This is an optimization exercise on Yosys and OpenROAD, whose aim is small area and a short achievable clock period, not a production implementation.
Where RTL was checked, it was by simulation tests only, not by an equivalence proof against the original.
Some runs may be left out. An edit can pass the tests and still lose a function that they never use.
For runs 2, 10 and 11, only the layout was checked, not whether the RTL still works.
Power is estimated from default activity; no workload was simulated.

File: design/flow/design.v
module agree_rf_sel (
    input  logic [30:0] d,
    input  logic [30:0] s,
    output logic        y
);
    assign y = |(d & s);
endmodule
module agree_add32 (
    input  logic [31:0] a,
    input  logic [31:0] b,
    input  logic        ci,
    output logic [31:0] s,
    output logic        co
);
    logic lo;
    assign {co, s, lo} = {1'b0, a, 1'b1} + {1'b0, b, ci};
endmodule
module agree_core (
    input  logic        clk_i,
    input  logic        rst_ni,
    output logic [31:0] imem_addr_o,
    input  logic [31:0] imem_rdata_i,
    output logic [13:0] dmem_addr_o,
    output logic [3:0]  dmem_wren_o,
    output logic [31:0] dmem_wdata_o,
    input  logic [31:0] dmem_rdata_i,
    input  logic [31:0] io_sw_i,
    input  logic [3:0]  io_btn_i,
    output logic [31:0] pc_debug_o,
    output logic        insn_vld_o,
    output logic        wb_wren_o,
    output logic [4:0]  wb_rd_o,
    output logic [31:0] wb_data_o,
    output logic [31:0] io_ledr_o,
    output logic [6:0]  io_hex0_o,
                        io_hex1_o,
                        io_hex2_o,
                        io_hex3_o,
                        io_hex4_o,
                        io_hex5_o,
    output logic [31:0] io_lcd_o
);
    localparam logic [6:0] OP_LUI = 7'b0110111, OP_AUIPC = 7'b0010111, OP_JAL = 7'b1101111,
                           OP_JALR = 7'b1100111, OP_BR = 7'b1100011, OP_LD = 7'b0000011,
                           OP_ST = 7'b0100011, OP_IMM = 7'b0010011, OP_REG = 7'b0110011;
    logic [31:2] pc_f;
    logic        fd_v;
    logic [31:0] fd_ir, fd_rv1;
    logic [31:2] fd_pc;
    logic        fd_lui, fd_auipc, fd_jal, fd_jalr, fd_br, fd_ld, fd_st, fd_imm, fd_reg;
    logic        dx_v, dx_we, dx_ld, dx_br, dx_dwe, dx_iowe, dx_kill, x_we;
    logic [4:0]  dx_sh;
    logic [4:0]  dx_rd;
    logic [2:0]  dx_f3;
    logic [3:0]  dx_lanes;
    logic        dx_sub, dx_sra, dx_c_eq, dx_c_lt, dx_c_ltu, dx_inv;
    logic        dx_s_add, dx_s_slt, dx_s_sltu, dx_s_xor, dx_s_or, dx_s_and, dx_s_sll, dx_s_srl;
    logic [31:0] dx_a, dx_b;
    logic [31:2] dx_alt, dx_pc;
    logic        mw_v, mw_we;
    logic [4:0]  mw_rd;
    logic [31:0] mw_data;
    logic [31:2] mw_pc;
    logic        stall, d_redir, x_redir;
    logic [31:0] x_res, dsum;
    logic [31:0] rf_q [1:31];
    logic [31:1] rf_ok, sel1, sel2;
    logic [4:0]  rs1_f, rs2;
    logic [31:0] rv1_f, rv2;
    for (genvar i = 1; i < 32; i++) begin : g_rf
        always_ff @(posedge clk_i) begin
            if (mw_we && mw_rd == i) rf_q[i] <= mw_data;
        end
        always_ff @(posedge clk_i or negedge rst_ni) begin
            if (!rst_ni) rf_ok[i] <= 1'b0;
            else if (mw_we && mw_rd == i) rf_ok[i] <= 1'b1;
        end
        assign sel1[i] = rf_ok[i] & (rs1_f == i);
        assign sel2[i] = rf_ok[i] & (rs2 == i);
    end
    for (genvar b = 0; b < 32; b++) begin : g_rd
        logic [30:0] col;
        for (genvar i = 1; i < 32; i++) begin : g_col
            assign col[i-1] = rf_q[i][b];
        end
        agree_rf_sel u_rd1 (.d(col), .s(sel1), .y(rv1_f[b]));
        agree_rf_sel u_rd2 (.d(col), .s(sel2), .y(rv2[b]));
    end
    assign imem_addr_o = {pc_f, 2'b00};
    always_ff @(posedge clk_i or negedge rst_ni) begin
        if (!rst_ni) pc_f <= '0;
        else if (x_redir) pc_f <= dx_alt;
        else if (!stall) pc_f <= d_redir ? dsum[31:2] : pc_f + 30'd1;
    end
    always_ff @(posedge clk_i or negedge rst_ni) begin
        if (!rst_ni) fd_v <= 1'b0;
        else if (x_redir || d_redir) fd_v <= 1'b0;
        else if (!stall) fd_v <= 1'b1;
    end
    logic [31:0] fd_rv1_d;
    logic        hxf1, hwf1, hx1;
    assign rs1_f = imem_rdata_i[19:15];
    assign hxf1  = x_we & (dx_rd == rs1_f);
    assign hwf1  = mw_we & (mw_rd == rs1_f);
    always_ff @(posedge clk_i) begin
        if (!stall) begin
            fd_ir    <= imem_rdata_i;
            fd_pc    <= pc_f;
            fd_rv1   <= hxf1 ? x_res : hwf1 ? mw_data : rv1_f;
            fd_lui   <= imem_rdata_i[6:0] == OP_LUI;
            fd_auipc <= imem_rdata_i[6:0] == OP_AUIPC;
            fd_jal   <= imem_rdata_i[6:0] == OP_JAL;
            fd_jalr  <= imem_rdata_i[6:0] == OP_JALR;
            fd_br    <= imem_rdata_i[6:0] == OP_BR;
            fd_ld    <= imem_rdata_i[6:0] == OP_LD;
            fd_st    <= imem_rdata_i[6:0] == OP_ST;
            fd_imm   <= imem_rdata_i[6:0] == OP_IMM;
            fd_reg   <= imem_rdata_i[6:0] == OP_REG;
        end else begin
            fd_rv1   <= hx1 ? x_res : fd_rv1;
        end
    end
    logic [2:0] f3;
    logic [4:0] rd;
    logic       f7_zero, f7_alt;
    assign f3  = fd_ir[14:12];
    assign rd  = fd_ir[11:7];
    assign rs2 = fd_ir[24:20];
    assign f7_zero = (fd_ir[31:25] == 7'b0000000);
    assign f7_alt  = (fd_ir[31:25] == 7'b0100000);
    logic i_alu;
    assign i_alu = fd_imm | fd_reg;
    logic legal;
    always_comb begin
        legal = fd_lui | fd_auipc | fd_jal | fd_jalr | fd_br | fd_ld | fd_st;
        if (fd_reg) legal = f7_zero | f7_alt;
        if (fd_imm) legal = (f3 == 3'b001) ? f7_zero : (f3 == 3'b101) ? (f7_zero | f7_alt) : 1'b1;
    end
    logic writes;
    assign writes = fd_lui | fd_auipc | fd_jal | fd_jalr | fd_ld | i_alu;
    logic [31:0] imm;
    always_comb begin
        if (fd_st)                  imm = {{20{fd_ir[31]}}, fd_ir[31:25], fd_ir[11:7]};
        else if (fd_br)             imm = {{20{fd_ir[31]}}, fd_ir[7], fd_ir[30:25], fd_ir[11:8], 1'b0};
        else if (fd_jal)            imm = {{12{fd_ir[31]}}, fd_ir[19:12], fd_ir[20], fd_ir[30:21], 1'b0};
        else if (fd_lui | fd_auipc) imm = {fd_ir[31:12], 12'b0};
        else                        imm = {{20{fd_ir[31]}}, fd_ir[31:20]};
    end
    logic hx2, hw2;
    assign hx1 = x_we & (dx_rd == fd_ir[19:15]);
    assign hx2 = x_we & (dx_rd == rs2);
    assign hw2 = mw_we & (mw_rd == rs2);
    logic [31:0] fv1, fv2;
    assign fv1 = hx1 ? x_res : fd_rv1;
    assign fv2 = hx2 ? x_res : hw2 ? mw_data : rv2;
    logic        use_pc, use_rs1;
    logic [31:0] dop;
    assign use_pc  = fd_jal | fd_br | fd_auipc;
    assign use_rs1 = fd_ld | fd_st | fd_jalr;
    assign dop  = ({32{use_pc}} & {fd_pc, 2'b00}) | ({32{use_rs1}} & fd_rv1);
    logic dsum_co;
    agree_add32 u_dadd (.a(dop), .b(imm), .ci(1'b0), .s(dsum), .co(dsum_co));
    logic pred;
    assign pred    = fd_br & fd_ir[31];
    assign stall   = fd_v & use_rs1 & hx1;
    assign d_redir = fd_v & (fd_jal | fd_jalr | pred) & ~stall;
    logic go;
    assign go = fd_v & ~stall;
    logic [3:0] lanes;
    always_comb begin
        case (f3[1:0])
            2'b00:   lanes = 4'b0001 << dsum[1:0];
            2'b01:   lanes = dsum[1] ? 4'b1100 : 4'b0011;
            default: lanes = 4'b1111;
        endcase
    end
    logic sub;
    assign sub = fd_br | (i_alu & (f3 == 3'b010 | f3 == 3'b011)) | (fd_reg & f3 == 3'b000 & fd_ir[30]);
    logic [31:0] b_d;
    always_comb begin
        if (fd_st) begin
            case (f3[1:0])
                2'b00:   b_d = {4{fv2[7:0]}};
                2'b01:   b_d = {2{fv2[15:0]}};
                default: b_d = fv2;
            endcase
        end
        else if (fd_reg | fd_br) b_d = fv2;
        else if (fd_imm)         b_d = imm;
        else                     b_d = 32'd0;
    end
    always_ff @(posedge clk_i or negedge rst_ni) begin
        if (!rst_ni) begin
            dx_v <= 1'b0; dx_we <= 1'b0; dx_ld <= 1'b0; dx_br <= 1'b0;
            dx_dwe <= 1'b0; dx_iowe <= 1'b0; dx_kill <= 1'b0;
        end else begin
            dx_kill <= x_redir;
            dx_v    <= go & legal;
            dx_we   <= go & legal & writes & (rd != 5'd0);
            dx_ld   <= go & fd_ld;
            dx_br   <= go & fd_br;
            dx_dwe  <= go & fd_st & (dsum[17:16] == 2'b01);
            dx_iowe <= go & fd_st & (dsum[17:16] == 2'b10);
        end
    end
    always_ff @(posedge clk_i) begin
        dx_rd    <= rd;
        dx_sh    <= b_d[4:0];
        dx_f3    <= f3;
        dx_lanes <= lanes;
        dx_pc    <= fd_pc;
        dx_alt   <= (fd_br & ~fd_ir[31]) ? dsum[31:2] : pc_f;
        if (i_alu | fd_br)         dx_a <= fv1;
        else if (fd_jal | fd_jalr) dx_a <= {pc_f, 2'b00};
        else                       dx_a <= dsum;
        dx_b     <= b_d ^ {32{sub}};
        dx_c_eq  <= f3[2:1] == 2'b00;
        dx_c_lt  <= f3[2:1] == 2'b10;
        dx_c_ltu <= f3[2:1] == 2'b11;
        dx_inv   <= (f3[0] & (f3[2] | ~f3[1])) ^ pred;
        dx_sub  <= sub;
        dx_sra  <= fd_ir[30];
        dx_s_add  <= ~i_alu | f3 == 3'b000;
        dx_s_slt  <= i_alu & f3 == 3'b010;
        dx_s_sltu <= i_alu & f3 == 3'b011;
        dx_s_xor  <= i_alu & f3 == 3'b100;
        dx_s_or   <= i_alu & f3 == 3'b110;
        dx_s_and  <= i_alu & f3 == 3'b111;
        dx_s_sll  <= i_alu & f3 == 3'b001;
        dx_s_srl  <= i_alu & f3 == 3'b101;
    end
    logic [31:0] a, b;
    assign a = dx_a;
    assign b = dx_b;
    logic [31:0] sum;
    logic        cout;
    agree_add32 u_xadd (.a(a), .b(b), .ci(dx_sub), .s(sum), .co(cout));
    logic lt, ltu, eq;
    assign ltu = ~cout;
    assign lt  = (a[31] ^ ~b[31]) ? a[31] : sum[31];
    assign eq  = &(a ^ b);
    logic [31:0] sh_in, sh_out, sh_r;
    logic        sh_fill;
    always_comb begin
        for (int i = 0; i < 32; i++) sh_in[i] = dx_s_sll ? a[31-i] : a[i];
    end
    assign sh_fill = dx_sra & a[31] & ~dx_s_sll;
    always_comb begin
        sh_r = sh_in;
        for (int k = 0; k < 5; k++)
            if (dx_sh[k]) sh_r = (sh_r >> (1 << k)) | ({32{sh_fill}} << (32 - (1 << k)));
    end
    always_comb begin
        for (int i = 0; i < 32; i++) sh_out[i] = dx_s_sll ? sh_r[31-i] : sh_r[i];
    end
    logic [31:0] res;
    assign res = ({32{dx_s_add}}  & sum)
               | ({32{dx_s_slt}}  & {31'd0, lt})
               | ({32{dx_s_sltu}} & {31'd0, ltu})
               | ({32{dx_s_xor}}  & (a ^ b))
               | ({32{dx_s_or}}   & (a | b))
               | ({32{dx_s_and}}  & (a & b))
               | ({32{dx_s_sll | dx_s_srl}} & sh_out);
    logic cond;
    assign cond    = (dx_c_eq & eq) | (dx_c_lt & lt) | (dx_c_ltu & ltu);
    assign x_redir = dx_br & ~dx_kill & (cond ^ dx_inv);
    assign x_we    = dx_we & ~dx_kill;
    assign dmem_addr_o  = dx_a[15:2];
    assign dmem_wren_o  = dx_lanes & {4{dx_dwe & ~dx_kill}};
    assign dmem_wdata_o = dx_b;
    logic [31:0] oreg [0:3];
    logic [31:0] sw_q;
    logic [3:0]  btn_q;
    for (genvar w = 0; w < 4; w++) begin : g_oreg
        for (genvar l = 0; l < 4; l++) begin : g_lane
            always_ff @(posedge clk_i or negedge rst_ni) begin
                if (!rst_ni) oreg[w][8*l +: 8] <= 8'd0;
                else if (dx_iowe && !dx_kill && dx_lanes[l] && dx_a[3:2] == w) oreg[w][8*l +: 8] <= dx_b[8*l +: 8];
            end
        end
    end
    always_ff @(posedge clk_i) begin
        sw_q  <= io_sw_i;
        btn_q <= io_btn_i;
    end
    assign io_ledr_o = oreg[0];
    assign io_hex0_o = oreg[1][6:0];
    assign io_hex1_o = oreg[1][14:8];
    assign io_hex2_o = oreg[1][22:16];
    assign io_hex3_o = oreg[1][30:24];
    assign io_hex4_o = oreg[2][6:0];
    assign io_hex5_o = oreg[2][14:8];
    assign io_lcd_o  = oreg[3];
    logic [31:0] ld_word, ld_data;
    logic [7:0]  ld_byte;
    logic [15:0] ld_half;
    always_comb begin
        case (dx_a[17:16])
            2'b10:   ld_word = oreg[dx_a[3:2]];
            2'b11:   ld_word = dx_a[2] ? {24'd0, 4'h4, btn_q} : sw_q;
            default: ld_word = dmem_rdata_i;
        endcase
        ld_half = dx_a[1] ? ld_word[31:16] : ld_word[15:0];
        ld_byte = dx_a[0] ? ld_half[15:8] : ld_half[7:0];
        case (dx_f3)
            3'b000:  ld_data = {{24{ld_byte[7]}}, ld_byte};
            3'b001:  ld_data = {{16{ld_half[15]}}, ld_half};
            3'b100:  ld_data = {24'd0, ld_byte};
            3'b101:  ld_data = {16'd0, ld_half};
            default: ld_data = ld_word;
        endcase
    end
    assign x_res = dx_ld ? ld_data : res;
    always_ff @(posedge clk_i or negedge rst_ni) begin
        if (!rst_ni) begin
            mw_v <= 1'b0; mw_we <= 1'b0;
        end else begin
            mw_v  <= dx_v & ~dx_kill;
            mw_we <= x_we;
        end
    end
    always_ff @(posedge clk_i) begin
        mw_rd   <= dx_rd;
        mw_pc   <= dx_pc;
        mw_data <= x_res;
    end
    assign insn_vld_o = mw_v;
    assign wb_wren_o  = mw_we;
    assign wb_rd_o    = mw_rd;
    assign wb_data_o  = mw_data;
    assign pc_debug_o = {mw_pc, 2'b00};
endmodule
File: design/flow/run.sh
#!/bin/bash
# synth_recipe.tcl (not shown) runs the flow's synth.tcl, then flattens the netlist and writes it again
# the make line also repeats each setting of config.mk as NAME=value (left out here)
make -C /OpenROAD-flow-scripts/flow DESIGN_CONFIG=/design/flow/config.mk WORK_HOME=/design/flow/orfs CLKGATE_MAP_FILE= SYNTH_SCRIPT=/design/flow/synth_recipe.tcl finish
File: design/flow/config.mk
export PLATFORM = sky130hd
export DESIGN_NAME = agree_core
export DESIGN_NICKNAME = agree_core
export VERILOG_FILES = /design/flow/design.v
export SDC_FILE = /design/flow/constraint.sdc
export NUM_CORES = 4
export LEC_CHECK = 0
export CAP_MARGIN = 20
export CORE_MARGIN = 2
export CORE_UTILIZATION = 55
export CTS_BUF_LIST = sky130_fd_sc_hd__clkbuf_16
export CTS_CLUSTER_DIAMETER = 100
export CTS_CLUSTER_SIZE = 20
export PLACE_DENSITY = 0.65
export SETUP_SLACK_MARGIN = 5
export SLEW_MARGIN = 20
export SYNTH_HIERARCHICAL = 1
File: design/flow/constraint.sdc
create_clock -name core_clock -period 11.0 [get_ports {clk_i}]
set_input_delay 2.2000 -clock core_clock [delete_from_list [all_inputs] [get_ports {clk_i}]]
set_output_delay 2.2000 -clock core_clock [all_outputs]
set_load 0.01 [all_outputs]
==> flow_summary.toml, run 1 <==
[grt]
grt_pass1_wl_mm = 443
first_global_vias = 58068
met2_usage_pct = 69.5
grt_util_met3_pct = 14.7

[cts]
cts_hold_buf = 0
cts_tree = "built"
cts.clk_slew.worst_paths_ps = 90
cts_setup_buffers = 0
clock_latency_ps = 790
cts_buffer_depth = 3
cts_made_buffers = 90

[yosys]
yosysWarnings = 9
syn-instance-count = 6061
netlist_area_um2 = 74300

[layout]
nMultiInputCombCells = 4095
fin_nets = 6666
syn2layout_area_growth_pct = 12.2
bufAreaShareNonClock_pct = 6.32
utilization_pct = 62.3
n_all_inverters = 120
multiInputGateArea_um2 = 30100
fillers = 10316
regMostFlops = "rf_q"
buffers = 581
clkbuf_count = 90
regArea_um2 = 42500
clock_cell_area_share_pct = 3.33
design.seq.count = 1545

[power]
cellPowerDensity_nw_per_um2 = 145
peakVddDrop_uv = 145
p_switching_uw = 3390
leakage_uw = 0.0302
top_power_group = "sequential cells"

[critical_path]
critPathCaptureType = "flip-flop"
crit_type = "reg2reg"
cpLargestDelayFamily = "compound AO/OA/AOI/OAI gates"
crit_cells = 18
rr_worst_depth = 18
worstPathArrival_ps = 6150
rr_startpoint = "dx_a[3]$_DFF_P_"
cp_cell_sequence = "ha_1, a21o_1, a21oi_1, nand2_1, o21ai_2, o21ai_0, o211ai_1, a21oi_1, xor2_1, a22oi_1, o211ai_1, a21oi_1, a32oi_1, buf_4, o21ai_0, o21ai_0, o221ai_1, xnor2_1"
cp-start-kind = "flip-flop"
rrSetupSlack_ps = 5390
worst-path-max-fanout = 33
startpoint = "dx_a[3]$_DFF_P_"
rr_endpoint = "dx_b[31]$_DFF_P_"
endpoint = "dx_b[31]$_DFF_P_"

[floorplan]
initial_core_util_pct = 55.5
taps = 1768
pin_count = 361
die_area_um2 = 138000
num_rows = 134

[drt]
wl_met1_mm = 111
post_drt_via_cell_ratio = 7.51
final_antenna_net_count = 0
highest_layer = "met5"
drt-pass1-iter-count = 10
met3WireLength_mm = 45.1
drtIter0Drc = 10412
drcViolationCount = 0

[timing]
maxSlewHeadroom_pct = 10.5
finalSetupTns_ps = 0
max_slew.worst_pin.slew_ps = 1330
min_period_ps = 5610
setup_slack_ps = 5390
skew_ps = 70.7
rsz0062_at_grt = "no"
slew_viol_final = 0
setup_viol = 0
finalCritPeriodShare_pct = 51.0

[placed_design]
dp_slack_ps = 5200
place_inst = 8109
dpl_cell_area_um2 = 80600
portBuffers = 356
place_congestion = 1.08
dp_hpwl_mm = 219

[hold_path]
hold_depth = 0
hp-start = "dx_pc[2]$_DFF_P_"

[job]
cap_violations = 0

[status]
status = "no timing/DRC/antenna violations"
### Register map, names as in the netlist, run 1

Scale bar: 100 µm. Other sequential cells in the stronger grey, the rest of the logic in the fainter grey.
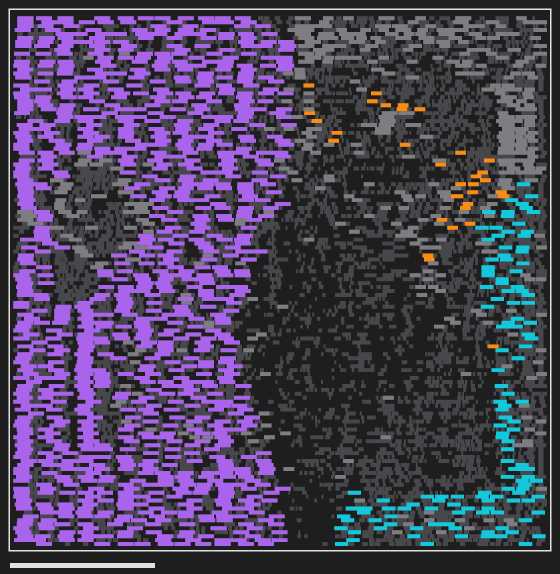
colour	name in the netlist	flops
cyan	oreg	128
orange	dx_a	32
purple	rf_q	992

### Wiring by layer, run 1

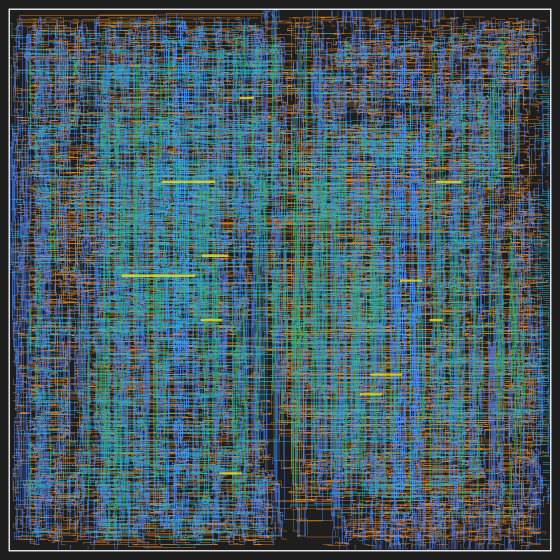
colour	layer	wire length
cyan	met3	45.1 mm
blue	met2	141 mm
yellow	met5	206 µm
orange	met1	111 mm
green	met4	25.6 mm
via count: 62242
drt wl/cell: 39.0 µm
Routed WL: 323 mm
gr usage total: 45.6%

### Top view of the die, run 1

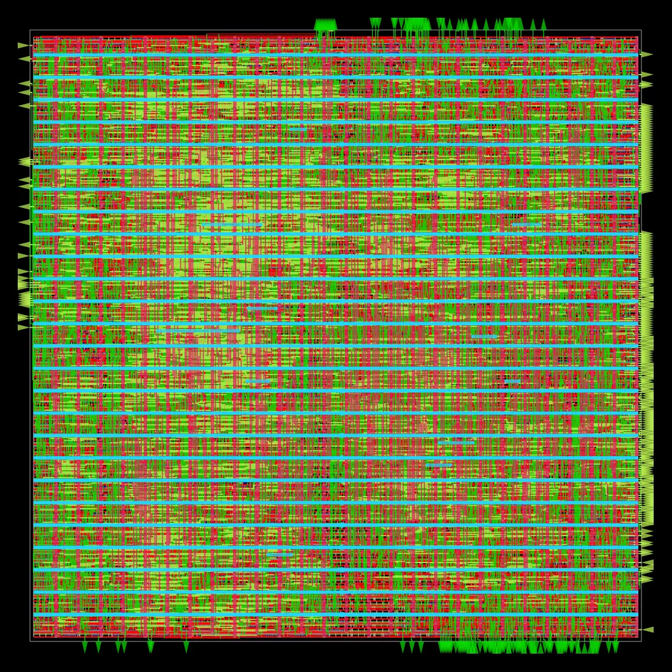
Die Width: 372 µm
Post-Layout Cell Count: 8287
Final Cell Area: 83400 µm²

### Met4 routing, run 1

Supply wires on this layer in grey.
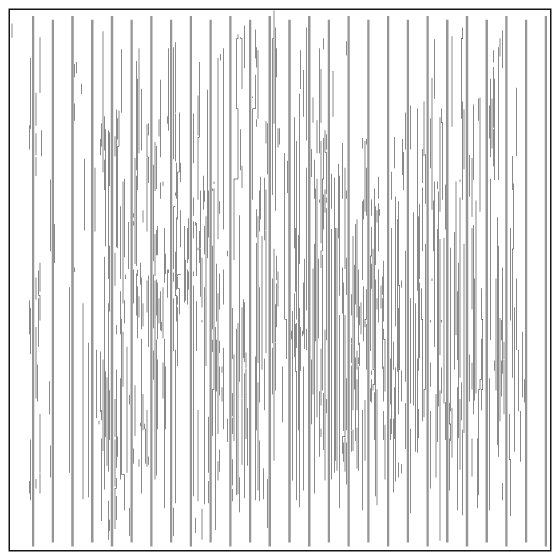
nets with wire on the layer	333
wire length on this layer	25.6 mm
main direction	vertical
share of all routed wire	7.9%

## Run 2: what changed since run 1
--- a/design/flow/design.v
+++ b/design/flow/design.v
@@ -245,11 +245,7 @@
         for (int i = 0; i < 32; i++) sh_in[i] = dx_s_sll ? a[31-i] : a[i];
     end
     assign sh_fill = dx_sra & a[31] & ~dx_s_sll;
-    always_comb begin
-        sh_r = sh_in;
-        for (int k = 0; k < 5; k++)
-            if (dx_sh[k]) sh_r = (sh_r >> (1 << k)) | ({32{sh_fill}} << (32 - (1 << k)));
-    end
+    assign sh_r = $signed({sh_fill, sh_in}) >>> dx_sh;
     always_comb begin
         for (int i = 0; i < 32; i++) sh_out[i] = dx_s_sll ? sh_r[31-i] : sh_r[i];
     end
==> design/flow/config.mk (replaced) <==
export PLATFORM = sky130hd
export DESIGN_NAME = agree_core
export DESIGN_NICKNAME = agree_core
export VERILOG_FILES = /design/flow/design.v
export SDC_FILE = /design/flow/constraint.sdc
export NUM_CORES = 4
export LEC_CHECK = 0
export CAP_MARGIN = 20
export CORE_MARGIN = 2
export CORE_UTILIZATION = 50
export PLACE_DENSITY = 0.6
export SETUP_SLACK_MARGIN = 5
export SLEW_MARGIN = 20
export SYNTH_HIERARCHICAL = 1
### Top view of the die, run 2

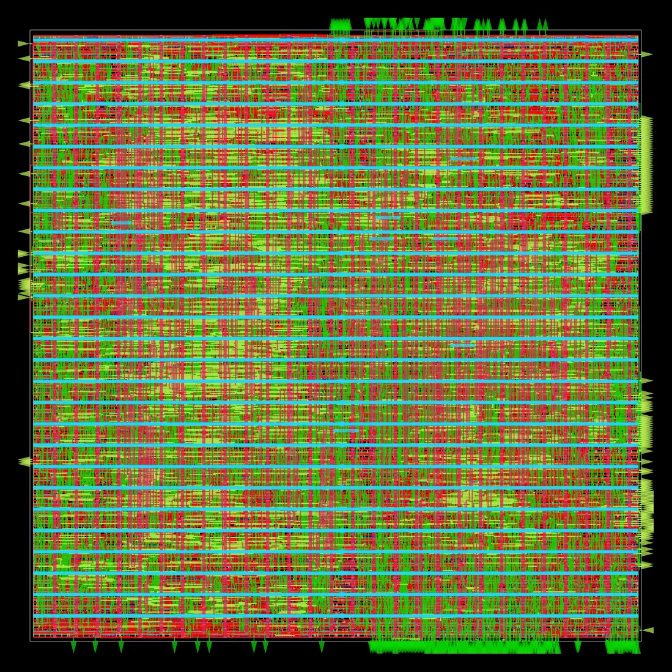
Post-Layout Cell Count: 8718
row cnt: 141

### Placement by cell class, run 2

Fill, decap, tap and diode cells in grey.
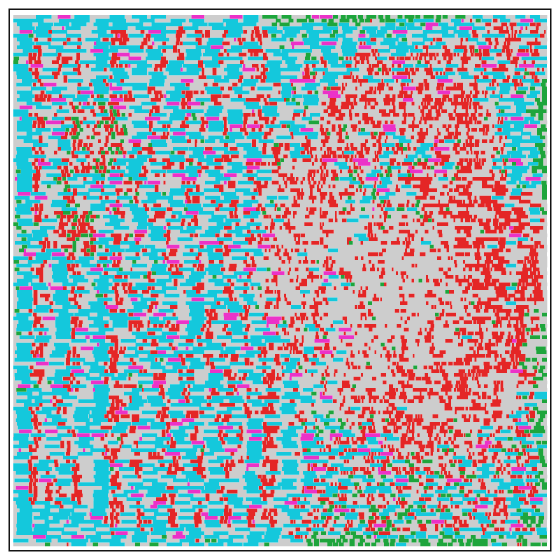
colour	class	cells	share of their area
red	all other logic	4346	37%
cyan	flip-flops	1545	51%
green	other buffers and delay cells	583	6.3%
magenta	clock drivers and dummy loads	299	6.5%

==> run 2 against run 1 <==
Net effect:
- cell count grew 5.2%
- non-clock buffer count grew 2
- flip-flop and latch count unchanged
- largest power group unchanged
- first-iteration DRC count down 5.6%
- synthesized cell count rose by 2.4%
- maximum frequency fell by 0.58%
==> flow_summary.toml, run 2 <==
[status]
status = "no timing/DRC/antenna violations"

[drt]
wl_met1_mm = 121
highest_layer = "met5"
routed_wirelength_mm = 334
drtIter0Drc = 9827
drt-pass1-iter-count = 10
met3WireLength_mm = 40.8
routed-wl-met2_mm = 147
wl_per_cell_um = 38.4
final_antenna_net_count = 0
post_drt_via_cell_ratio = 7.21
vias = 62821
drcViolationCount = 0

[layout]
biggestCellCategory = "sequential cells"
multiInputGateArea_um2 = 30200
drive_above_1_share_pct = 12.5
design.seq.count = 1545
top_regs = "rf_q x992, oreg x128"
antennaDiodeCount = 15
clkbuf_count = 221
largest_register_ffs = 992
nMultiInputCombCells = 4231
utilization_pct = 58.4
buffers = 583
seq-cell-share_pct = 49.3
fin_nets = 6870
n_all_inverters = 115
syn2layout_area_growth_pct = 15.9
bufAreaShareNonClock_pct = 6.12
final_cell_mix = "1056 x edfxtp_1, 800 x a22oi_1, 486 x nand2_1"
fillers = 12166
finish.instance_area_um2 = 86300
regMostFlops = "rf_q"
clock_cell_area_share_pct = 6.30
regArea_um2 = 42500

[grt]
grt_pass1_wl_mm = 460
grt_use_total_pct = 42.9
grt_max_degree = 132
met1_usage_pct = 54.4
grt_util_met3_pct = 12.3
met2_usage_pct = 64.8
first_global_vias = 59044

[timing]
maxSlewHeadroom_pct = 15.3
skew_ps = 59.7
finalSetupTns_ps = 0
finalCritPeriodShare_pct = 51.3
min_period_ps = 5640
hold_viol_final = 0
whs_ps = 295
slew_viol_final = 0
max_slew.worst_pin.slew_ps = 1260
max_freq_mhz = 177
setup_slack_ps = 5360
setup_viol = 0
rsz0062_at_grt = "no"

[cts]
cts_setup_buffers = 0
cts_hold_buf = 0
cts.clk_slew.worst_paths_ps = 70
cts_root_buf = "clkbuf_16"
cts_sinks = 1545
cts_buffer_depth = 3
cts_made_buffers = 161
cts_resized = 0
htreeDepth = 4
clock_latency_ps = 840
cts_tree = "built"

[yosys]
syn-instance-count = 6205
netlist_area_um2 = 74400
yosysWarnings = 9

[floorplan]
core_area_um2 = 148000
die_area_um2 = 152000
die_h_um = 390
die_w_um = 390
taps = 1930
initial_core_util_pct = 50.4
pin_count = 361

[critical_path]
cp-start-kind = "flip-flop"
crit_cells = 11
startpoint = "dx_a[17]$_DFF_P_"
cp_cell_sequence = "buf_4, nor3b_2, a22oi_1, nand2_1, o211ai_1, nor2_1, a32o_1, inv_1, o211ai_1, a31oi_1, xnor2_1"
worst-path-max-fanout = 59
rr_endpoint = "dx_b[8]$_DFF_P_"
worstPathArrival_ps = 6280
critical_path_required_ps = 11640
endpoint = "dx_b[8]$_DFF_P_"
rr_worst_depth = 11
rrSetupSlack_ps = 5360
crit_type = "reg2reg"
cpLargestDelayFamily = "simple AND/OR/NAND/NOR gates"
critPathCaptureType = "flip-flop"
crit_top_cell = "o211ai_1"
crit_buf_inv = 2
rr_startpoint = "dx_a[17]$_DFF_P_"

[job]
cap_violations = 0

[placed_design]
place_inst = 8403
portBuffers = 356
dp_hpwl_mm = 225
dpl_cell_area_um2 = 80800
place_congestion = 1.06
dp_slack_ps = 5150

[power]
top_power_group = "sequential cells"
sw_frac_of_total_pct = 26.4
leakage_uw = 0.0310
p_int_uw = 10400
p_switching_uw = 3730
cellPowerDensity_nw_per_um2 = 164
seqPwrFrac_pct = 48.9
peakVddDrop_uv = 188

[hold_path]
hold_end = "mw_pc[24]$_DFF_P_"
hold_depth = 0
hp-start = "dx_pc[24]$_DFF_P_"
### Register map, names as in the netlist, run 2

Scale bar: 100 µm. Other sequential cells in the stronger grey, the rest of the logic in the fainter grey.
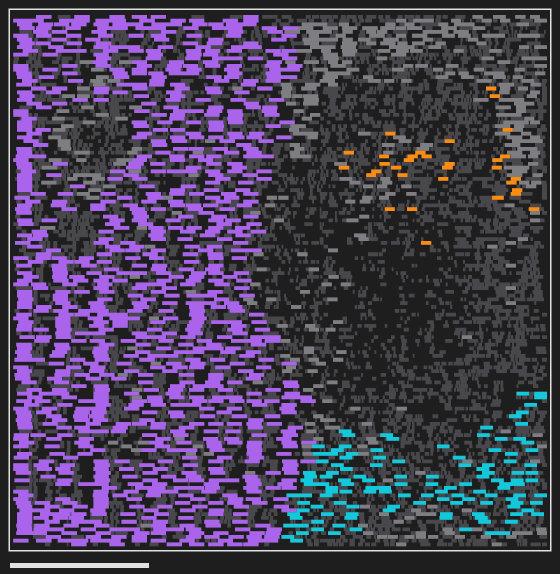
colour	name in the netlist	flops
cyan	oreg	128
purple	rf_q	992
orange	dx_a	32

## Run 3: what changed since run 2
--- a/design/flow/design.v
+++ b/design/flow/design.v
@@ -90,12 +90,12 @@
     always_ff @(posedge clk_i or negedge rst_ni) begin
         if (!rst_ni) pc_f <= '0;
         else if (x_redir) pc_f <= dx_alt;
-        else if (!stall) pc_f <= d_redir ? dsum[31:2] : pc_f + 30'd1;
+        else if (stall) pc_f <= fd_pc;
+        else pc_f <= d_redir ? dsum[31:2] : pc_f + 30'd1;
     end
     always_ff @(posedge clk_i or negedge rst_ni) begin
         if (!rst_ni) fd_v <= 1'b0;
-        else if (x_redir || d_redir) fd_v <= 1'b0;
-        else if (!stall) fd_v <= 1'b1;
+        else fd_v <= ~(x_redir | d_redir | stall);
     end
     logic [31:0] fd_rv1_d;
     logic        hxf1, hwf1, hx1;
@@ -103,22 +103,18 @@
     assign hxf1  = x_we & (dx_rd == rs1_f);
     assign hwf1  = mw_we & (mw_rd == rs1_f);
     always_ff @(posedge clk_i) begin
-        if (!stall) begin
-            fd_ir    <= imem_rdata_i;
-            fd_pc    <= pc_f;
-            fd_rv1   <= hxf1 ? x_res : hwf1 ? mw_data : rv1_f;
-            fd_lui   <= imem_rdata_i[6:0] == OP_LUI;
-            fd_auipc <= imem_rdata_i[6:0] == OP_AUIPC;
-            fd_jal   <= imem_rdata_i[6:0] == OP_JAL;
-            fd_jalr  <= imem_rdata_i[6:0] == OP_JALR;
-            fd_br    <= imem_rdata_i[6:0] == OP_BR;
-            fd_ld    <= imem_rdata_i[6:0] == OP_LD;
-            fd_st    <= imem_rdata_i[6:0] == OP_ST;
-            fd_imm   <= imem_rdata_i[6:0] == OP_IMM;
-            fd_reg   <= imem_rdata_i[6:0] == OP_REG;
-        end else begin
-            fd_rv1   <= hx1 ? x_res : fd_rv1;
-        end
+        fd_ir    <= imem_rdata_i;
+        fd_pc    <= pc_f;
+        fd_rv1   <= hxf1 ? x_res : hwf1 ? mw_data : rv1_f;
+        fd_lui   <= imem_rdata_i[6:0] == OP_LUI;
+        fd_auipc <= imem_rdata_i[6:0] == OP_AUIPC;
+        fd_jal   <= imem_rdata_i[6:0] == OP_JAL;
+        fd_jalr  <= imem_rdata_i[6:0] == OP_JALR;
+        fd_br    <= imem_rdata_i[6:0] == OP_BR;
+        fd_ld    <= imem_rdata_i[6:0] == OP_LD;
+        fd_st    <= imem_rdata_i[6:0] == OP_ST;
+        fd_imm   <= imem_rdata_i[6:0] == OP_IMM;
+        fd_reg   <= imem_rdata_i[6:0] == OP_REG;
     end
     logic [2:0] f3;
     logic [4:0] rd;
@@ -245,7 +241,11 @@
         for (int i = 0; i < 32; i++) sh_in[i] = dx_s_sll ? a[31-i] : a[i];
     end
     assign sh_fill = dx_sra & a[31] & ~dx_s_sll;
-    assign sh_r = $signed({sh_fill, sh_in}) >>> dx_sh;
+    always_comb begin
+        sh_r = sh_in;
+        for (int k = 0; k < 5; k++)
+            if (dx_sh[k]) sh_r = (sh_r >> (1 << k)) | ({32{sh_fill}} << (32 - (1 << k)));
+    end
     always_comb begin
         for (int i = 0; i < 32; i++) sh_out[i] = dx_s_sll ? sh_r[31-i] : sh_r[i];
     end
--- a/design/flow/config.mk
+++ b/design/flow/config.mk
@@ -7,8 +7,11 @@
 export LEC_CHECK = 0
 export CAP_MARGIN = 20
 export CORE_MARGIN = 2
-export CORE_UTILIZATION = 50
-export PLACE_DENSITY = 0.6
+export CORE_UTILIZATION = 55
+export CTS_BUF_LIST = sky130_fd_sc_hd__clkbuf_16
+export CTS_CLUSTER_DIAMETER = 100
+export CTS_CLUSTER_SIZE = 28
+export PLACE_DENSITY = 0.7
 export SETUP_SLACK_MARGIN = 5
 export SLEW_MARGIN = 20
 export SYNTH_HIERARCHICAL = 1
### Top view of the die, run 3

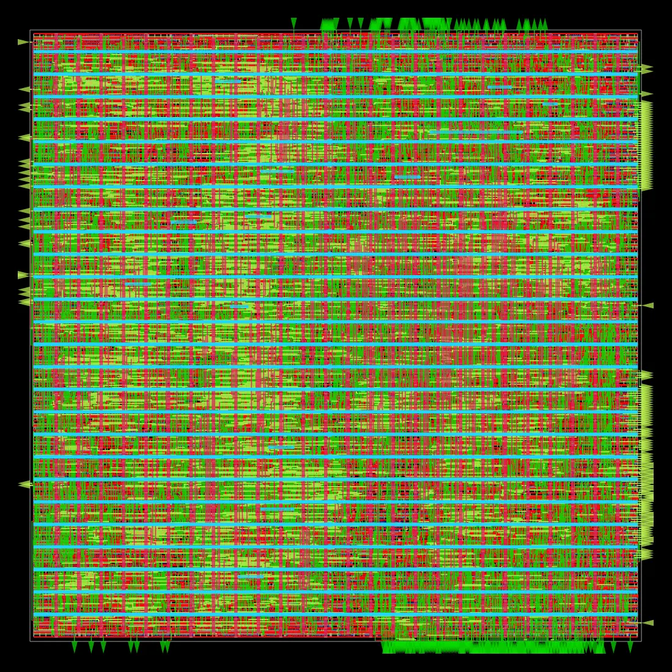
Final Cell Area: 81800 µm²
Ports: 361
Post-Layout Cell Count: 8328

### Met4 routing, run 3

Supply wires on this layer in grey.
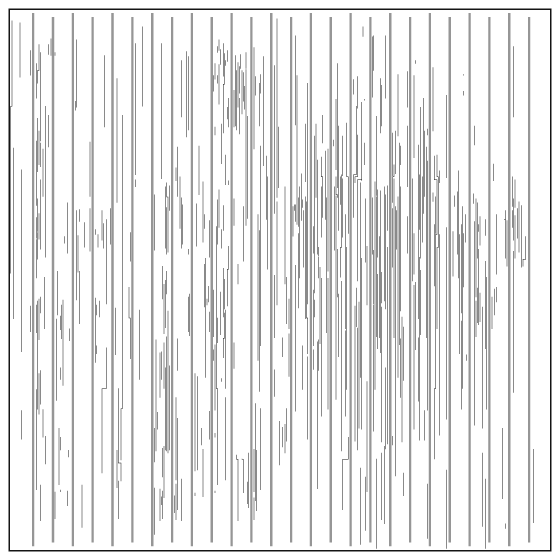
longest straight run	201 µm
wire length on this layer	19100 µm
share of all routed wire	6.2%
nets with wire on the layer	291
main direction	vertical

==> run 3 against run 2 <==
Net effect:
- setup slack got worse by 23 ps
- via count is 2.6% lower
- synthesized cell count down 0.66%
- combinational power rose by 8%
- critical path type unchanged
==> flow_summary.toml, run 3 <==
[status]
status = "no timing/DRC/antenna violations"

[critical_path]
critical_path_required_ps = 11600
endpoint = "dx_b[24]$_DFF_P_"
startpoint = "dx_a[1]$_DFF_P_"
crit_buf_inv = 1
worstPathArrival_ps = 6260
cp_cell_sequence = "buf_4, ha_1, o21ai_0, o21bai_1, a211oi_2, nor3_2, o21ai_1, o21ai_2, xor2_1, a22o_1, a2111oi_0, o21ai_0, a211oi_1, a22o_1, a21oi_1, o211ai_1, xnor2_1"
rr_endpoint = "dx_b[24]$_DFF_P_"
crit_slowest_cell = "a2111oi_0"
cp-start-kind = "flip-flop"
rrSetupSlack_ps = 5340
crit_type = "reg2reg"
rr_startpoint = "dx_a[1]$_DFF_P_"
critPathCaptureType = "flip-flop"
worst-path-max-fanout = 26
cpLargestDelayFamily = "compound AO/OA/AOI/OAI gates"
crit_cells = 17
rr_worst_depth = 17
cpPeakStageDelay_ps = 740

[yosys]
syn-instance-count = 6164
yosysWarnings = 9
synth.avg_cell_area_um2 = 11.9
netlist_area_um2 = 73400

[timing]
max_freq_mhz = 177
finalSetupTns_ps = 0
max_slew.worst_pin.slew_ps = 1330
rsz0062_at_grt = "no"
skew_ps = 57.9
hold_viol_final = 0
setup_slack_ps = 5340
slew_viol_final = 0
finalCritPeriodShare_pct = 51.5
min_period_ps = 5660
whs_ps = 326
maxSlewHeadroom_pct = 9.98
setup_viol = 0

[hold_path]
min_path_type = "reg2reg"
hold_end = "mw_pc[21]$_DFF_P_"
hp-start = "dx_pc[21]$_DFF_P_"
hold_depth = 0

[layout]
antennaDiodeCount = 9
clock_cell_area_share_pct = 2.62
final_common_cell = "edfxtp_1"
final_cell_mix = "992 x edfxtp_1, 788 x a22oi_1, 453 x nand2_1"
biggestCellCategory = "sequential cells"
top_regs = "rf_q x992, oreg x128"
syn2layout_area_growth_pct = 11.3
multi_input_area_share_pct = 36.7
clkbuf_count = 71
bufAreaShareNonClock_pct = 6.26
buffers = 562
regArea_um2 = 41900
drive_above_1_share_pct = 10.1
design.seq.count = 1545
regMostFlops = "rf_q"
fin_nets = 6731
utilization_pct = 61.5
fillers = 10649
nMultiInputCombCells = 4212
seq-cell-share_pct = 51.2
n_all_inverters = 109
largest_register_ffs = 992
multiInputGateArea_um2 = 30000

[floorplan]
die_w_um = 369
num_rows = 134
core_area_um2 = 133000
taps = 1768
die_area_um2 = 136000
initial_core_util_pct = 55.2
die_h_um = 369

[grt]
grt_max_degree = 82
top_usage_layer = "met2"
met2_usage_pct = 68.7
first_global_vias = 56466
grt_pass1_wl_mm = 429
grt_overflow_total = 0
grt_util_met3_pct = 10.9
antenna_found_initial = 30
met1_usage_pct = 57.3

[drt]
drcViolationCount = 0
final_antenna_net_count = 0
routed-wl-met2_mm = 139
drtIter0Drc = 10498
post_drt_via_cell_ratio = 7.35
drt-pass1-iter-count = 10
wl_met1_mm = 112
met3WireLength_mm = 38.6
highest_layer = "met5"

[job]
cap_violations = 0

[cts]
htreeDepth = 3
cts_root_buf = "clkbuf_16"
cts_buffer_depth = 3
cts_tree = "built"
cts.clk_slew.worst_paths_ps = 120
cts_resized = 0
clock_latency_ps = 730
cts_sinks = 1545
cts_made_buffers = 68
cts_setup_buffers = 0
cts_hold_buf = 0

[power]
pwr-share-comb_pct = 14.6
power_uw = 11800
p_switching_uw = 3270
peakVddDrop_uv = 213
pg_seq_uw = 6880
p_int_uw = 8480
top_power_group = "sequential cells"
leakage_uw = 0.0293
pwr-share-clk_pct = 26.9
sw_frac_of_total_pct = 27.8
p_comb_uw = 1710
p_clk_uw = 3160
cellPowerDensity_nw_per_um2 = 144
seqPwrFrac_pct = 58.5

[placed_design]
dp_slack_ps = 4890
dp_hpwl_mm = 211
dpl_cell_area_um2 = 79600
place_congestion = 1.04
place_inst = 8196
portBuffers = 356
### Wiring by layer, run 3

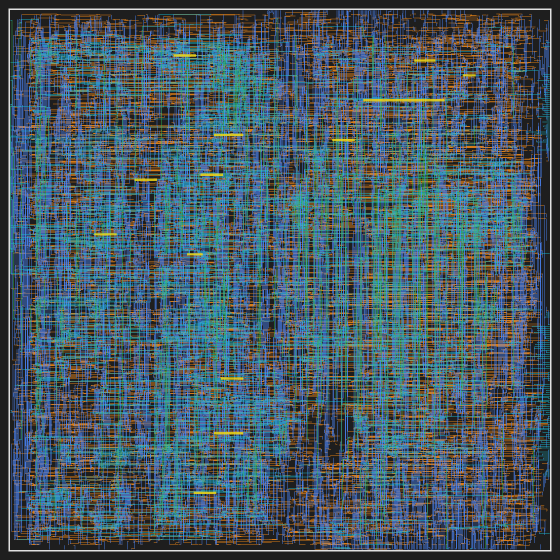
gr usage total: 44.0%
Routed WL: 309 mm
drt wl/cell: 37.1 µm
via count: 61219

## Run 4: what changed since run 3
--- a/design/flow/config.mk
+++ b/design/flow/config.mk
@@ -10,8 +10,8 @@
 export CORE_UTILIZATION = 55
 export CTS_BUF_LIST = sky130_fd_sc_hd__clkbuf_16
 export CTS_CLUSTER_DIAMETER = 100
-export CTS_CLUSTER_SIZE = 28
-export PLACE_DENSITY = 0.7
+export CTS_CLUSTER_SIZE = 20
+export PLACE_DENSITY = 0.65
 export SETUP_SLACK_MARGIN = 5
 export SLEW_MARGIN = 20
 export SYNTH_HIERARCHICAL = 1
### Placement by cell class, run 4

Fill, decap, tap and diode cells in grey.
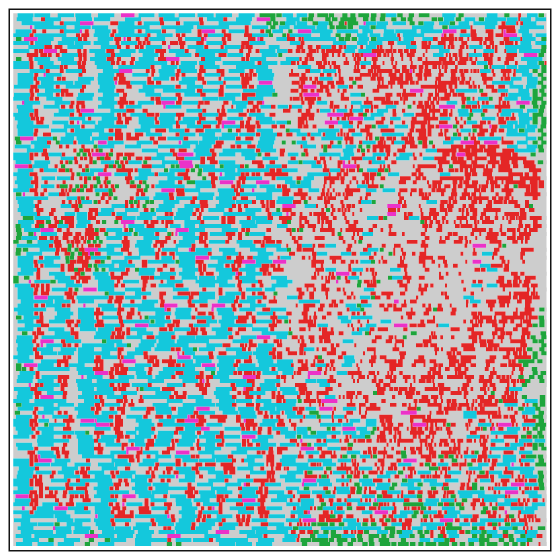
colour	class	cells	share of their area
magenta	clock drivers and dummy loads	165	3.4%
cyan	flip-flops	1545	52%
green	other buffers and delay cells	562	6.4%
red	all other logic	4321	38%
row cnt: 134
post-layout util: 62.0%
Seq/total area: 50.8%

### Met4 routing, run 4

Supply wires on this layer in grey.
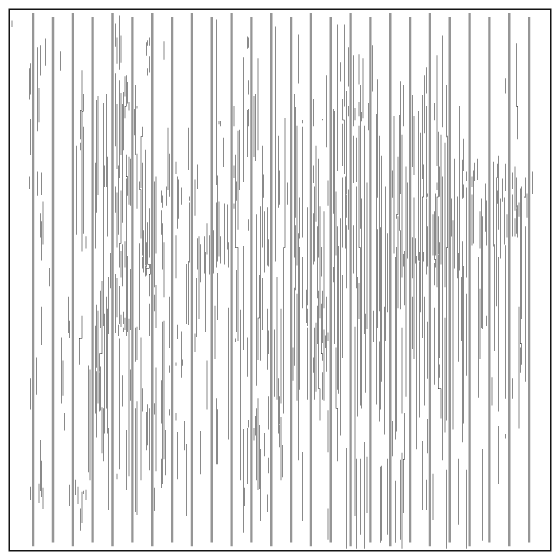
Routed WL: 312 mm
via count: 61431

==> run 4 against run 3 <==
Net effect:
- still clean
- combinational power barely moved
- hold slack improved by 4.9 ps
- global-route usage rose by 0.50 points
- register-to-register slack improved by 210 ps
- final area rose by 0.78%
- non-clock buffer count did not move
- critical path type unchanged
- highest routed layer unchanged
==> flow_summary.toml, run 4 <==
[cts]
cts.clk_slew.worst_paths_ps = 90
cts_tree = "built"
cts_buffer_depth = 3
cts_root_buf = "clkbuf_16"
htreeDepth = 3
cts_made_buffers = 89
cts_hold_buf = 0
cts_setup_buffers = 0
cts_resized = 0
cts_sinks = 1545
clock_latency_ps = 780

[layout]
regArea_um2 = 41900
syn2layout_area_growth_pct = 12.2
multi_input_area_share_pct = 36.4
biggestCellCategory = "sequential cells"
drive_above_1_share_pct = 10.3
clock_cell_area_share_pct = 3.32
final_common_cell = "edfxtp_1"
fin_nets = 6752
bufAreaShareNonClock_pct = 6.23
layout.cells.non_filler = 8380
nMultiInputCombCells = 4212
top_regs = "rf_q x992, oreg x128"
final_cell_mix = "992 x edfxtp_1, 788 x a22oi_1, 453 x nand2_1"
design.seq.count = 1545
finish.instance_area_um2 = 82400
largest_register_ffs = 992
buffers = 562
n_all_inverters = 109
multiInputGateArea_um2 = 30000
clkbuf_count = 89
regMostFlops = "rf_q"
fillers = 10652
antennaDiodeCount = 19

[critical_path]
startpoint = "dx_a[1]$_DFF_P_"
worst-path-max-fanout = 26
cpPeakStageDelay_ps = 790
rrSetupSlack_ps = 5550
rr_startpoint = "dx_a[1]$_DFF_P_"
worstPathArrival_ps = 6090
rr_worst_depth = 17
crit_cells = 17
cpLargestDelayFamily = "compound AO/OA/AOI/OAI gates"
crit_type = "reg2reg"
crit_slowest_cell = "a2111oi_1"
cp_cell_sequence = "buf_4, ha_1, o21ai_0, o21bai_1, a211oi_2, nor3_2, o21ai_1, o21ai_2, xor2_1, a22o_1, a2111oi_1, o21ai_0, a211oi_1, a22o_1, a21oi_1, o211ai_1, xnor2_1"
critPathCaptureType = "flip-flop"
rr_endpoint = "dx_b[24]$_DFF_P_"
cp-start-kind = "flip-flop"
critical_path_required_ps = 11630
crit_buf_inv = 1
endpoint = "dx_b[24]$_DFF_P_"

[hold_path]
hold_depth = 0
hold_end = "mw_pc[31]$_DFF_P_"
hp-start = "dx_pc[31]$_DFF_P_"
min_path_type = "reg2reg"

[drt]
highest_layer = "met5"
final_antenna_net_count = 0
drcViolationCount = 0
drt-pass1-iter-count = 9
met3WireLength_mm = 41.5
wl_met1_mm = 108
post_drt_via_cell_ratio = 7.33
drtIter0Drc = 10358
routed-wl-met2_mm = 139

[timing]
finalCritPeriodShare_pct = 49.6
max_slew.worst_pin.slew_ps = 1220
rsz0062_at_grt = "no"
maxSlewHeadroom_pct = 18.0
hold_viol_final = 0
max_freq_mhz = 183
skew_ps = 73.0
finalSetupTns_ps = 0
setup_slack_ps = 5550
setup_viol = 0
min_period_ps = 5450
slew_viol_final = 0
whs_ps = 330

[job]
cap_violations = 0

[floorplan]
initial_core_util_pct = 55.2
die_h_um = 369
pin_count = 361
taps = 1768
die_w_um = 369
core_area_um2 = 133000
die_area_um2 = 136000

[power]
sw_frac_of_total_pct = 27.7
pwr-share-comb_pct = 13.9
p_clk_uw = 3550
p_comb_uw = 1680
leakage_uw = 0.0297
power_uw = 12100
p_switching_uw = 3360
pwr-share-clk_pct = 29.2
pg_seq_uw = 6900
top_power_group = "sequential cells"
peakVddDrop_uv = 181
cellPowerDensity_nw_per_um2 = 147
p_int_uw = 8770
seqPwrFrac_pct = 56.9

[yosys]
netlist_area_um2 = 73400
yosysWarnings = 9
syn-instance-count = 6164
synth.avg_cell_area_um2 = 11.9

[placed_design]
place_inst = 8195
dp_hpwl_mm = 210
place_congestion = 1.08
portBuffers = 356
dp_slack_ps = 5170
dpl_cell_area_um2 = 79600

[grt]
grt_util_met3_pct = 13.4
grt_pass1_wl_mm = 432
first_global_vias = 57292
grt_overflow_total = 0
met1_usage_pct = 55.9
met2_usage_pct = 68.2
grt_max_degree = 86
antenna_found_initial = 17
top_usage_layer = "met2"

[status]
status = "no timing/DRC/antenna violations"
### Wiring by layer, run 4

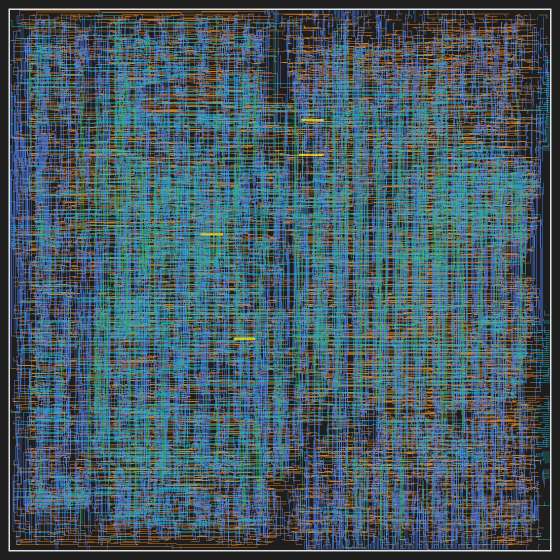
gr usage total: 44.5%
drt wl/cell: 37.2 µm

## Run 5: what changed since run 4
--- a/design/flow/config.mk
+++ b/design/flow/config.mk
@@ -10,7 +10,7 @@
 export CORE_UTILIZATION = 55
 export CTS_BUF_LIST = sky130_fd_sc_hd__clkbuf_16
 export CTS_CLUSTER_DIAMETER = 100
-export CTS_CLUSTER_SIZE = 20
+export CTS_CLUSTER_SIZE = 24
 export PLACE_DENSITY = 0.65
 export SETUP_SLACK_MARGIN = 5
 export SLEW_MARGIN = 20
### Placement by cell class, run 5

Fill, decap, tap and diode cells in grey.
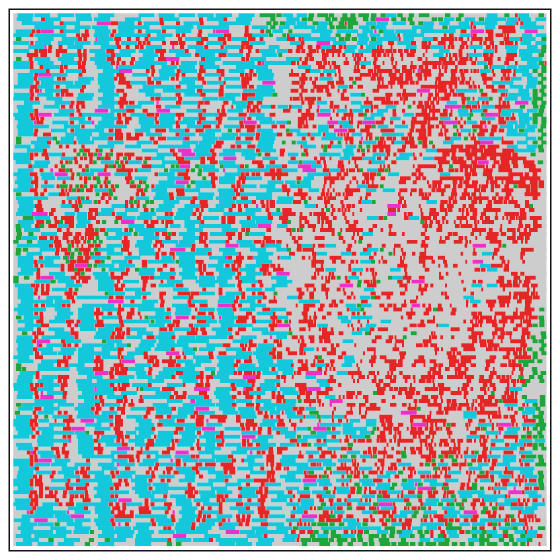
Seq/total area: 51.1%
Core ar.: 133000 µm²
Final Cell Area: 82000 µm²
post-layout util: 61.7%

### Top view of the die, run 5

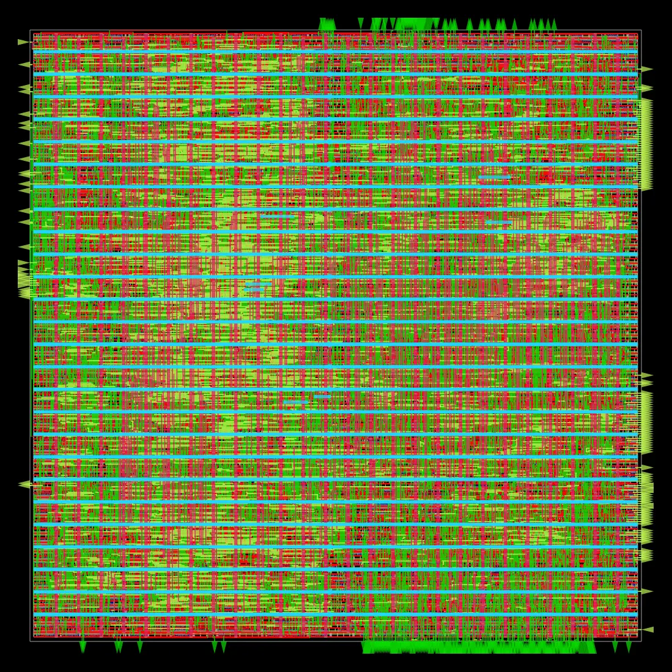
Die Width: 369 µm
die span in y: 369 µm
Routed WL: 310 mm
die area: 136000 µm²

==> run 5 against run 4 <==
Net effect:
- flip-flop and latch count is the same
- wire length shrank 0.44%
- combinational power is essentially flat
- via count shrank 0.24%
- still clean on timing, DRC and antenna
- cell count shrank 0.33%
- clock skew shrank 35 ps
- clock power shrank 6.8%
- critical endpoint unchanged
- maximum frequency shrank 0.51%
==> flow_summary.toml, run 5 <==
[hold_path]
hold_end = "mw_pc[20]$_DFF_P_"
min_path_type = "reg2reg"
hold_depth = 0
hp-start = "dx_pc[20]$_DFF_P_"

[critical_path]
worstPathArrival_ps = 6120
rr_endpoint = "dx_b[24]$_DFF_P_"
startpoint = "dx_a[1]$_DFF_P_"
rr_worst_depth = 17
rr_startpoint = "dx_a[1]$_DFF_P_"
rrSetupSlack_ps = 5520
crit_type = "reg2reg"
worst-path-max-fanout = 26
critPathCaptureType = "flip-flop"
crit_buf_inv = 1
cpPeakStageDelay_ps = 770
endpoint = "dx_b[24]$_DFF_P_"
critical_path_required_ps = 11640
crit_cells = 17
crit_slowest_cell = "a2111oi_1"
cpLargestDelayFamily = "compound AO/OA/AOI/OAI gates"
cp_cell_sequence = "buf_4, ha_1, o21ai_0, o21bai_1, a211oi_2, nor3_2, o21ai_1, o21ai_2, xor2_1, a22o_1, a2111oi_1, o21ai_0, a211oi_1, a22o_1, a21oi_1, o211ai_1, xnor2_1"
cp-start-kind = "flip-flop"

[grt]
top_usage_layer = "met2"
antenna_found_initial = 23
met2_usage_pct = 67.8
grt_util_met3_pct = 13.3
grt_use_total_pct = 44.4
grt_overflow_total = 0
met1_usage_pct = 55.8
grt_max_degree = 86
first_global_vias = 57087
grt_pass1_wl_mm = 431

[layout]
fillers = 10688
largest_register_ffs = 992
nMultiInputCombCells = 4212
design.seq.count = 1545
fin_nets = 6739
top_regs = "rf_q x992, oreg x128"
bufAreaShareNonClock_pct = 6.23
final_common_cell = "edfxtp_1"
final_cell_mix = "992 x edfxtp_1, 788 x a22oi_1, 453 x nand2_1"
buffers = 561
drive_above_1_share_pct = 10.1
layout.cells.non_filler = 8352
multi_input_area_share_pct = 36.6
regArea_um2 = 41900
antennaDiodeCount = 14
syn2layout_area_growth_pct = 11.6
clkbuf_count = 78
clock_cell_area_share_pct = 2.90
biggestCellCategory = "sequential cells"
multiInputGateArea_um2 = 30000
n_all_inverters = 109
regMostFlops = "rf_q"

[cts]
cts_tree = "built"
cts_resized = 0
cts_sinks = 1545
cts_setup_buffers = 0
cts_hold_buf = 0
htreeDepth = 3
cts_made_buffers = 77
clock_latency_ps = 750
cts_root_buf = "clkbuf_16"
cts.clk_slew.worst_paths_ps = 110
cts_buffer_depth = 3

[placed_design]
dp_slack_ps = 5170
place_inst = 8195
portBuffers = 356
dpl_cell_area_um2 = 79600
place_congestion = 1.08
dp_hpwl_mm = 210

[timing]
finalCritPeriodShare_pct = 49.8
whs_ps = 329
hold_viol_final = 0
slew_viol_final = 0
rsz0062_at_grt = "no"
finalSetupTns_ps = 0
setup_viol = 0
max_slew.worst_pin.slew_ps = 1250
max_freq_mhz = 182
setup_slack_ps = 5520
maxSlewHeadroom_pct = 16.0
skew_ps = 38.1
min_period_ps = 5480

[job]
cap_violations = 0

[floorplan]
pin_count = 361
taps = 1768
num_rows = 134
initial_core_util_pct = 55.2

[power]
peakVddDrop_uv = 149
leakage_uw = 0.0294
p_comb_uw = 1680
p_switching_uw = 3310
pwr-share-comb_pct = 14.1
top_power_group = "sequential cells"
pwr-share-clk_pct = 27.8
p_clk_uw = 3310
cellPowerDensity_nw_per_um2 = 145
sw_frac_of_total_pct = 27.8
pg_seq_uw = 6900
seqPwrFrac_pct = 58.0
power_uw = 11900
p_int_uw = 8580

[drt]
drt-pass1-iter-count = 10
post_drt_via_cell_ratio = 7.34
routed-wl-met2_mm = 138
met3WireLength_mm = 40.9
highest_layer = "met5"
vias = 61286
drtIter0Drc = 10204
wl_per_cell_um = 37.2
final_antenna_net_count = 0
drcViolationCount = 0
wl_met1_mm = 108

[yosys]
synth.avg_cell_area_um2 = 11.9
netlist_area_um2 = 73400
yosysWarnings = 9
syn-instance-count = 6164

[status]
status = "no timing/DRC/antenna violations"
### Register map, names as in the netlist, run 5

Scale bar: 100 µm. Other sequential cells in the stronger grey, the rest of the logic in the fainter grey.
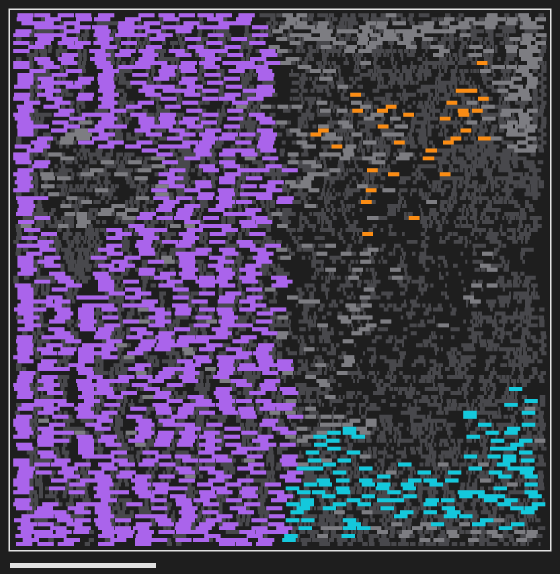
colour	name in the netlist	flops
purple	rf_q	992
orange	dx_a	32
cyan	oreg	128
not coloured	393

## Run 6: what changed since run 5
--- a/design/flow/config.mk
+++ b/design/flow/config.mk
@@ -11,6 +11,7 @@
 export CTS_BUF_LIST = sky130_fd_sc_hd__clkbuf_16
 export CTS_CLUSTER_DIAMETER = 100
 export CTS_CLUSTER_SIZE = 24
+export GPL_ROUTABILITY_DRIVEN = 0
 export PLACE_DENSITY = 0.65
 export SETUP_SLACK_MARGIN = 5
 export SLEW_MARGIN = 20
### Register map, names as in the netlist, run 6

Scale bar: 100 µm. Other sequential cells in the stronger grey, the rest of the logic in the fainter grey.
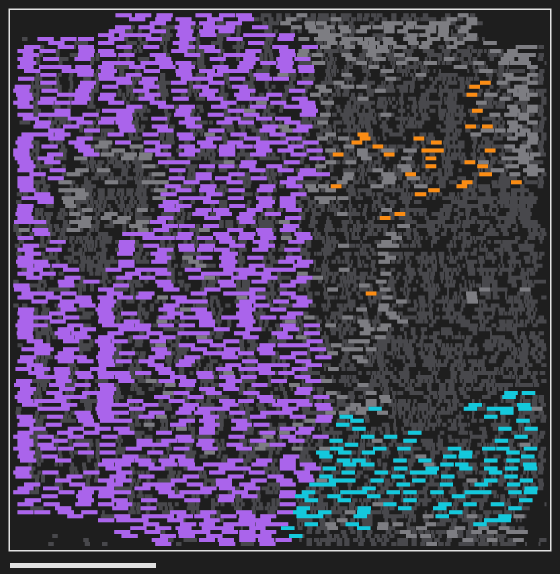
register area: 41900 µm²
Seq/total area: 51.1%
Seq. pwr: 6880 µW
post-layout util: 61.6%

### Top view of the die, run 6

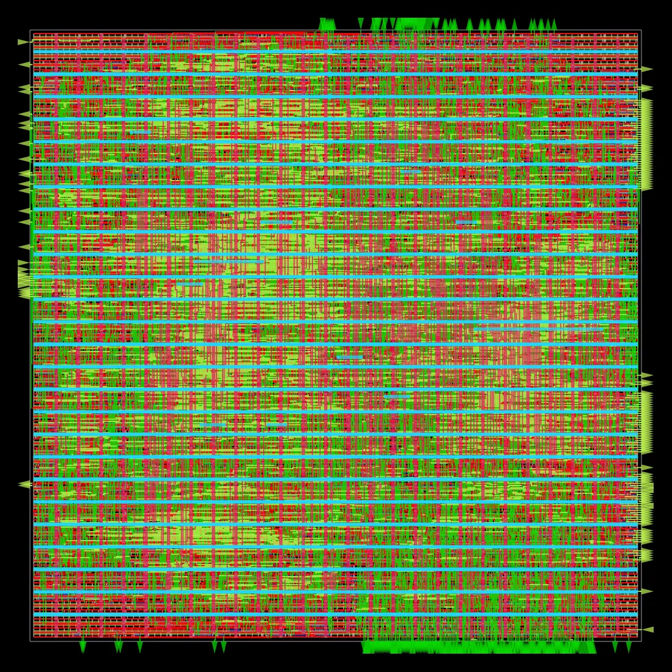
Final Cell Area: 81900 µm²
Routed WL: 302 mm
Post-Layout Cell Count: 8344

==> run 6 against run 5 <==
Net effect:
- area after synthesis stayed put
- clock power fell by 1%
- wire length fell by 2.6%
- global-route usage fell by 1.2 points
- final area hardly changed
- setup slack worse by 41 ps
- via count about the same
- largest power group unchanged
==> flow_summary.toml, run 6 <==
[status]
status = "no timing/DRC/antenna violations"

[critical_path]
rr_startpoint = "dx_a[1]$_DFF_P_"
cpPeakStageDelay_ps = 1020
cp_cell_sequence = "buf_4, ha_1, o21ai_0, o21bai_1, a211oi_2, nor3_2, o21ai_1, o21ai_2, a21oi_1, xnor2_1, a2111oi_1, o221ai_1, a31oi_1, a22oi_1, a221oi_1, a221oi_1, xnor2_1"
crit_type = "reg2reg"
rr_worst_depth = 17
endpoint = "dx_b[26]$_DFF_P_"
critical_path_required_ps = 11600
worstPathArrival_ps = 6120
crit_cells = 17
critPathCaptureType = "flip-flop"
worst-path-max-fanout = 26
crit_buf_inv = 1
cpLargestDelayFamily = "compound AO/OA/AOI/OAI gates"
startpoint = "dx_a[1]$_DFF_P_"

[power]
p_switching_uw = 3260
peakVddDrop_uv = 124
p_comb_uw = 1670
top_power_group = "sequential cells"
p_int_uw = 8560
p_clk_uw = 3270
pwr-share-clk_pct = 27.7

[cts]
cts.clk_slew.worst_paths_ps = 100
htreeDepth = 3
cts_setup_buffers = 0
cts_resized = 0
cts_buffer_depth = 3
cts_tree = "built"
cts_made_buffers = 76
clock_latency_ps = 760
cts_sinks = 1545
cts_hold_buf = 0

[drt]
highest_layer = "met5"
drt-pass1-iter-count = 13
drtIter0Drc = 10595
drcViolationCount = 0
final_antenna_net_count = 0
wl_met1_mm = 104
wl_per_cell_um = 36.2
post_drt_via_cell_ratio = 7.35
met3WireLength_mm = 44.7
routed-wl-met2_mm = 130

[grt]
grt_overflow_total = 0
first_global_vias = 57701
grt_pass1_wl_mm = 421
grt_util_met3_pct = 16.8
top_usage_layer = "met2"
met2_usage_pct = 64.4

[timing]
finalCritPeriodShare_pct = 50.2
max_freq_mhz = 181
skew_ps = 55.4
min_period_ps = 5520
slew_viol_final = 0
whs_ps = 317
setup_slack_ps = 5480
hold_viol_final = 0

[floorplan]
die_h_um = 369
die_w_um = 369
num_rows = 134
pin_count = 361
die_area_um2 = 136000

[hold_path]
hold_end = "mw_pc[21]$_DFF_P_"
hp-start = "dx_pc[21]$_DFF_P_"
hold_depth = 0

[layout]
buffers = 562
bufAreaShareNonClock_pct = 6.25
multi_input_area_share_pct = 36.6
clock_cell_area_share_pct = 2.83
top_regs = "rf_q x992, oreg x128"
fin_nets = 6739
final_cell_mix = "992 x edfxtp_1, 788 x a22oi_1, 453 x nand2_1"
biggestCellCategory = "sequential cells"
clkbuf_count = 78
multiInputGateArea_um2 = 30000
syn2layout_area_growth_pct = 11.5
antennaDiodeCount = 9
fillers = 10676
regMostFlops = "rf_q"
design.seq.count = 1545

[yosys]
yosysWarnings = 9
netlist_area_um2 = 73400
syn-instance-count = 6164

[placed_design]
dp_hpwl_mm = 197
dpl_cell_area_um2 = 79500
dp_slack_ps = 5150
portBuffers = 356
place_inst = 8193
### Met4 routing, run 6

Supply wires on this layer in grey.
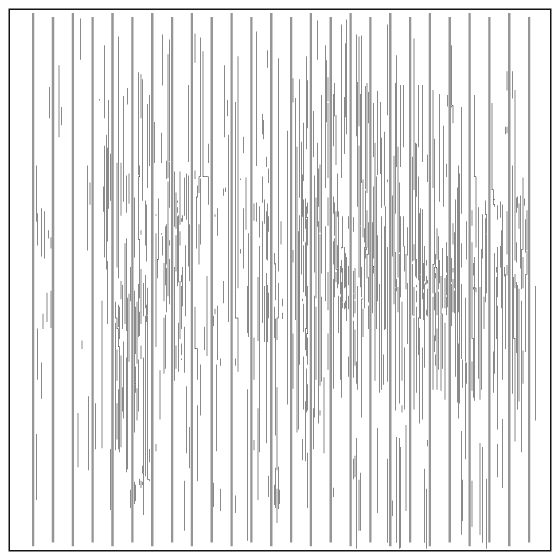
via count: 61295

## Run 7: what changed since run 6
--- a/design/flow/design.v
+++ b/design/flow/design.v
@@ -50,6 +50,8 @@
     logic        fd_lui, fd_auipc, fd_jal, fd_jalr, fd_br, fd_ld, fd_st, fd_imm, fd_reg;
     logic        dx_v, dx_we, dx_ld, dx_br, dx_dwe, dx_iowe, dx_kill, x_we;
     logic [4:0]  dx_sh;
+    logic        dx_rg_out, dx_rg_in, dx_rg_ram, dx_l_mid1, dx_l_mid3, dx_l_byte, dx_l_word, dx_l_sgn;
+    logic [3:0]  dx_l_lo;
     logic [4:0]  dx_rd;
     logic [2:0]  dx_f3;
     logic [3:0]  dx_lanes;
@@ -204,6 +206,16 @@
         dx_sh    <= b_d[4:0];
         dx_f3    <= f3;
         dx_lanes <= lanes;
+        dx_rg_out <= fd_ld & (dsum[17:16] == 2'b10);
+        dx_rg_in  <= fd_ld & (dsum[17:16] == 2'b11);
+        dx_rg_ram <= fd_ld & ~dsum[17];
+        for (int k = 0; k < 4; k++)
+            dx_l_lo[k] <= fd_ld & (f3[1] ? (k == 0) : f3[0] ? (k == {dsum[1], 1'b0}) : (k == dsum[1:0]));
+        dx_l_mid1 <= fd_ld & (f3[1] | (f3[0] & ~dsum[1]));
+        dx_l_mid3 <= fd_ld & ~f3[1] & f3[0] & dsum[1];
+        dx_l_byte <= fd_ld & ~f3[1] & ~f3[0];
+        dx_l_word <= fd_ld & f3[1];
+        dx_l_sgn  <= fd_ld & ~f3[2] & ~f3[1];
         dx_pc    <= fd_pc;
         dx_alt   <= (fd_br & ~fd_ir[31]) ? dsum[31:2] : pc_f;
         if (i_alu | fd_br)         dx_a <= fv1;
@@ -288,25 +300,21 @@
     assign io_hex5_o = oreg[2][14:8];
     assign io_lcd_o  = oreg[3];
     logic [31:0] ld_word, ld_data;
-    logic [7:0]  ld_byte;
-    logic [15:0] ld_half;
+    logic [7:0]  ld_lo, ld_mid;
+    logic        ld_ext;
     always_comb begin
-        case (dx_a[17:16])
-            2'b10:   ld_word = oreg[dx_a[3:2]];
-            2'b11:   ld_word = dx_a[2] ? {24'd0, 4'h4, btn_q} : sw_q;
-            default: ld_word = dmem_rdata_i;
-        endcase
-        ld_half = dx_a[1] ? ld_word[31:16] : ld_word[15:0];
-        ld_byte = dx_a[0] ? ld_half[15:8] : ld_half[7:0];
-        case (dx_f3)
-            3'b000:  ld_data = {{24{ld_byte[7]}}, ld_byte};
-            3'b001:  ld_data = {{16{ld_half[15]}}, ld_half};
-            3'b100:  ld_data = {24'd0, ld_byte};
-            3'b101:  ld_data = {16'd0, ld_half};
-            default: ld_data = ld_word;
-        endcase
+        ld_word = ({32{dx_rg_ram}} & dmem_rdata_i)
+                | ({32{dx_rg_out}} & oreg[dx_a[3:2]])
+                | ({32{dx_rg_in}}  & (dx_a[2] ? {24'd0, 4'h4, btn_q} : sw_q));
+        ld_lo = '0;
+        for (int k = 0; k < 4; k++) ld_lo = ld_lo | ({8{dx_l_lo[k]}} & ld_word[8*k +: 8]);
+        ld_mid = ({8{dx_l_mid1}} & ld_word[15:8]) | ({8{dx_l_mid3}} & ld_word[31:24]);
+        ld_ext = dx_l_sgn & (dx_l_byte ? ld_lo[7] : ld_mid[7]);
+        ld_data[7:0]   = ld_lo;
+        ld_data[15:8]  = ld_mid | {8{ld_ext & dx_l_byte}};
+        ld_data[31:16] = dx_l_word ? ld_word[31:16] : {16{ld_ext}};
     end
-    assign x_res = dx_ld ? ld_data : res;
+    assign x_res = ld_data | (res & {32{~dx_ld}});
     always_ff @(posedge clk_i or negedge rst_ni) begin
         if (!rst_ni) begin
             mw_v <= 1'b0; mw_we <= 1'b0;
--- a/design/flow/config.mk
+++ b/design/flow/config.mk
@@ -10,8 +10,7 @@
 export CORE_UTILIZATION = 55
 export CTS_BUF_LIST = sky130_fd_sc_hd__clkbuf_16
 export CTS_CLUSTER_DIAMETER = 100
-export CTS_CLUSTER_SIZE = 24
-export GPL_ROUTABILITY_DRIVEN = 0
+export CTS_CLUSTER_SIZE = 20
 export PLACE_DENSITY = 0.65
 export SETUP_SLACK_MARGIN = 5
 export SLEW_MARGIN = 20
### Wiring by layer, run 7

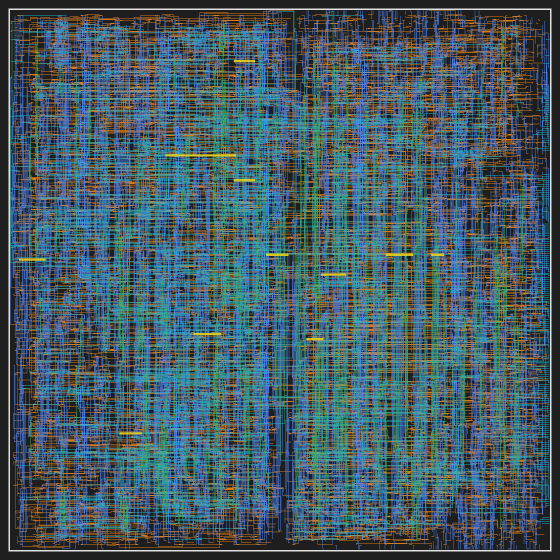
gr usage total: 44.8%
via count: 60729
drt wl/cell: 38.3 µm
Routed WL: 314 mm

### Met4 routing, run 7

Supply wires on this layer in grey.
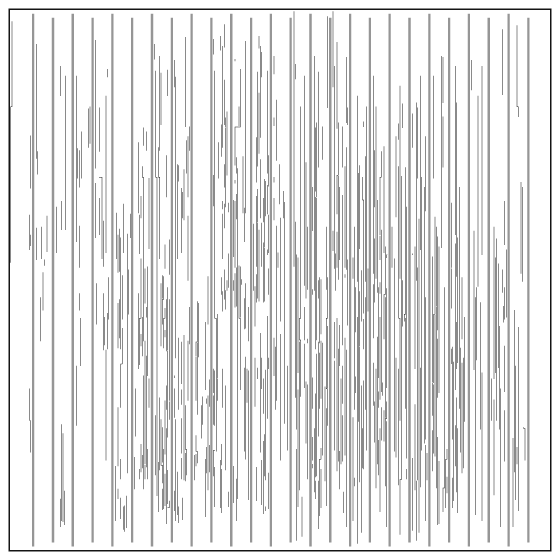
main direction	vertical
nets with wire on the layer	330
share of all routed wire	8.4%

==> run 7 against run 6 <==
Net effect:
- highest routed layer unchanged
- cell count decreased by 2.0%
- clock skew decreased by 7.2 ps
- wire length increased by 3.7%
- still clean
- setup slack got worse by 310 ps
==> flow_summary.toml, run 7 <==
[floorplan]
num_rows = 134
initial_core_util_pct = 55.3
die_area_um2 = 137000
pin_count = 361
die_w_um = 370
die_h_um = 370
core_area_um2 = 133000
taps = 1768

[timing]
maxSlewHeadroom_pct = 10.4
whs_ps = 330
setup_slack_ps = 5170
skew_ps = 48.2
finalCritPeriodShare_pct = 53.0
setup_viol = 0
slew_viol_final = 0
max_slew.worst_pin.slew_ps = 1330
finalSetupTns_ps = 0
hold_viol_final = 0
min_period_ps = 5830
max_freq_mhz = 172
rsz0062_at_grt = "no"

[critical_path]
cp-start-kind = "flip-flop"
worstPathArrival_ps = 6440
critPathCaptureType = "flip-flop"
worst-path-max-fanout = 54
cpPeakStageDelay_ps = 840
rr_startpoint = "dx_sh[2]$_DFF_P_"
critical_path_required_ps = 11610
cp_cell_sequence = "buf_4, mux2_2, mux4_2, o32ai_1, a2111oi_0, a311oi_1, o211ai_2, buf_4, o21ai_1, a221oi_1, xnor2_1"
cpLargestDelayFamily = "compound AO/OA/AOI/OAI gates"
rrSetupSlack_ps = 5170
rr_worst_depth = 11
crit_top_cell = "buf_4"
startpoint = "dx_sh[2]$_DFF_P_"
crit_type = "reg2reg"
crit_buf_inv = 2
endpoint = "dx_b[27]$_DFF_P_"
crit_slowest_cell = "dfxtp_2"
crit_cells = 11
rr_endpoint = "dx_b[27]$_DFF_P_"

[layout]
multiInputGateArea_um2 = 30100
regArea_um2 = 42000
seq-cell-share_pct = 50.8
layout.cells.non_filler = 8180
fin_nets = 6573
utilization_pct = 62.2
regMostFlops = "rf_q"
syn2layout_area_growth_pct = 12.4
design.seq.count = 1554
buffers = 583
drive_above_1_share_pct = 12.5
antennaDiodeCount = 8
finish.instance_area_um2 = 82800
bufAreaShareNonClock_pct = 6.39
fillers = 10532
largest_register_ffs = 992
final_common_cell = "edfxtp_1"
nMultiInputCombCells = 3996
biggestCellCategory = "sequential cells"
n_all_inverters = 115
top_regs = "rf_q x992, oreg x128"
final_cell_mix = "992 x edfxtp_1, 816 x a22oi_1, 356 x dfxtp_1"
clkbuf_count = 90
multi_input_area_share_pct = 36.3
clock_cell_area_share_pct = 3.27

[placed_design]
dpl_cell_area_um2 = 80000
portBuffers = 356
place_congestion = 1.06
dp_hpwl_mm = 216
place_inst = 8015
dp_slack_ps = 5130

[grt]
grt_util_met3_pct = 12.6
top_usage_layer = "met2"
met2_usage_pct = 69.0
grt_pass1_wl_mm = 433
met1_usage_pct = 55.2
antenna_found_initial = 23
grt_max_degree = 93
first_global_vias = 57049
grt_overflow_total = 0

[yosys]
yosysWarnings = 9
syn-instance-count = 5960
netlist_area_um2 = 73700
synth.avg_cell_area_um2 = 12.4

[power]
top_power_group = "sequential cells"
power_uw = 12000
p_comb_uw = 1530
p_switching_uw = 3270
seqPwrFrac_pct = 57.6
pg_seq_uw = 6910
p_int_uw = 8730
pwr-share-comb_pct = 12.8
leakage_uw = 0.0300
sw_frac_of_total_pct = 27.3
peakVddDrop_uv = 173
cellPowerDensity_nw_per_um2 = 145
pwr-share-clk_pct = 29.7
p_clk_uw = 3560

[drt]
drt-pass1-iter-count = 10
met3WireLength_mm = 40.6
post_drt_via_cell_ratio = 7.42
highest_layer = "met5"
drtIter0Drc = 9827
wl_met1_mm = 107
routed-wl-met2_mm = 139
final_antenna_net_count = 0
drcViolationCount = 0

[hold_path]
hold_depth = 0
hold_end = "mw_pc[18]$_DFF_P_"
hp-start = "dx_pc[18]$_DFF_P_"
min_path_type = "reg2reg"

[cts]
htreeDepth = 3
cts_hold_buf = 0
cts.clk_slew.worst_paths_ps = 90
cts_resized = 0
cts_setup_buffers = 0
clock_latency_ps = 780
cts_made_buffers = 90
cts_buffer_depth = 3
cts_tree = "built"
cts_root_buf = "clkbuf_16"
cts_sinks = 1554

[status]
status = "no timing/DRC/antenna violations"

[job]
cap_violations = 0
### Placement by cell class, run 7

Fill, decap, tap and diode cells in grey.
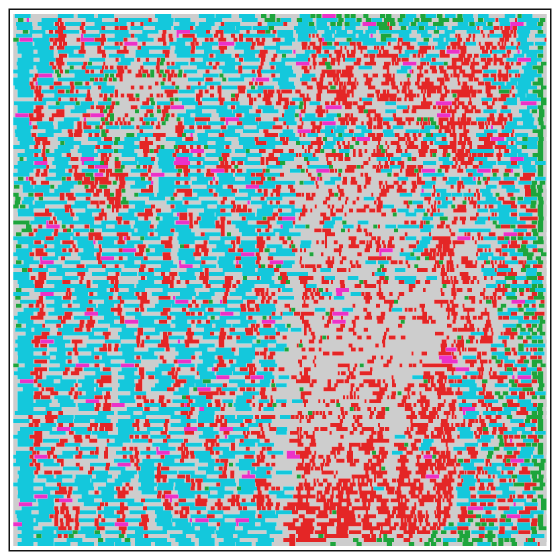
colour	class	cells	share of their area
cyan	flip-flops	1554	52%
magenta	clock drivers and dummy loads	156	3.4%
red	all other logic	4111	38%
green	other buffers and delay cells	583	6.6%

## Run 8: what changed since run 7
--- a/design/flow/design.v
+++ b/design/flow/design.v
@@ -92,12 +92,12 @@
     always_ff @(posedge clk_i or negedge rst_ni) begin
         if (!rst_ni) pc_f <= '0;
         else if (x_redir) pc_f <= dx_alt;
-        else if (stall) pc_f <= fd_pc;
-        else pc_f <= d_redir ? dsum[31:2] : pc_f + 30'd1;
+        else if (!stall) pc_f <= d_redir ? dsum[31:2] : pc_f + 30'd1;
     end
     always_ff @(posedge clk_i or negedge rst_ni) begin
         if (!rst_ni) fd_v <= 1'b0;
-        else fd_v <= ~(x_redir | d_redir | stall);
+        else if (x_redir || d_redir) fd_v <= 1'b0;
+        else if (!stall) fd_v <= 1'b1;
     end
     logic [31:0] fd_rv1_d;
     logic        hxf1, hwf1, hx1;
@@ -105,18 +105,22 @@
     assign hxf1  = x_we & (dx_rd == rs1_f);
     assign hwf1  = mw_we & (mw_rd == rs1_f);
     always_ff @(posedge clk_i) begin
-        fd_ir    <= imem_rdata_i;
-        fd_pc    <= pc_f;
-        fd_rv1   <= hxf1 ? x_res : hwf1 ? mw_data : rv1_f;
-        fd_lui   <= imem_rdata_i[6:0] == OP_LUI;
-        fd_auipc <= imem_rdata_i[6:0] == OP_AUIPC;
-        fd_jal   <= imem_rdata_i[6:0] == OP_JAL;
-        fd_jalr  <= imem_rdata_i[6:0] == OP_JALR;
-        fd_br    <= imem_rdata_i[6:0] == OP_BR;
-        fd_ld    <= imem_rdata_i[6:0] == OP_LD;
-        fd_st    <= imem_rdata_i[6:0] == OP_ST;
-        fd_imm   <= imem_rdata_i[6:0] == OP_IMM;
-        fd_reg   <= imem_rdata_i[6:0] == OP_REG;
+        if (!stall) begin
+            fd_ir    <= imem_rdata_i;
+            fd_pc    <= pc_f;
+            fd_rv1   <= hxf1 ? x_res : hwf1 ? mw_data : rv1_f;
+            fd_lui   <= imem_rdata_i[6:0] == OP_LUI;
+            fd_auipc <= imem_rdata_i[6:0] == OP_AUIPC;
+            fd_jal   <= imem_rdata_i[6:0] == OP_JAL;
+            fd_jalr  <= imem_rdata_i[6:0] == OP_JALR;
+            fd_br    <= imem_rdata_i[6:0] == OP_BR;
+            fd_ld    <= imem_rdata_i[6:0] == OP_LD;
+            fd_st    <= imem_rdata_i[6:0] == OP_ST;
+            fd_imm   <= imem_rdata_i[6:0] == OP_IMM;
+            fd_reg   <= imem_rdata_i[6:0] == OP_REG;
+        end else begin
+            fd_rv1   <= hx1 ? x_res : fd_rv1;
+        end
     end
     logic [2:0] f3;
     logic [4:0] rd;
### Wiring by layer, run 8

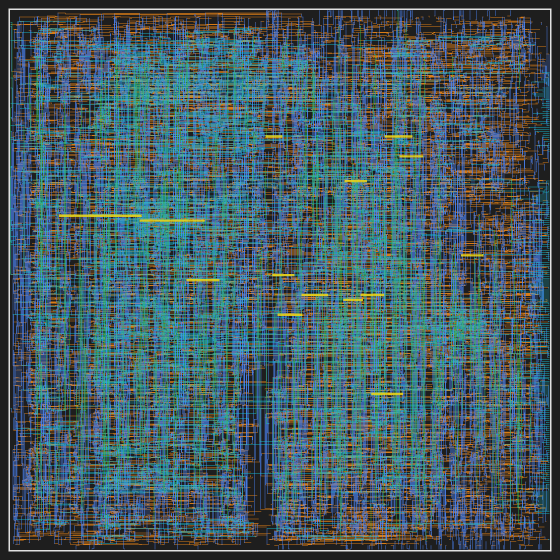
colour	layer	wire length
cyan	met3	43.0 mm
green	met4	29.1 mm
blue	met2	139 mm
yellow	met5	282 µm
orange	met1	110 mm
via count: 61865
drt wl/cell: 38.6 µm
gr usage total: 45.7%
Routed WL: 321 mm

### Top view of the die, run 8

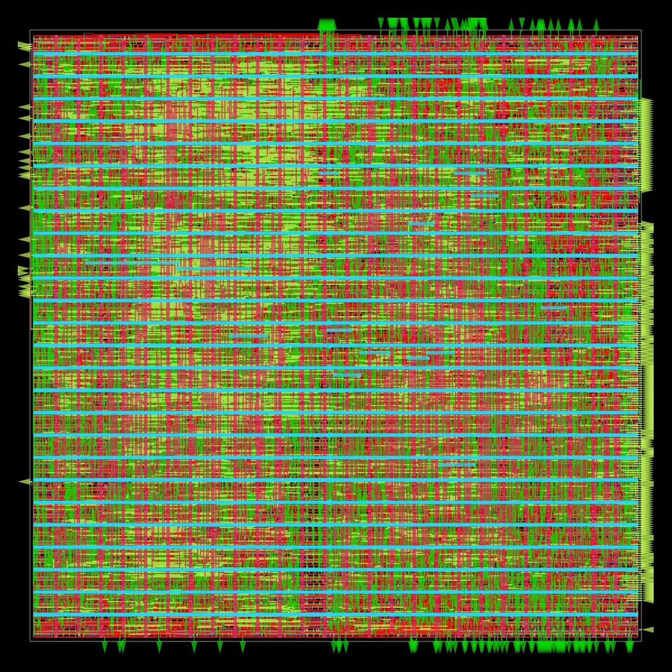
Die Width: 371 µm
die span in y: 371 µm
die area: 137000 µm²
Final Cell Area: 83200 µm²
Post-Layout Cell Count: 8322

==> run 8 against run 7 <==
Net effect:
- sequential share of layout area grew 0.51 points
- critical path depth fell by 2
- core utilization increased by 0.17 points
- critical path type is now in2reg
- non-clock buffer count is 7 higher
- via count increased by 1.9%
- first-iteration DRC count increased by 6.1%
- total power is 0.88% higher
- setup slack gained 98 ps
- wire length up 2.4%
- area after synthesis grew 0.45%
==> flow_summary.toml, run 8 <==
[power]
leakage_uw = 0.0301
sw_frac_of_total_pct = 27.2
top_power_group = "sequential cells"
p_int_uw = 8820
pg_seq_uw = 6960
peakVddDrop_uv = 173
seqPwrFrac_pct = 57.5
pwr-share-comb_pct = 12.8
pwr-share-clk_pct = 29.7
cellPowerDensity_nw_per_um2 = 146
power_uw = 12100

[critical_path]
crit_buf_inv = 2
critical_path_required_ps = 11590
cp-start-kind = "primary input"
cpPeakStageDelay_ps = 740
rr_worst_depth = 13
endpoint = "fd_rv1[2]$_DFF_P_"
rr_startpoint = "fd_ir[22]$_DFFE_PN_"
critPathCaptureType = "flip-flop"
crit_slowest_cell = "mux2i_1"
cp_cell_sequence = "clkdlybuf4s50_1, and2_0, and3_1, buf_4, a22oi_1, nand4_1, or4_1, mux2i_1, mux2i_1"
rrSetupSlack_ps = 5470
cpLargestDelayFamily = "simple AND/OR/NAND/NOR gates"
worstPathArrival_ps = 6320
crit_cells = 9

[timing]
skew_ps = 53.9
setup_viol = 0
max_slew.worst_pin.slew_ps = 1260
whs_ps = 323
finalCritPeriodShare_pct = 52.1
maxSlewHeadroom_pct = 14.8
rsz0062_at_grt = "no"
finalSetupTns_ps = 0
hold_viol_final = 0
setup_slack_ps = 5270
max_freq_mhz = 175

[floorplan]
pin_count = 361
core_area_um2 = 133000
taps = 1768
initial_core_util_pct = 55.4
num_rows = 134

[grt]
grt_overflow_total = 0
grt_pass1_wl_mm = 442
met1_usage_pct = 56.5
first_global_vias = 57079
top_usage_layer = "met2"
antenna_found_initial = 21
grt_util_met3_pct = 14.0

[cts]
cts_made_buffers = 90
cts_root_buf = "clkbuf_16"
cts_buffer_depth = 3
cts_tree = "built"
htreeDepth = 3
cts_resized = 0
clock_latency_ps = 790
cts_setup_buffers = 0
cts_sinks = 1554
cts.clk_slew.worst_paths_ps = 100

[placed_design]
dpl_cell_area_um2 = 80400
place_congestion = 1.07
portBuffers = 356
dp_slack_ps = 4840
dp_hpwl_mm = 223
place_inst = 8146

[layout]
regArea_um2 = 42700
fin_nets = 6703
buffers = 590
clock_cell_area_share_pct = 3.31
clkbuf_count = 93
biggestCellCategory = "sequential cells"
regMostFlops = "rf_q"
seq-cell-share_pct = 51.3
n_all_inverters = 119
largest_register_ffs = 992
drive_above_1_share_pct = 10.7
syn2layout_area_growth_pct = 12.5
bufAreaShareNonClock_pct = 6.43
design.seq.count = 1554
utilization_pct = 62.3
multi_input_area_share_pct = 35.7
fillers = 10510
nMultiInputCombCells = 4115
top_regs = "rf_q x992, oreg x128"
final_common_cell = "edfxtp_1"

[drt]
routed-wl-met2_mm = 139
met3WireLength_mm = 43.0
drtIter0Drc = 10424
drt-pass1-iter-count = 10
highest_layer = "met5"
post_drt_via_cell_ratio = 7.43
final_antenna_net_count = 0
wl_met1_mm = 110

[hold_path]
hold_depth = 0
hp-start = "dx_pc[15]$_DFF_P_"

[status]
status = "no timing/DRC/antenna violations"

[yosys]
synth.avg_cell_area_um2 = 12.2
yosysWarnings = 9
netlist_area_um2 = 74000
syn-instance-count = 6083

[job]
cap_violations = 0
### Met4 routing, run 8

Supply wires on this layer in grey.
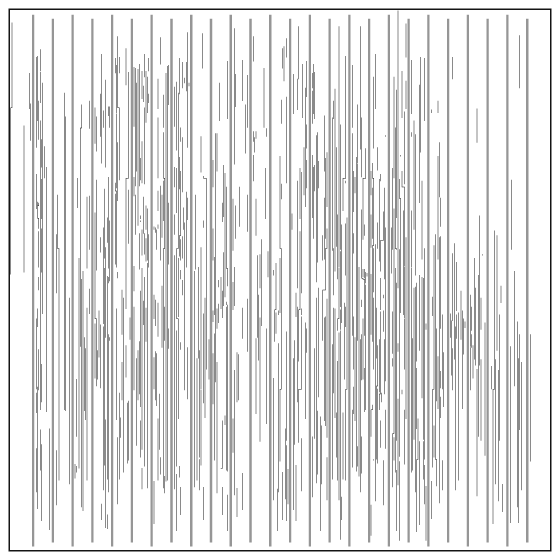

## Run 9: what changed since run 8
--- a/design/flow/config.mk
+++ b/design/flow/config.mk
@@ -7,11 +7,11 @@
 export LEC_CHECK = 0
 export CAP_MARGIN = 20
 export CORE_MARGIN = 2
-export CORE_UTILIZATION = 55
+export CORE_UTILIZATION = 65
 export CTS_BUF_LIST = sky130_fd_sc_hd__clkbuf_16
 export CTS_CLUSTER_DIAMETER = 100
 export CTS_CLUSTER_SIZE = 20
-export PLACE_DENSITY = 0.65
+export PLACE_DENSITY = 0.72
 export SETUP_SLACK_MARGIN = 5
 export SLEW_MARGIN = 20
 export SYNTH_HIERARCHICAL = 1
### Top view of the die, run 9

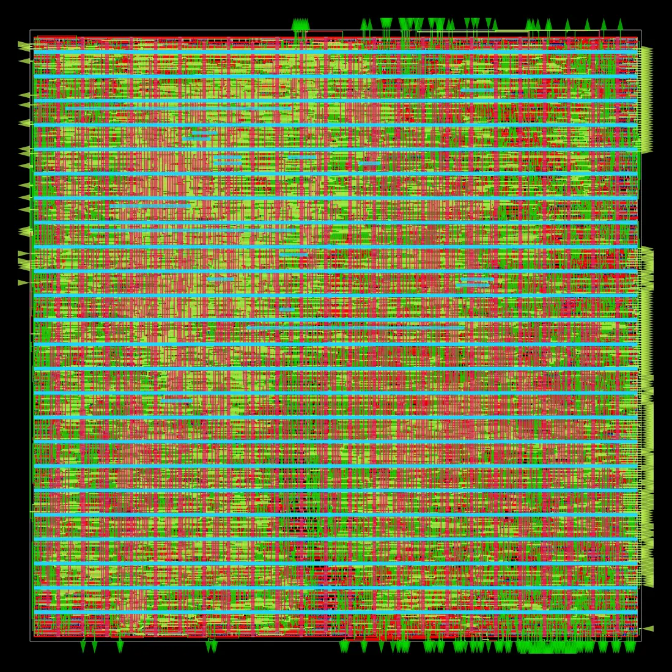
Final Cell Area: 82700 µm²
die area: 117000 µm²
Post-Layout Cell Count: 8055

### Wiring by layer, run 9

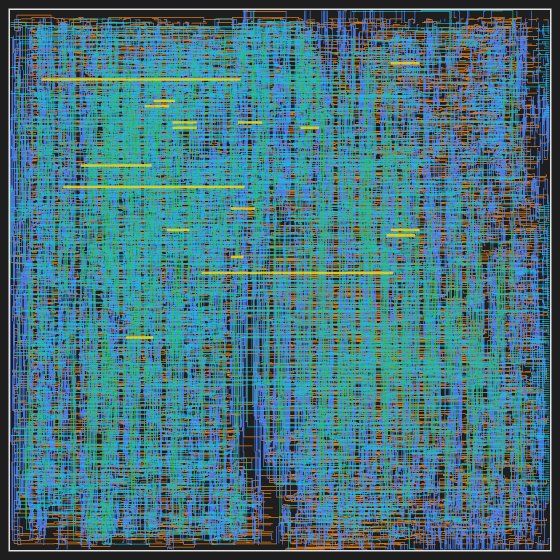
Routed WL: 317 mm
gr usage total: 53.4%
via count: 64526
drt wl/cell: 39.4 µm

==> run 9 against run 8 <==
Net effect:
- still clean
- clock power fell by 2%
- hold slack improved by 2.7 ps
- maximum frequency down 5.9%
- die area down 15%
- clock skew shrank 13 ps
- register-to-register slack worse by 420 ps
- critical path depth did not move
- critical path type unchanged
- largest cell class unchanged
==> flow_summary.toml, run 9 <==
[grt]
top_usage_layer = "met2"
grt_pass1_wl_mm = 444
antenna_found_initial = 39
met1_usage_pct = 63.5
grt_util_met3_pct = 23.7
grt_overflow_total = 0
first_global_vias = 60257

[layout]
regArea_um2 = 42700
n_all_inverters = 119
drive_above_1_share_pct = 10.6
final_common_cell = "edfxtp_1"
top_regs = "rf_q x992, oreg x128"
biggestCellCategory = "sequential cells"
utilization_pct = 73.4
bufAreaShareNonClock_pct = 6.27
syn2layout_area_growth_pct = 11.8
design.seq.count = 1554
buffers = 572
largest_register_ffs = 992
clock_cell_area_share_pct = 3.26
seq-cell-share_pct = 51.6

[placed_design]
dpl_cell_area_um2 = 79900
place_congestion = 1.18
dp_hpwl_mm = 215
place_inst = 7857
dp_slack_ps = 4590

[floorplan]
pin_count = 361
die_w_um = 341
initial_core_util_pct = 65.7
core_area_um2 = 113000
num_rows = 123
taps = 1500

[drt]
routed-wl-met2_mm = 131
highest_layer = "met5"
met3WireLength_mm = 55.0
drtIter0Drc = 13569
drt-pass1-iter-count = 19
final_antenna_net_count = 0

[critical_path]
rr_worst_depth = 10
crit_slowest_cell = "clkdlybuf4s50_1"
cpLargestDelayFamily = "simple AND/OR/NAND/NOR gates"
cp-start-kind = "primary input"
endpoint = "fd_rv1[0]$_DFF_P_"
worstPathArrival_ps = 6640
critical_path_required_ps = 11550
critPathCaptureType = "flip-flop"
cp_cell_sequence = "clkdlybuf4s50_1, and2_0, and3_1, buf_4, a22oi_1, nand4_1, or4_1, mux2i_1, mux2i_1"
crit_cells = 9
rr_startpoint = "dx_sh[0]$_DFF_P_"
cpPeakStageDelay_ps = 830

[cts]
cts_made_buffers = 89
cts.clk_slew.worst_paths_ps = 90
clock_latency_ps = 750
cts_setup_buffers = 0
cts_resized = 0
cts_root_buf = "clkbuf_16"
htreeDepth = 3
cts_buffer_depth = 3
cts_sinks = 1554

[power]
pg_seq_uw = 6990
power_uw = 12100
pwr-share-comb_pct = 12.9
seqPwrFrac_pct = 57.9
sw_frac_of_total_pct = 27.3
cellPowerDensity_nw_per_um2 = 146
pwr-share-clk_pct = 29.2
top_power_group = "sequential cells"
p_int_uw = 8770
peakVddDrop_uv = 191

[job]
cap_violations = 0

[yosys]
synth.avg_cell_area_um2 = 12.2
syn-instance-count = 6083
netlist_area_um2 = 74000
yosysWarnings = 9

[timing]
hold_viol_final = 0
max_slew.worst_pin.slew_ps = 1340
setup_slack_ps = 4910
skew_ps = 40.8
finalCritPeriodShare_pct = 55.3
rsz0062_at_grt = "no"
max_freq_mhz = 164
whs_ps = 326

[status]
status = "no timing/DRC/antenna violations"

[hold_path]
hp-start = "dx_pc[17]$_DFF_P_"
### Met4 routing, run 9

Supply wires on this layer in grey.
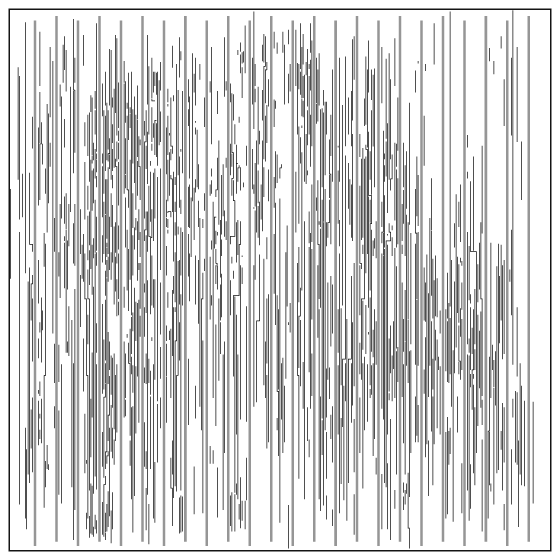

## Run 10: files that changed since run 9, shown whole
==> design/flow/design.v <==
module agree_rf_sel (
    input  logic [30:0] d,
    input  logic [30:0] s,
    output logic        y
);
    assign y = |(d & s);
endmodule
module agree_core (
    input  logic        clk_i,
    input  logic        rst_ni,
    output logic [31:0] imem_addr_o,
    input  logic [31:0] imem_rdata_i,
    output logic [13:0] dmem_addr_o,
    output logic [3:0]  dmem_wren_o,
    output logic [31:0] dmem_wdata_o,
    input  logic [31:0] dmem_rdata_i,
    input  logic [31:0] io_sw_i,
    input  logic [3:0]  io_btn_i,
    output logic [31:0] pc_debug_o,
    output logic        insn_vld_o,
    output logic        wb_wren_o,
    output logic [4:0]  wb_rd_o,
    output logic [31:0] wb_data_o,
    output logic [31:0] io_ledr_o,
    output logic [6:0]  io_hex0_o,
                        io_hex1_o,
                        io_hex2_o,
                        io_hex3_o,
                        io_hex4_o,
                        io_hex5_o,
    output logic [31:0] io_lcd_o
);
    localparam logic [6:0] OP_LUI = 7'b0110111, OP_AUIPC = 7'b0010111, OP_JAL = 7'b1101111,
                           OP_JALR = 7'b1100111, OP_BR = 7'b1100011, OP_LD = 7'b0000011,
                           OP_ST = 7'b0100011, OP_IMM = 7'b0010011, OP_REG = 7'b0110011;
    logic [31:2] pc_f;
    logic        fd_v;
    logic [31:0] fd_ir;
    logic [31:2] fd_pc;
    logic        dx_v, dx_we, dx_ld, dx_br, dx_dwe, dx_iowe, dx_pred;
    logic [4:0]  dx_rd;
    logic [2:0]  dx_f3;
    logic [3:0]  dx_lanes;
    logic        dx_sub, dx_sra;
    logic        dx_s_add, dx_s_slt, dx_s_sltu, dx_s_xor, dx_s_or, dx_s_and, dx_s_sll, dx_s_srl;
    logic [31:0] dx_a, dx_b;
    logic [31:2] dx_alt, dx_pc;
    logic        mw_v, mw_we;
    logic [4:0]  mw_rd;
    logic [31:0] mw_data;
    logic [31:2] mw_pc;
    logic        stall, d_redir, x_redir;
    logic [31:0] x_res;
    logic [31:0] dsum;
    assign imem_addr_o = {pc_f, 2'b00};
    always_ff @(posedge clk_i or negedge rst_ni) begin
        if (!rst_ni) pc_f <= '0;
        else if (x_redir) pc_f <= dx_alt;
        else if (!stall) pc_f <= d_redir ? dsum[31:2] : pc_f + 30'd1;
    end
    always_ff @(posedge clk_i or negedge rst_ni) begin
        if (!rst_ni) fd_v <= 1'b0;
        else if (x_redir || d_redir) fd_v <= 1'b0;
        else if (!stall) fd_v <= 1'b1;
    end
    always_ff @(posedge clk_i) begin
        if (!stall) begin
            fd_ir <= imem_rdata_i;
            fd_pc <= pc_f;
        end
    end
    logic [6:0] op;
    logic [2:0] f3;
    logic [4:0] rs1, rs2, rd;
    logic       f7_zero, f7_alt;
    assign op  = fd_ir[6:0];
    assign f3  = fd_ir[14:12];
    assign rd  = fd_ir[11:7];
    assign rs1 = fd_ir[19:15];
    assign rs2 = fd_ir[24:20];
    assign f7_zero = (fd_ir[31:25] == 7'b0000000);
    assign f7_alt  = (fd_ir[31:25] == 7'b0100000);
    logic i_lui, i_auipc, i_jal, i_jalr, i_br, i_ld, i_st, i_imm, i_reg, i_alu;
    assign i_lui   = (op == OP_LUI);
    assign i_auipc = (op == OP_AUIPC);
    assign i_jal   = (op == OP_JAL);
    assign i_jalr  = (op == OP_JALR);
    assign i_br    = (op == OP_BR);
    assign i_ld    = (op == OP_LD);
    assign i_st    = (op == OP_ST);
    assign i_imm   = (op == OP_IMM);
    assign i_reg   = (op == OP_REG);
    assign i_alu   = i_imm | i_reg;
    logic legal;
    always_comb begin
        legal = i_lui | i_auipc | i_jal | i_jalr | i_br | i_ld | i_st;
        if (i_reg) legal = f7_zero | f7_alt;
        if (i_imm) legal = (f3 == 3'b001) ? f7_zero : (f3 == 3'b101) ? (f7_zero | f7_alt) : 1'b1;
    end
    logic writes;
    assign writes = i_lui | i_auipc | i_jal | i_jalr | i_ld | i_alu;
    logic [31:0] imm;
    always_comb begin
        if (i_st)                 imm = {{20{fd_ir[31]}}, fd_ir[31:25], fd_ir[11:7]};
        else if (i_br)            imm = {{20{fd_ir[31]}}, fd_ir[7], fd_ir[30:25], fd_ir[11:8], 1'b0};
        else if (i_jal)           imm = {{12{fd_ir[31]}}, fd_ir[19:12], fd_ir[20], fd_ir[30:21], 1'b0};
        else if (i_lui | i_auipc) imm = {fd_ir[31:12], 12'b0};
        else                      imm = {{20{fd_ir[31]}}, fd_ir[31:20]};
    end
    logic [31:0] rf_q [1:31];
    logic [31:1] rf_ok, sel1, sel2;
    for (genvar i = 1; i < 32; i++) begin : g_rf
        always_ff @(posedge clk_i) begin
            if (dx_we && dx_rd == i) rf_q[i] <= x_res;
        end
        always_ff @(posedge clk_i or negedge rst_ni) begin
            if (!rst_ni) rf_ok[i] <= 1'b0;
            else if (dx_we && dx_rd == i) rf_ok[i] <= 1'b1;
        end
        assign sel1[i] = rf_ok[i] & (rs1 == i);
        assign sel2[i] = rf_ok[i] & (rs2 == i);
    end
    logic [31:0] rv1, rv2;
    for (genvar b = 0; b < 32; b++) begin : g_rd
        logic [30:0] col;
        for (genvar i = 1; i < 32; i++) begin : g_col
            assign col[i-1] = rf_q[i][b];
        end
        agree_rf_sel u_rd1 (.d(col), .s(sel1), .y(rv1[b]));
        agree_rf_sel u_rd2 (.d(col), .s(sel2), .y(rv2[b]));
    end
    logic hx1, hx2;
    assign hx1 = dx_we & (dx_rd == rs1);
    assign hx2 = dx_we & (dx_rd == rs2);
    logic [31:0] fv1, fv2;
    assign fv1 = hx1 ? x_res : rv1;
    assign fv2 = hx2 ? x_res : rv2;
    logic        use_pc, use_rs1;
    logic [31:0] dop;
    assign use_pc  = i_jal | i_br | i_auipc;
    assign use_rs1 = i_ld | i_st | i_jalr;
    assign dop  = use_pc ? {fd_pc, 2'b00} : use_rs1 ? rv1 : 32'd0;
    assign dsum = dop + imm;
    logic pred;
    assign pred    = i_br & fd_ir[31];
    assign stall   = fd_v & use_rs1 & hx1;
    assign d_redir = fd_v & (i_jal | i_jalr | pred) & ~stall;
    logic go;
    assign go = fd_v & ~stall & ~x_redir;
    logic [3:0] lanes;
    always_comb begin
        case (f3[1:0])
            2'b00:   lanes = 4'b0001 << dsum[1:0];
            2'b01:   lanes = dsum[1] ? 4'b1100 : 4'b0011;
            default: lanes = 4'b1111;
        endcase
    end
    always_ff @(posedge clk_i or negedge rst_ni) begin
        if (!rst_ni) begin
            dx_v <= 1'b0; dx_we <= 1'b0; dx_ld <= 1'b0; dx_br <= 1'b0;
            dx_dwe <= 1'b0; dx_iowe <= 1'b0;
        end else begin
            dx_v    <= go & legal;
            dx_we   <= go & legal & writes & (rd != 5'd0);
            dx_ld   <= go & i_ld;
            dx_br   <= go & i_br;
            dx_dwe  <= go & i_st & (dsum[17:16] == 2'b01);
            dx_iowe <= go & i_st & (dsum[17:16] == 2'b10);
        end
    end
    always_ff @(posedge clk_i) begin
        dx_rd    <= rd;
        dx_f3    <= f3;
        dx_lanes <= lanes;
        dx_pred  <= pred;
        dx_pc    <= fd_pc;
        dx_alt   <= (i_br & ~fd_ir[31]) ? dsum[31:2] : pc_f;
        if (i_alu | i_br)       dx_a <= fv1;
        else if (i_jal | i_jalr) dx_a <= {pc_f, 2'b00};
        else                    dx_a <= dsum;
        if (i_st) begin
            case (f3[1:0])
                2'b00:   dx_b <= {4{fv2[7:0]}};
                2'b01:   dx_b <= {2{fv2[15:0]}};
                default: dx_b <= fv2;
            endcase
        end
        else if (i_reg | i_br) dx_b <= fv2;
        else if (i_imm)        dx_b <= imm;
        else                   dx_b <= 32'd0;
        dx_sub  <= i_br | (i_alu & (f3 == 3'b010 | f3 == 3'b011)) | (i_reg & f3 == 3'b000 & fd_ir[30]);
        dx_sra  <= fd_ir[30];
        dx_s_add  <= ~i_alu | f3 == 3'b000;
        dx_s_slt  <= i_alu & f3 == 3'b010;
        dx_s_sltu <= i_alu & f3 == 3'b011;
        dx_s_xor  <= i_alu & f3 == 3'b100;
        dx_s_or   <= i_alu & f3 == 3'b110;
        dx_s_and  <= i_alu & f3 == 3'b111;
        dx_s_sll  <= i_alu & f3 == 3'b001;
        dx_s_srl  <= i_alu & f3 == 3'b101;
    end
    logic [31:0] a, b;
    assign a = dx_a;
    assign b = dx_b;
    logic [31:0] sum;
    logic        cout;
    assign {cout, sum} = {1'b0, a} + {1'b0, b ^ {32{dx_sub}}} + {32'd0, dx_sub};
    logic lt, ltu, eq;
    assign ltu = ~cout;
    assign lt  = (a[31] ^ b[31]) ? a[31] : sum[31];
    assign eq  = (a == b);
    logic [31:0] sh_in, sh_out, sh_r;
    logic        sh_fill;
    always_comb begin
        for (int i = 0; i < 32; i++) sh_in[i] = dx_s_sll ? a[31-i] : a[i];
    end
    assign sh_fill = dx_sra & a[31] & ~dx_s_sll;
    assign sh_r = $signed({sh_fill, sh_in}) >>> b[4:0];
    always_comb begin
        for (int i = 0; i < 32; i++) sh_out[i] = dx_s_sll ? sh_r[31-i] : sh_r[i];
    end
    logic [31:0] res;
    assign res = ({32{dx_s_add}}  & sum)
               | ({32{dx_s_slt}}  & {31'd0, lt})
               | ({32{dx_s_sltu}} & {31'd0, ltu})
               | ({32{dx_s_xor}}  & (a ^ b))
               | ({32{dx_s_or}}   & (a | b))
               | ({32{dx_s_and}}  & (a & b))
               | ({32{dx_s_sll | dx_s_srl}} & sh_out);
    logic taken;
    always_comb begin
        case (dx_f3)
            3'b000:  taken = eq;
            3'b001:  taken = ~eq;
            3'b100:  taken = lt;
            3'b101:  taken = ~lt;
            3'b110:  taken = ltu;
            3'b111:  taken = ~ltu;
            default: taken = 1'b0;
        endcase
    end
    assign x_redir = dx_br & (taken ^ dx_pred);
    assign dmem_addr_o  = dx_a[15:2];
    assign dmem_wren_o  = dx_lanes & {4{dx_dwe}};
    assign dmem_wdata_o = dx_b;
    logic [31:0] oreg [0:3];
    logic [31:0] sw_q;
    logic [3:0]  btn_q;
    for (genvar w = 0; w < 4; w++) begin : g_oreg
        for (genvar l = 0; l < 4; l++) begin : g_lane
            always_ff @(posedge clk_i or negedge rst_ni) begin
                if (!rst_ni) oreg[w][8*l +: 8] <= 8'd0;
                else if (dx_iowe && dx_lanes[l] && dx_a[3:2] == w) oreg[w][8*l +: 8] <= dx_b[8*l +: 8];
            end
        end
    end
    always_ff @(posedge clk_i) begin
        sw_q  <= io_sw_i;
        btn_q <= io_btn_i;
    end
    assign io_ledr_o = oreg[0];
    assign io_hex0_o = oreg[1][6:0];
    assign io_hex1_o = oreg[1][14:8];
    assign io_hex2_o = oreg[1][22:16];
    assign io_hex3_o = oreg[1][30:24];
    assign io_hex4_o = oreg[2][6:0];
    assign io_hex5_o = oreg[2][14:8];
    assign io_lcd_o  = oreg[3];
    logic [31:0] ld_word, ld_data;
    logic [7:0]  ld_byte;
    logic [15:0] ld_half;
    always_comb begin
        case (dx_a[17:16])
            2'b10:   ld_word = oreg[dx_a[3:2]];
            2'b11:   ld_word = dx_a[2] ? {24'd0, 4'h4, btn_q} : sw_q;
            default: ld_word = dmem_rdata_i;
        endcase
        ld_half = dx_a[1] ? ld_word[31:16] : ld_word[15:0];
        ld_byte = dx_a[0] ? ld_half[15:8] : ld_half[7:0];
        case (dx_f3)
            3'b000:  ld_data = {{24{ld_byte[7]}}, ld_byte};
            3'b001:  ld_data = {{16{ld_half[15]}}, ld_half};
            3'b100:  ld_data = {24'd0, ld_byte};
            3'b101:  ld_data = {16'd0, ld_half};
            default: ld_data = ld_word;
        endcase
    end
    assign x_res = dx_ld ? ld_data : res;
    always_ff @(posedge clk_i or negedge rst_ni) begin
        if (!rst_ni) begin
            mw_v <= 1'b0; mw_we <= 1'b0;
        end else begin
            mw_v  <= dx_v;
            mw_we <= dx_we;
        end
    end
    always_ff @(posedge clk_i) begin
        mw_rd   <= dx_rd;
        mw_pc   <= dx_pc;
        mw_data <= x_res;
    end
    assign insn_vld_o = mw_v;
    assign wb_wren_o  = mw_we;
    assign wb_rd_o    = mw_rd;
    assign wb_data_o  = mw_data;
    assign pc_debug_o = {mw_pc, 2'b00};
endmodule
==> design/flow/config.mk <==
export PLATFORM = sky130hd
export DESIGN_NAME = agree_core
export DESIGN_NICKNAME = agree_core
export VERILOG_FILES = /design/flow/design.v
export SDC_FILE = /design/flow/constraint.sdc
export NUM_CORES = 4
export LEC_CHECK = 0
export CAP_MARGIN = 20
export CORE_MARGIN = 2
export CORE_UTILIZATION = 25
export PLACE_DENSITY = 0.45
export SLEW_MARGIN = 20
export SYNTH_HIERARCHICAL = 1
### Top view of the die, run 10

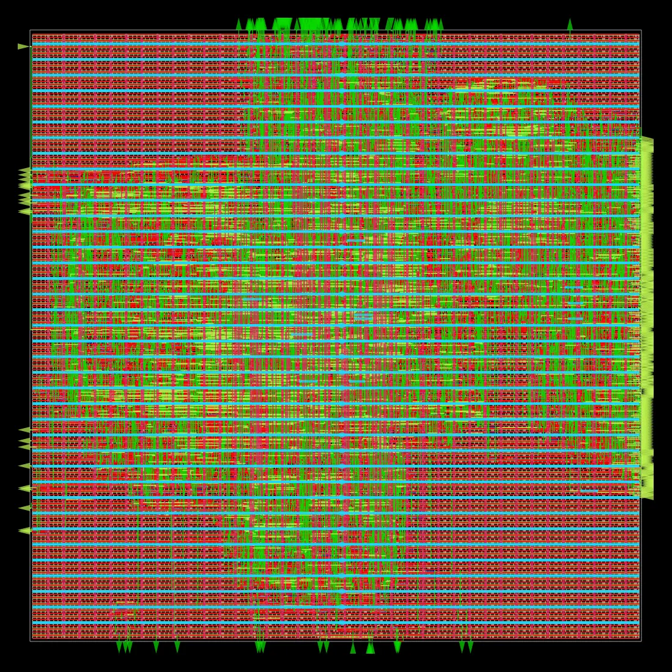
Routed WL: 350 mm
Die Width: 532 µm
post-layout util: 30.5%

### Register map, names as in the netlist, run 10

Scale bar: 200 µm. Other sequential cells in the stronger grey, the rest of the logic in the fainter grey.
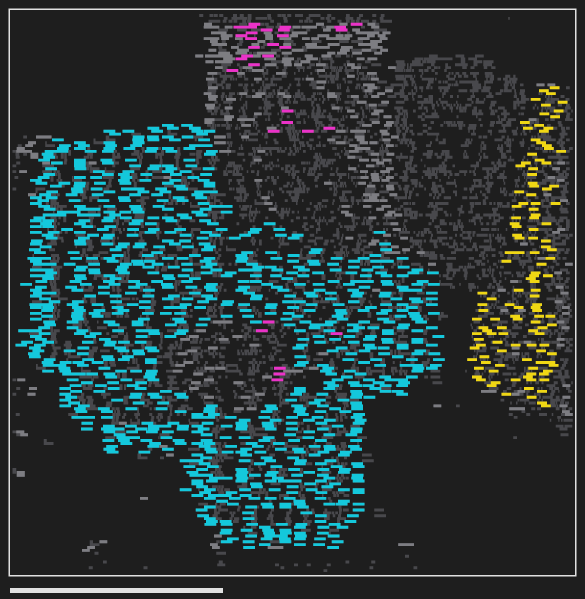
colour	name in the netlist	flops
cyan	rf_q	992
magenta	fd_ir	32
yellow	oreg	128
Seq. pwr: 6740 µW
Seq/total area: 49.3%

==> run 10 against run 9 <==
Net effect:
- non-clock buffer count decreased by 6
- via count down 13%
- combinational power fell by 15%
- core utilization is 43 points lower
- critical endpoint is now dx_a[30]$_DFF_P_
==> flow_summary.toml, run 10 <==
[power]
top_power_group = "sequential cells"
pwr-share-comb_pct = 9.5
pwr-share-clk_pct = 42.3
sw_frac_of_total_pct = 26.2
p_clk_uw = 5910
power_uw = 14000
cellPowerDensity_nw_per_um2 = 165
seqPwrFrac_pct = 48.2
p_int_uw = 10300
peakVddDrop_uv = 112

[yosys]
synth-edff-count = 1054
yosysWarnings = 9
syn-instance-count = 5546
synth-compound-area-share_pct = 19.8
netlist_area_um2 = 69600
synth.avg_cell_area_um2 = 12.5

[placed_design]
place_congestion = 0.978
place_inst = 9560
dp_slack_ps = 4450
dp_hpwl_mm = 241
dpl_cell_area_um2 = 78700

[layout]
biggestCellCategory = "sequential cells"
finish.instance_area_um2 = 84500
top_regs = "rf_q x992, oreg x128"
bufAreaShareNonClock_pct = 6.10
buffers = 566
drive_above_1_share_pct = 13.5
largest_register_ffs = 992
design.seq.count = 1502
clock_cell_area_share_pct = 6.79
final_common_cell = "edfxtp_1"
n_all_inverters = 119
layout.cells.non_filler = 9916
syn2layout_area_growth_pct = 21.5
regArea_um2 = 41600

[critical_path]
cpPeakStageDelay_ps = 730
cpLargestDelayFamily = "compound AO/OA/AOI/OAI gates"
cp_cell_sequence = "and3_1, and3_1, buf_4, a22oi_1, nand4_1, or4_1, and2_1, ha_1, fa_1, a211oi_1, o21ai_0, nand4b_1, o211ai_1, a311oi_1, o211ai_1, and3_1, mux2i_1, a21oi_1, a211oi_1, a211oi_1"
critical_path_required_ps = 11720
crit_slowest_cell = "a311oi_1"
rr_startpoint = "fd_ir[19]$_DFFE_PN_"
cp-start-kind = "flip-flop"
crit_cells = 20
crit_type = "reg2reg"
startpoint = "fd_ir[19]$_DFFE_PN_"
rr_worst_depth = 20
critPathCaptureType = "flip-flop"
worstPathArrival_ps = 7570

[cts]
cts_root_buf = "clkbuf_16"
cts_sinks = 1502
clock_latency_ps = 930
cts_buffer_depth = 4
cts_setup_buffers = 0
htreeDepth = 4
cts_resized = 0
cts.clk_slew.worst_paths_ps = 70
cts_made_buffers = 180

[grt]
met1_usage_pct = 31.3
grt_util_met3_pct = 5.02
grt_use_total_pct = 23.8
grt_overflow_total = 0
first_global_vias = 53583
grt_pass1_wl_mm = 471

[floorplan]
num_rows = 193
taps = 3705
pin_count = 361
core_area_um2 = 277000
initial_core_util_pct = 25.1
die_area_um2 = 283000

[drt]
routed-wl-met2_mm = 154
drt-pass1-iter-count = 9
met3WireLength_mm = 32.0
vias = 56365
drtIter0Drc = 7952
final_antenna_net_count = 0
wl_per_cell_um = 35.3
highest_layer = "met5"

[timing]
max_freq_mhz = 146
whs_ps = 325
hold_viol_final = 0
max_slew.worst_pin.slew_ps = 1190
rsz0062_at_grt = "no"
finalCritPeriodShare_pct = 62.3
setup_slack_ps = 4150

[hold_path]
hp-start = "dx_pc[17]$_DFF_P_"

[job]
cap_violations = 0

[status]
status = "no timing/DRC/antenna violations"
### Placement by cell class, run 10

Fill, decap, tap and diode cells in grey.
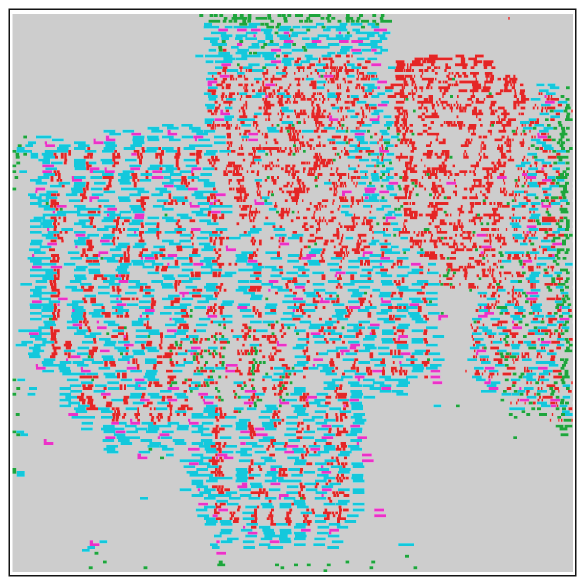
colour	class	cells	share of their area
magenta	clock drivers and dummy loads	319	7.2%
green	other buffers and delay cells	566	6.5%
cyan	flip-flops	1502	52%
red	all other logic	3787	34%

## Run 11: what changed since run 10
--- a/design/flow/config.mk
+++ b/design/flow/config.mk
@@ -7,7 +7,8 @@
 export LEC_CHECK = 0
 export CAP_MARGIN = 20
 export CORE_MARGIN = 2
-export CORE_UTILIZATION = 25
-export PLACE_DENSITY = 0.45
+export CORE_UTILIZATION = 50
+export PLACE_DENSITY = 0.6
+export SETUP_SLACK_MARGIN = 5
 export SLEW_MARGIN = 20
 export SYNTH_HIERARCHICAL = 1
### Wiring by layer, run 11

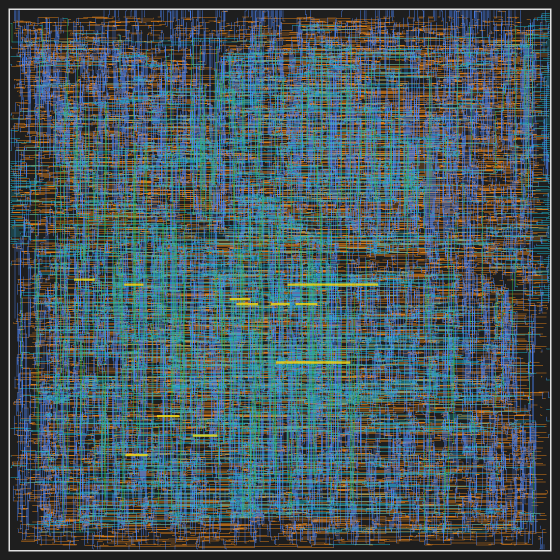
via count: 57440
Routed WL: 307 mm
drt wl/cell: 38.5 µm
gr usage total: 42.3%

### Top view of the die, run 11

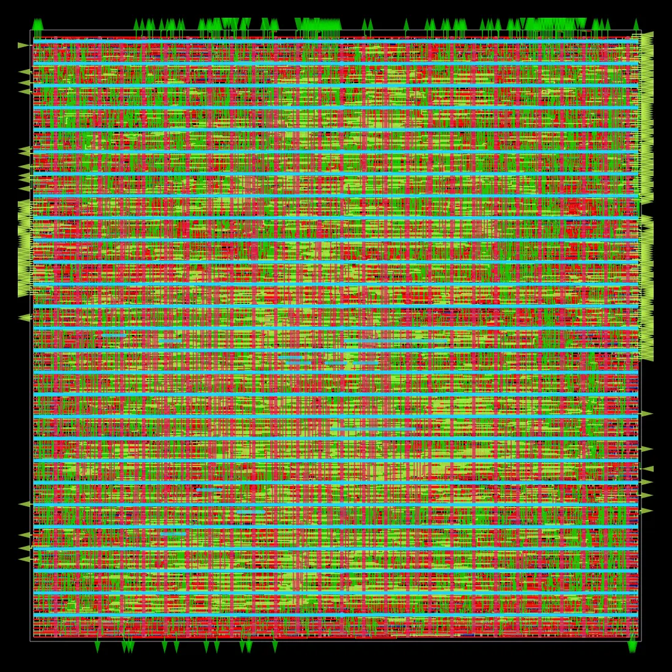
post-layout util: 59.4%
Die Width: 377 µm

==> run 11 against run 10 <==
Net effect:
- still clean
- cell count fell by 20%
- combinational power decreased by 3%
- setup slack better by 960 ps
- first-iteration DRC count rose by 20%
- maximum frequency up 16%
- non-clock buffer count decreased by 4
- flip-flop and latch count unchanged
- die area down 50%
- wire length fell by 12%
- total power fell by 2.6%
- critical path type unchanged
- critical endpoint is now pc_f[30]$_DFFE_PN0P_
- highest routed layer unchanged
==> flow_summary.toml, run 11 <==
[power]
p_int_uw = 10200
sw_frac_of_total_pct = 25.3
top_power_group = "sequential cells"
seqPwrFrac_pct = 49.1
peakVddDrop_uv = 167
pwr-share-clk_pct = 41.5
leakage_uw = 0.0299
power_uw = 13600
cellPowerDensity_nw_per_um2 = 166
pg_seq_uw = 6680
p_clk_uw = 5650
p_comb_uw = 1280
pwr-share-comb_pct = 9.4

[hold_path]
hold_end = "mw_pc[10]$_DFF_P_"
hold_depth = 0
min_path_type = "reg2reg"
hp-start = "dx_pc[10]$_DFF_P_"

[placed_design]
place_inst = 7631
place_congestion = 1.05
dp_slack_ps = 4420
dp_hpwl_mm = 209
dpl_cell_area_um2 = 76100

[floorplan]
num_rows = 136
pin_count = 361
die_area_um2 = 142000
taps = 1794
initial_core_util_pct = 50.5
core_area_um2 = 138000

[yosys]
synth.avg_cell_area_um2 = 12.5
yosysWarnings = 9
synthArstFlopShare_pct = 13.2
synth_top_family_by_area = "compound AO/OA/AOI/OAI gates"
yosysMostFrequentCell = "edfxtp_1"
synth-edff-count = 1054
syn-instance-count = 5546
synth.distinct_cells = 90
netlist_area_um2 = 69600
synth_top_area_share_pct = 45.5
synthMuxAreaShare_pct = 4.82
yosysSeqAreaShare_pct = 59.8
synth-compound-area-share_pct = 19.8

[layout]
syn2layout_area_growth_pct = 17.8
regMostFlops = "rf_q"
multi_input_area_share_pct = 32.8
seq-cell-share_pct = 50.8
clock_cell_area_share_pct = 6.68
regArea_um2 = 41600
layout.cells.non_filler = 7979
final_cell_mix = "1054 x edfxtp_1, 792 x a22oi_1, 420 x nand2_1"
design.seq.count = 1502
fillers = 11167
buffers = 562
largest_register_ffs = 992
final_common_cell = "edfxtp_1"
finish.instance_area_um2 = 81900
biggestCellCategory = "sequential cells"
n_all_inverters = 119
antennaDiodeCount = 38
bufAreaShareNonClock_pct = 6.28
drive_above_1_share_pct = 13.6
top_regs = "rf_q x992, oreg x128"
nMultiInputCombCells = 3668

[grt]
met1_usage_pct = 57.7
grt_overflow_total = 0
grt_util_met3_pct = 15.8
first_global_vias = 52650
grt_max_degree = 109
grt_pass1_wl_mm = 420

[critical_path]
critical_path_required_ps = 11670
cpLargestDelayFamily = "simple AND/OR/NAND/NOR gates"
crit_type = "reg2reg"
crit_cells = 22
crit_buf_inv = 4
critPathCaptureType = "flip-flop"
cpPeakStageDelay_ps = 760
crit_top_cell = "buf_4"
cp-start-kind = "flip-flop"
rr_worst_depth = 22
crit_slowest_cell = "or4_4"
cp_cell_sequence = "buf_4, and3b_1, and3_1, buf_4, a22oi_1, nand4_1, or4_4, a22o_1, ha_1, a21oi_1, o21ai_0, nand4_1, o211ai_1, buf_4, a311oi_2, buf_4, o211ai_1, and3_1, mux2i_1, o221ai_1, a21oi_1, mux2i_1"
rr_startpoint = "fd_ir[17]$_DFFE_PN_"
startpoint = "fd_ir[17]$_DFFE_PN_"
rr_endpoint = "pc_f[30]$_DFFE_PN0P_"
worstPathArrival_ps = 6570

[timing]
rsz0062_at_grt = "no"
max_freq_mhz = 170
whs_ps = 322
slew_viol_final = 0
setup_slack_ps = 5110
min_period_ps = 5890
finalCritPeriodShare_pct = 53.6
hold_viol_final = 0
finalSetupTns_ps = 0
max_slew.worst_pin.slew_ps = 1230

[cts]
cts_root_buf = "clkbuf_16"
cts_setup_buffers = 1
cts_resized = 14
htreeDepth = 4
cts.clk_slew.worst_paths_ps = 60
clock_latency_ps = 820
cts_made_buffers = 159
cts_buffer_depth = 3
cts_sinks = 1502

[drt]
final_antenna_net_count = 0
met3WireLength_mm = 45.1
highest_layer = "met5"
drt-pass1-iter-count = 9
routed-wl-met2_mm = 125
wl_met1_mm = 117
drtIter0Drc = 9528

[job]
cap_violations = 0

[status]
status = "no timing/DRC/antenna violations"
### Placement by cell class, run 11

Fill, decap, tap and diode cells in grey.
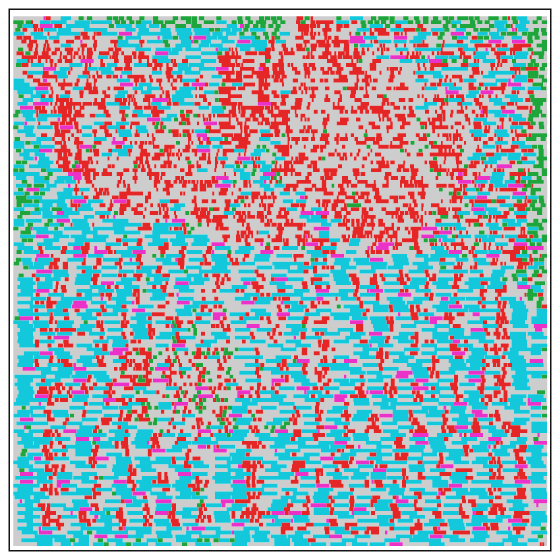
colour	class	cells	share of their area
magenta	clock drivers and dummy loads	296	6.9%
cyan	flip-flops	1502	52%
red	all other logic	3787	34%
green	other buffers and delay cells	562	6.5%


==> layout pictures side by side <==
Wiring by layer.
Plate I
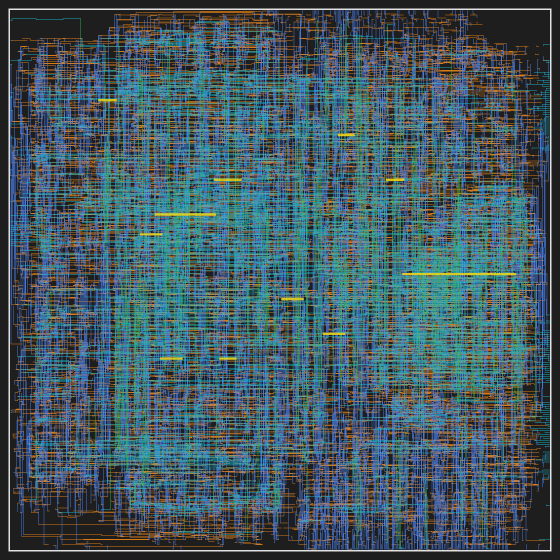
Plate II
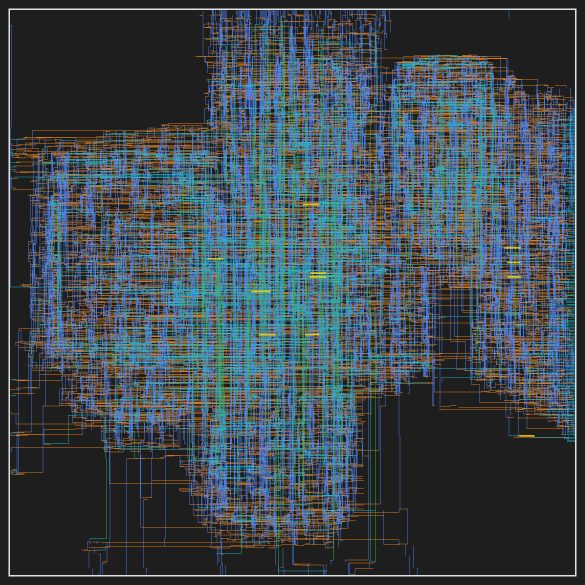
- run 6 = Plate I
- run 10 = Plate II
- most wire: Plate II

Key to Plate I:
colour	layer	wire length
green	met4	22.9 mm
yellow	met5	232 µm
cyan	met3	44.7 mm
blue	met2	130 mm
orange	met1	104 mm


==> gallery <==
Met4 routing.
Supply wires on this layer in grey.
(a)
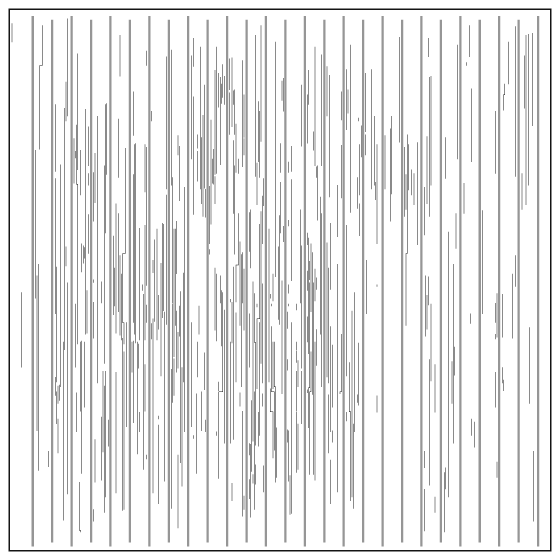
(b)
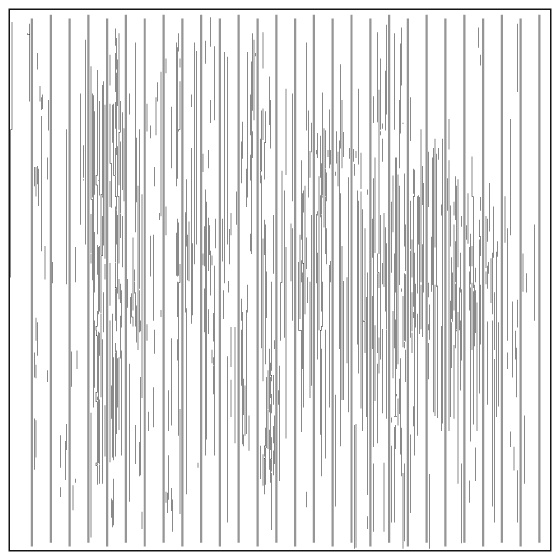
(a): run 11
(b): run 2

re-timing with driven ports:
How much do the figures lean on ideal ports? The routed layouts below were timed once more, with nothing changed but the port constraints.
Step 1, drivers: a clkbuf_16 drives clk_i and a buf_2 each remaining input, both assumed.
Step 2 moves the port delays by t, midway between the first and last clock arrival at a register: inputs arrive t later, outputs are due t later. That takes back most of the time a late clock gives input paths.
a / b / c = ideal ports / drivers / drivers and shift; a / b = the first two.
| run | shift t [ns] | setup slack, ns | clock arrival spread, ns |
|---|---|---|---|
| run 1 | 0.840 | 5.391 / 5.391 / 4.897 | 0.071 / 0.072 |
| run 2 | 0.896 | 5.359 / 5.359 / 4.828 | 0.062 / 0.062 |
| run 3 | 0.788 | 5.335 / 5.335 / 4.662 | 0.058 / 0.059 |
| run 4 | 0.830 | 5.548 / 5.548 / 5.062 | 0.075 / 0.075 |
| run 5 | 0.820 | 5.520 / 5.520 / 5.122 | 0.041 / 0.041 |
| run 6 | 0.820 | 5.479 / 5.479 / 4.885 | 0.058 / 0.059 |
| run 7 | 0.841 | 5.173 / 5.173 / 4.754 | 0.051 / 0.050 |
| run 8 | 0.849 | 5.271 / 5.249 / 4.400 | 0.055 / 0.054 |
| run 9 | 0.820 | 4.912 / 4.905 / 4.085 | 0.043 / 0.044 |
| run 10 | 0.959 | 4.151 / 4.151 / 4.151 | 0.110 / 0.110 |
| run 11 | 0.889 | 5.107 / 5.107 / 5.107 | 0.044 / 0.044 |
After both steps setup and hold are still met in every run listed. For run 8, which loses most, drivers alone change the setup slack by -0.022 ns; drivers and shift together by -0.871 ns.
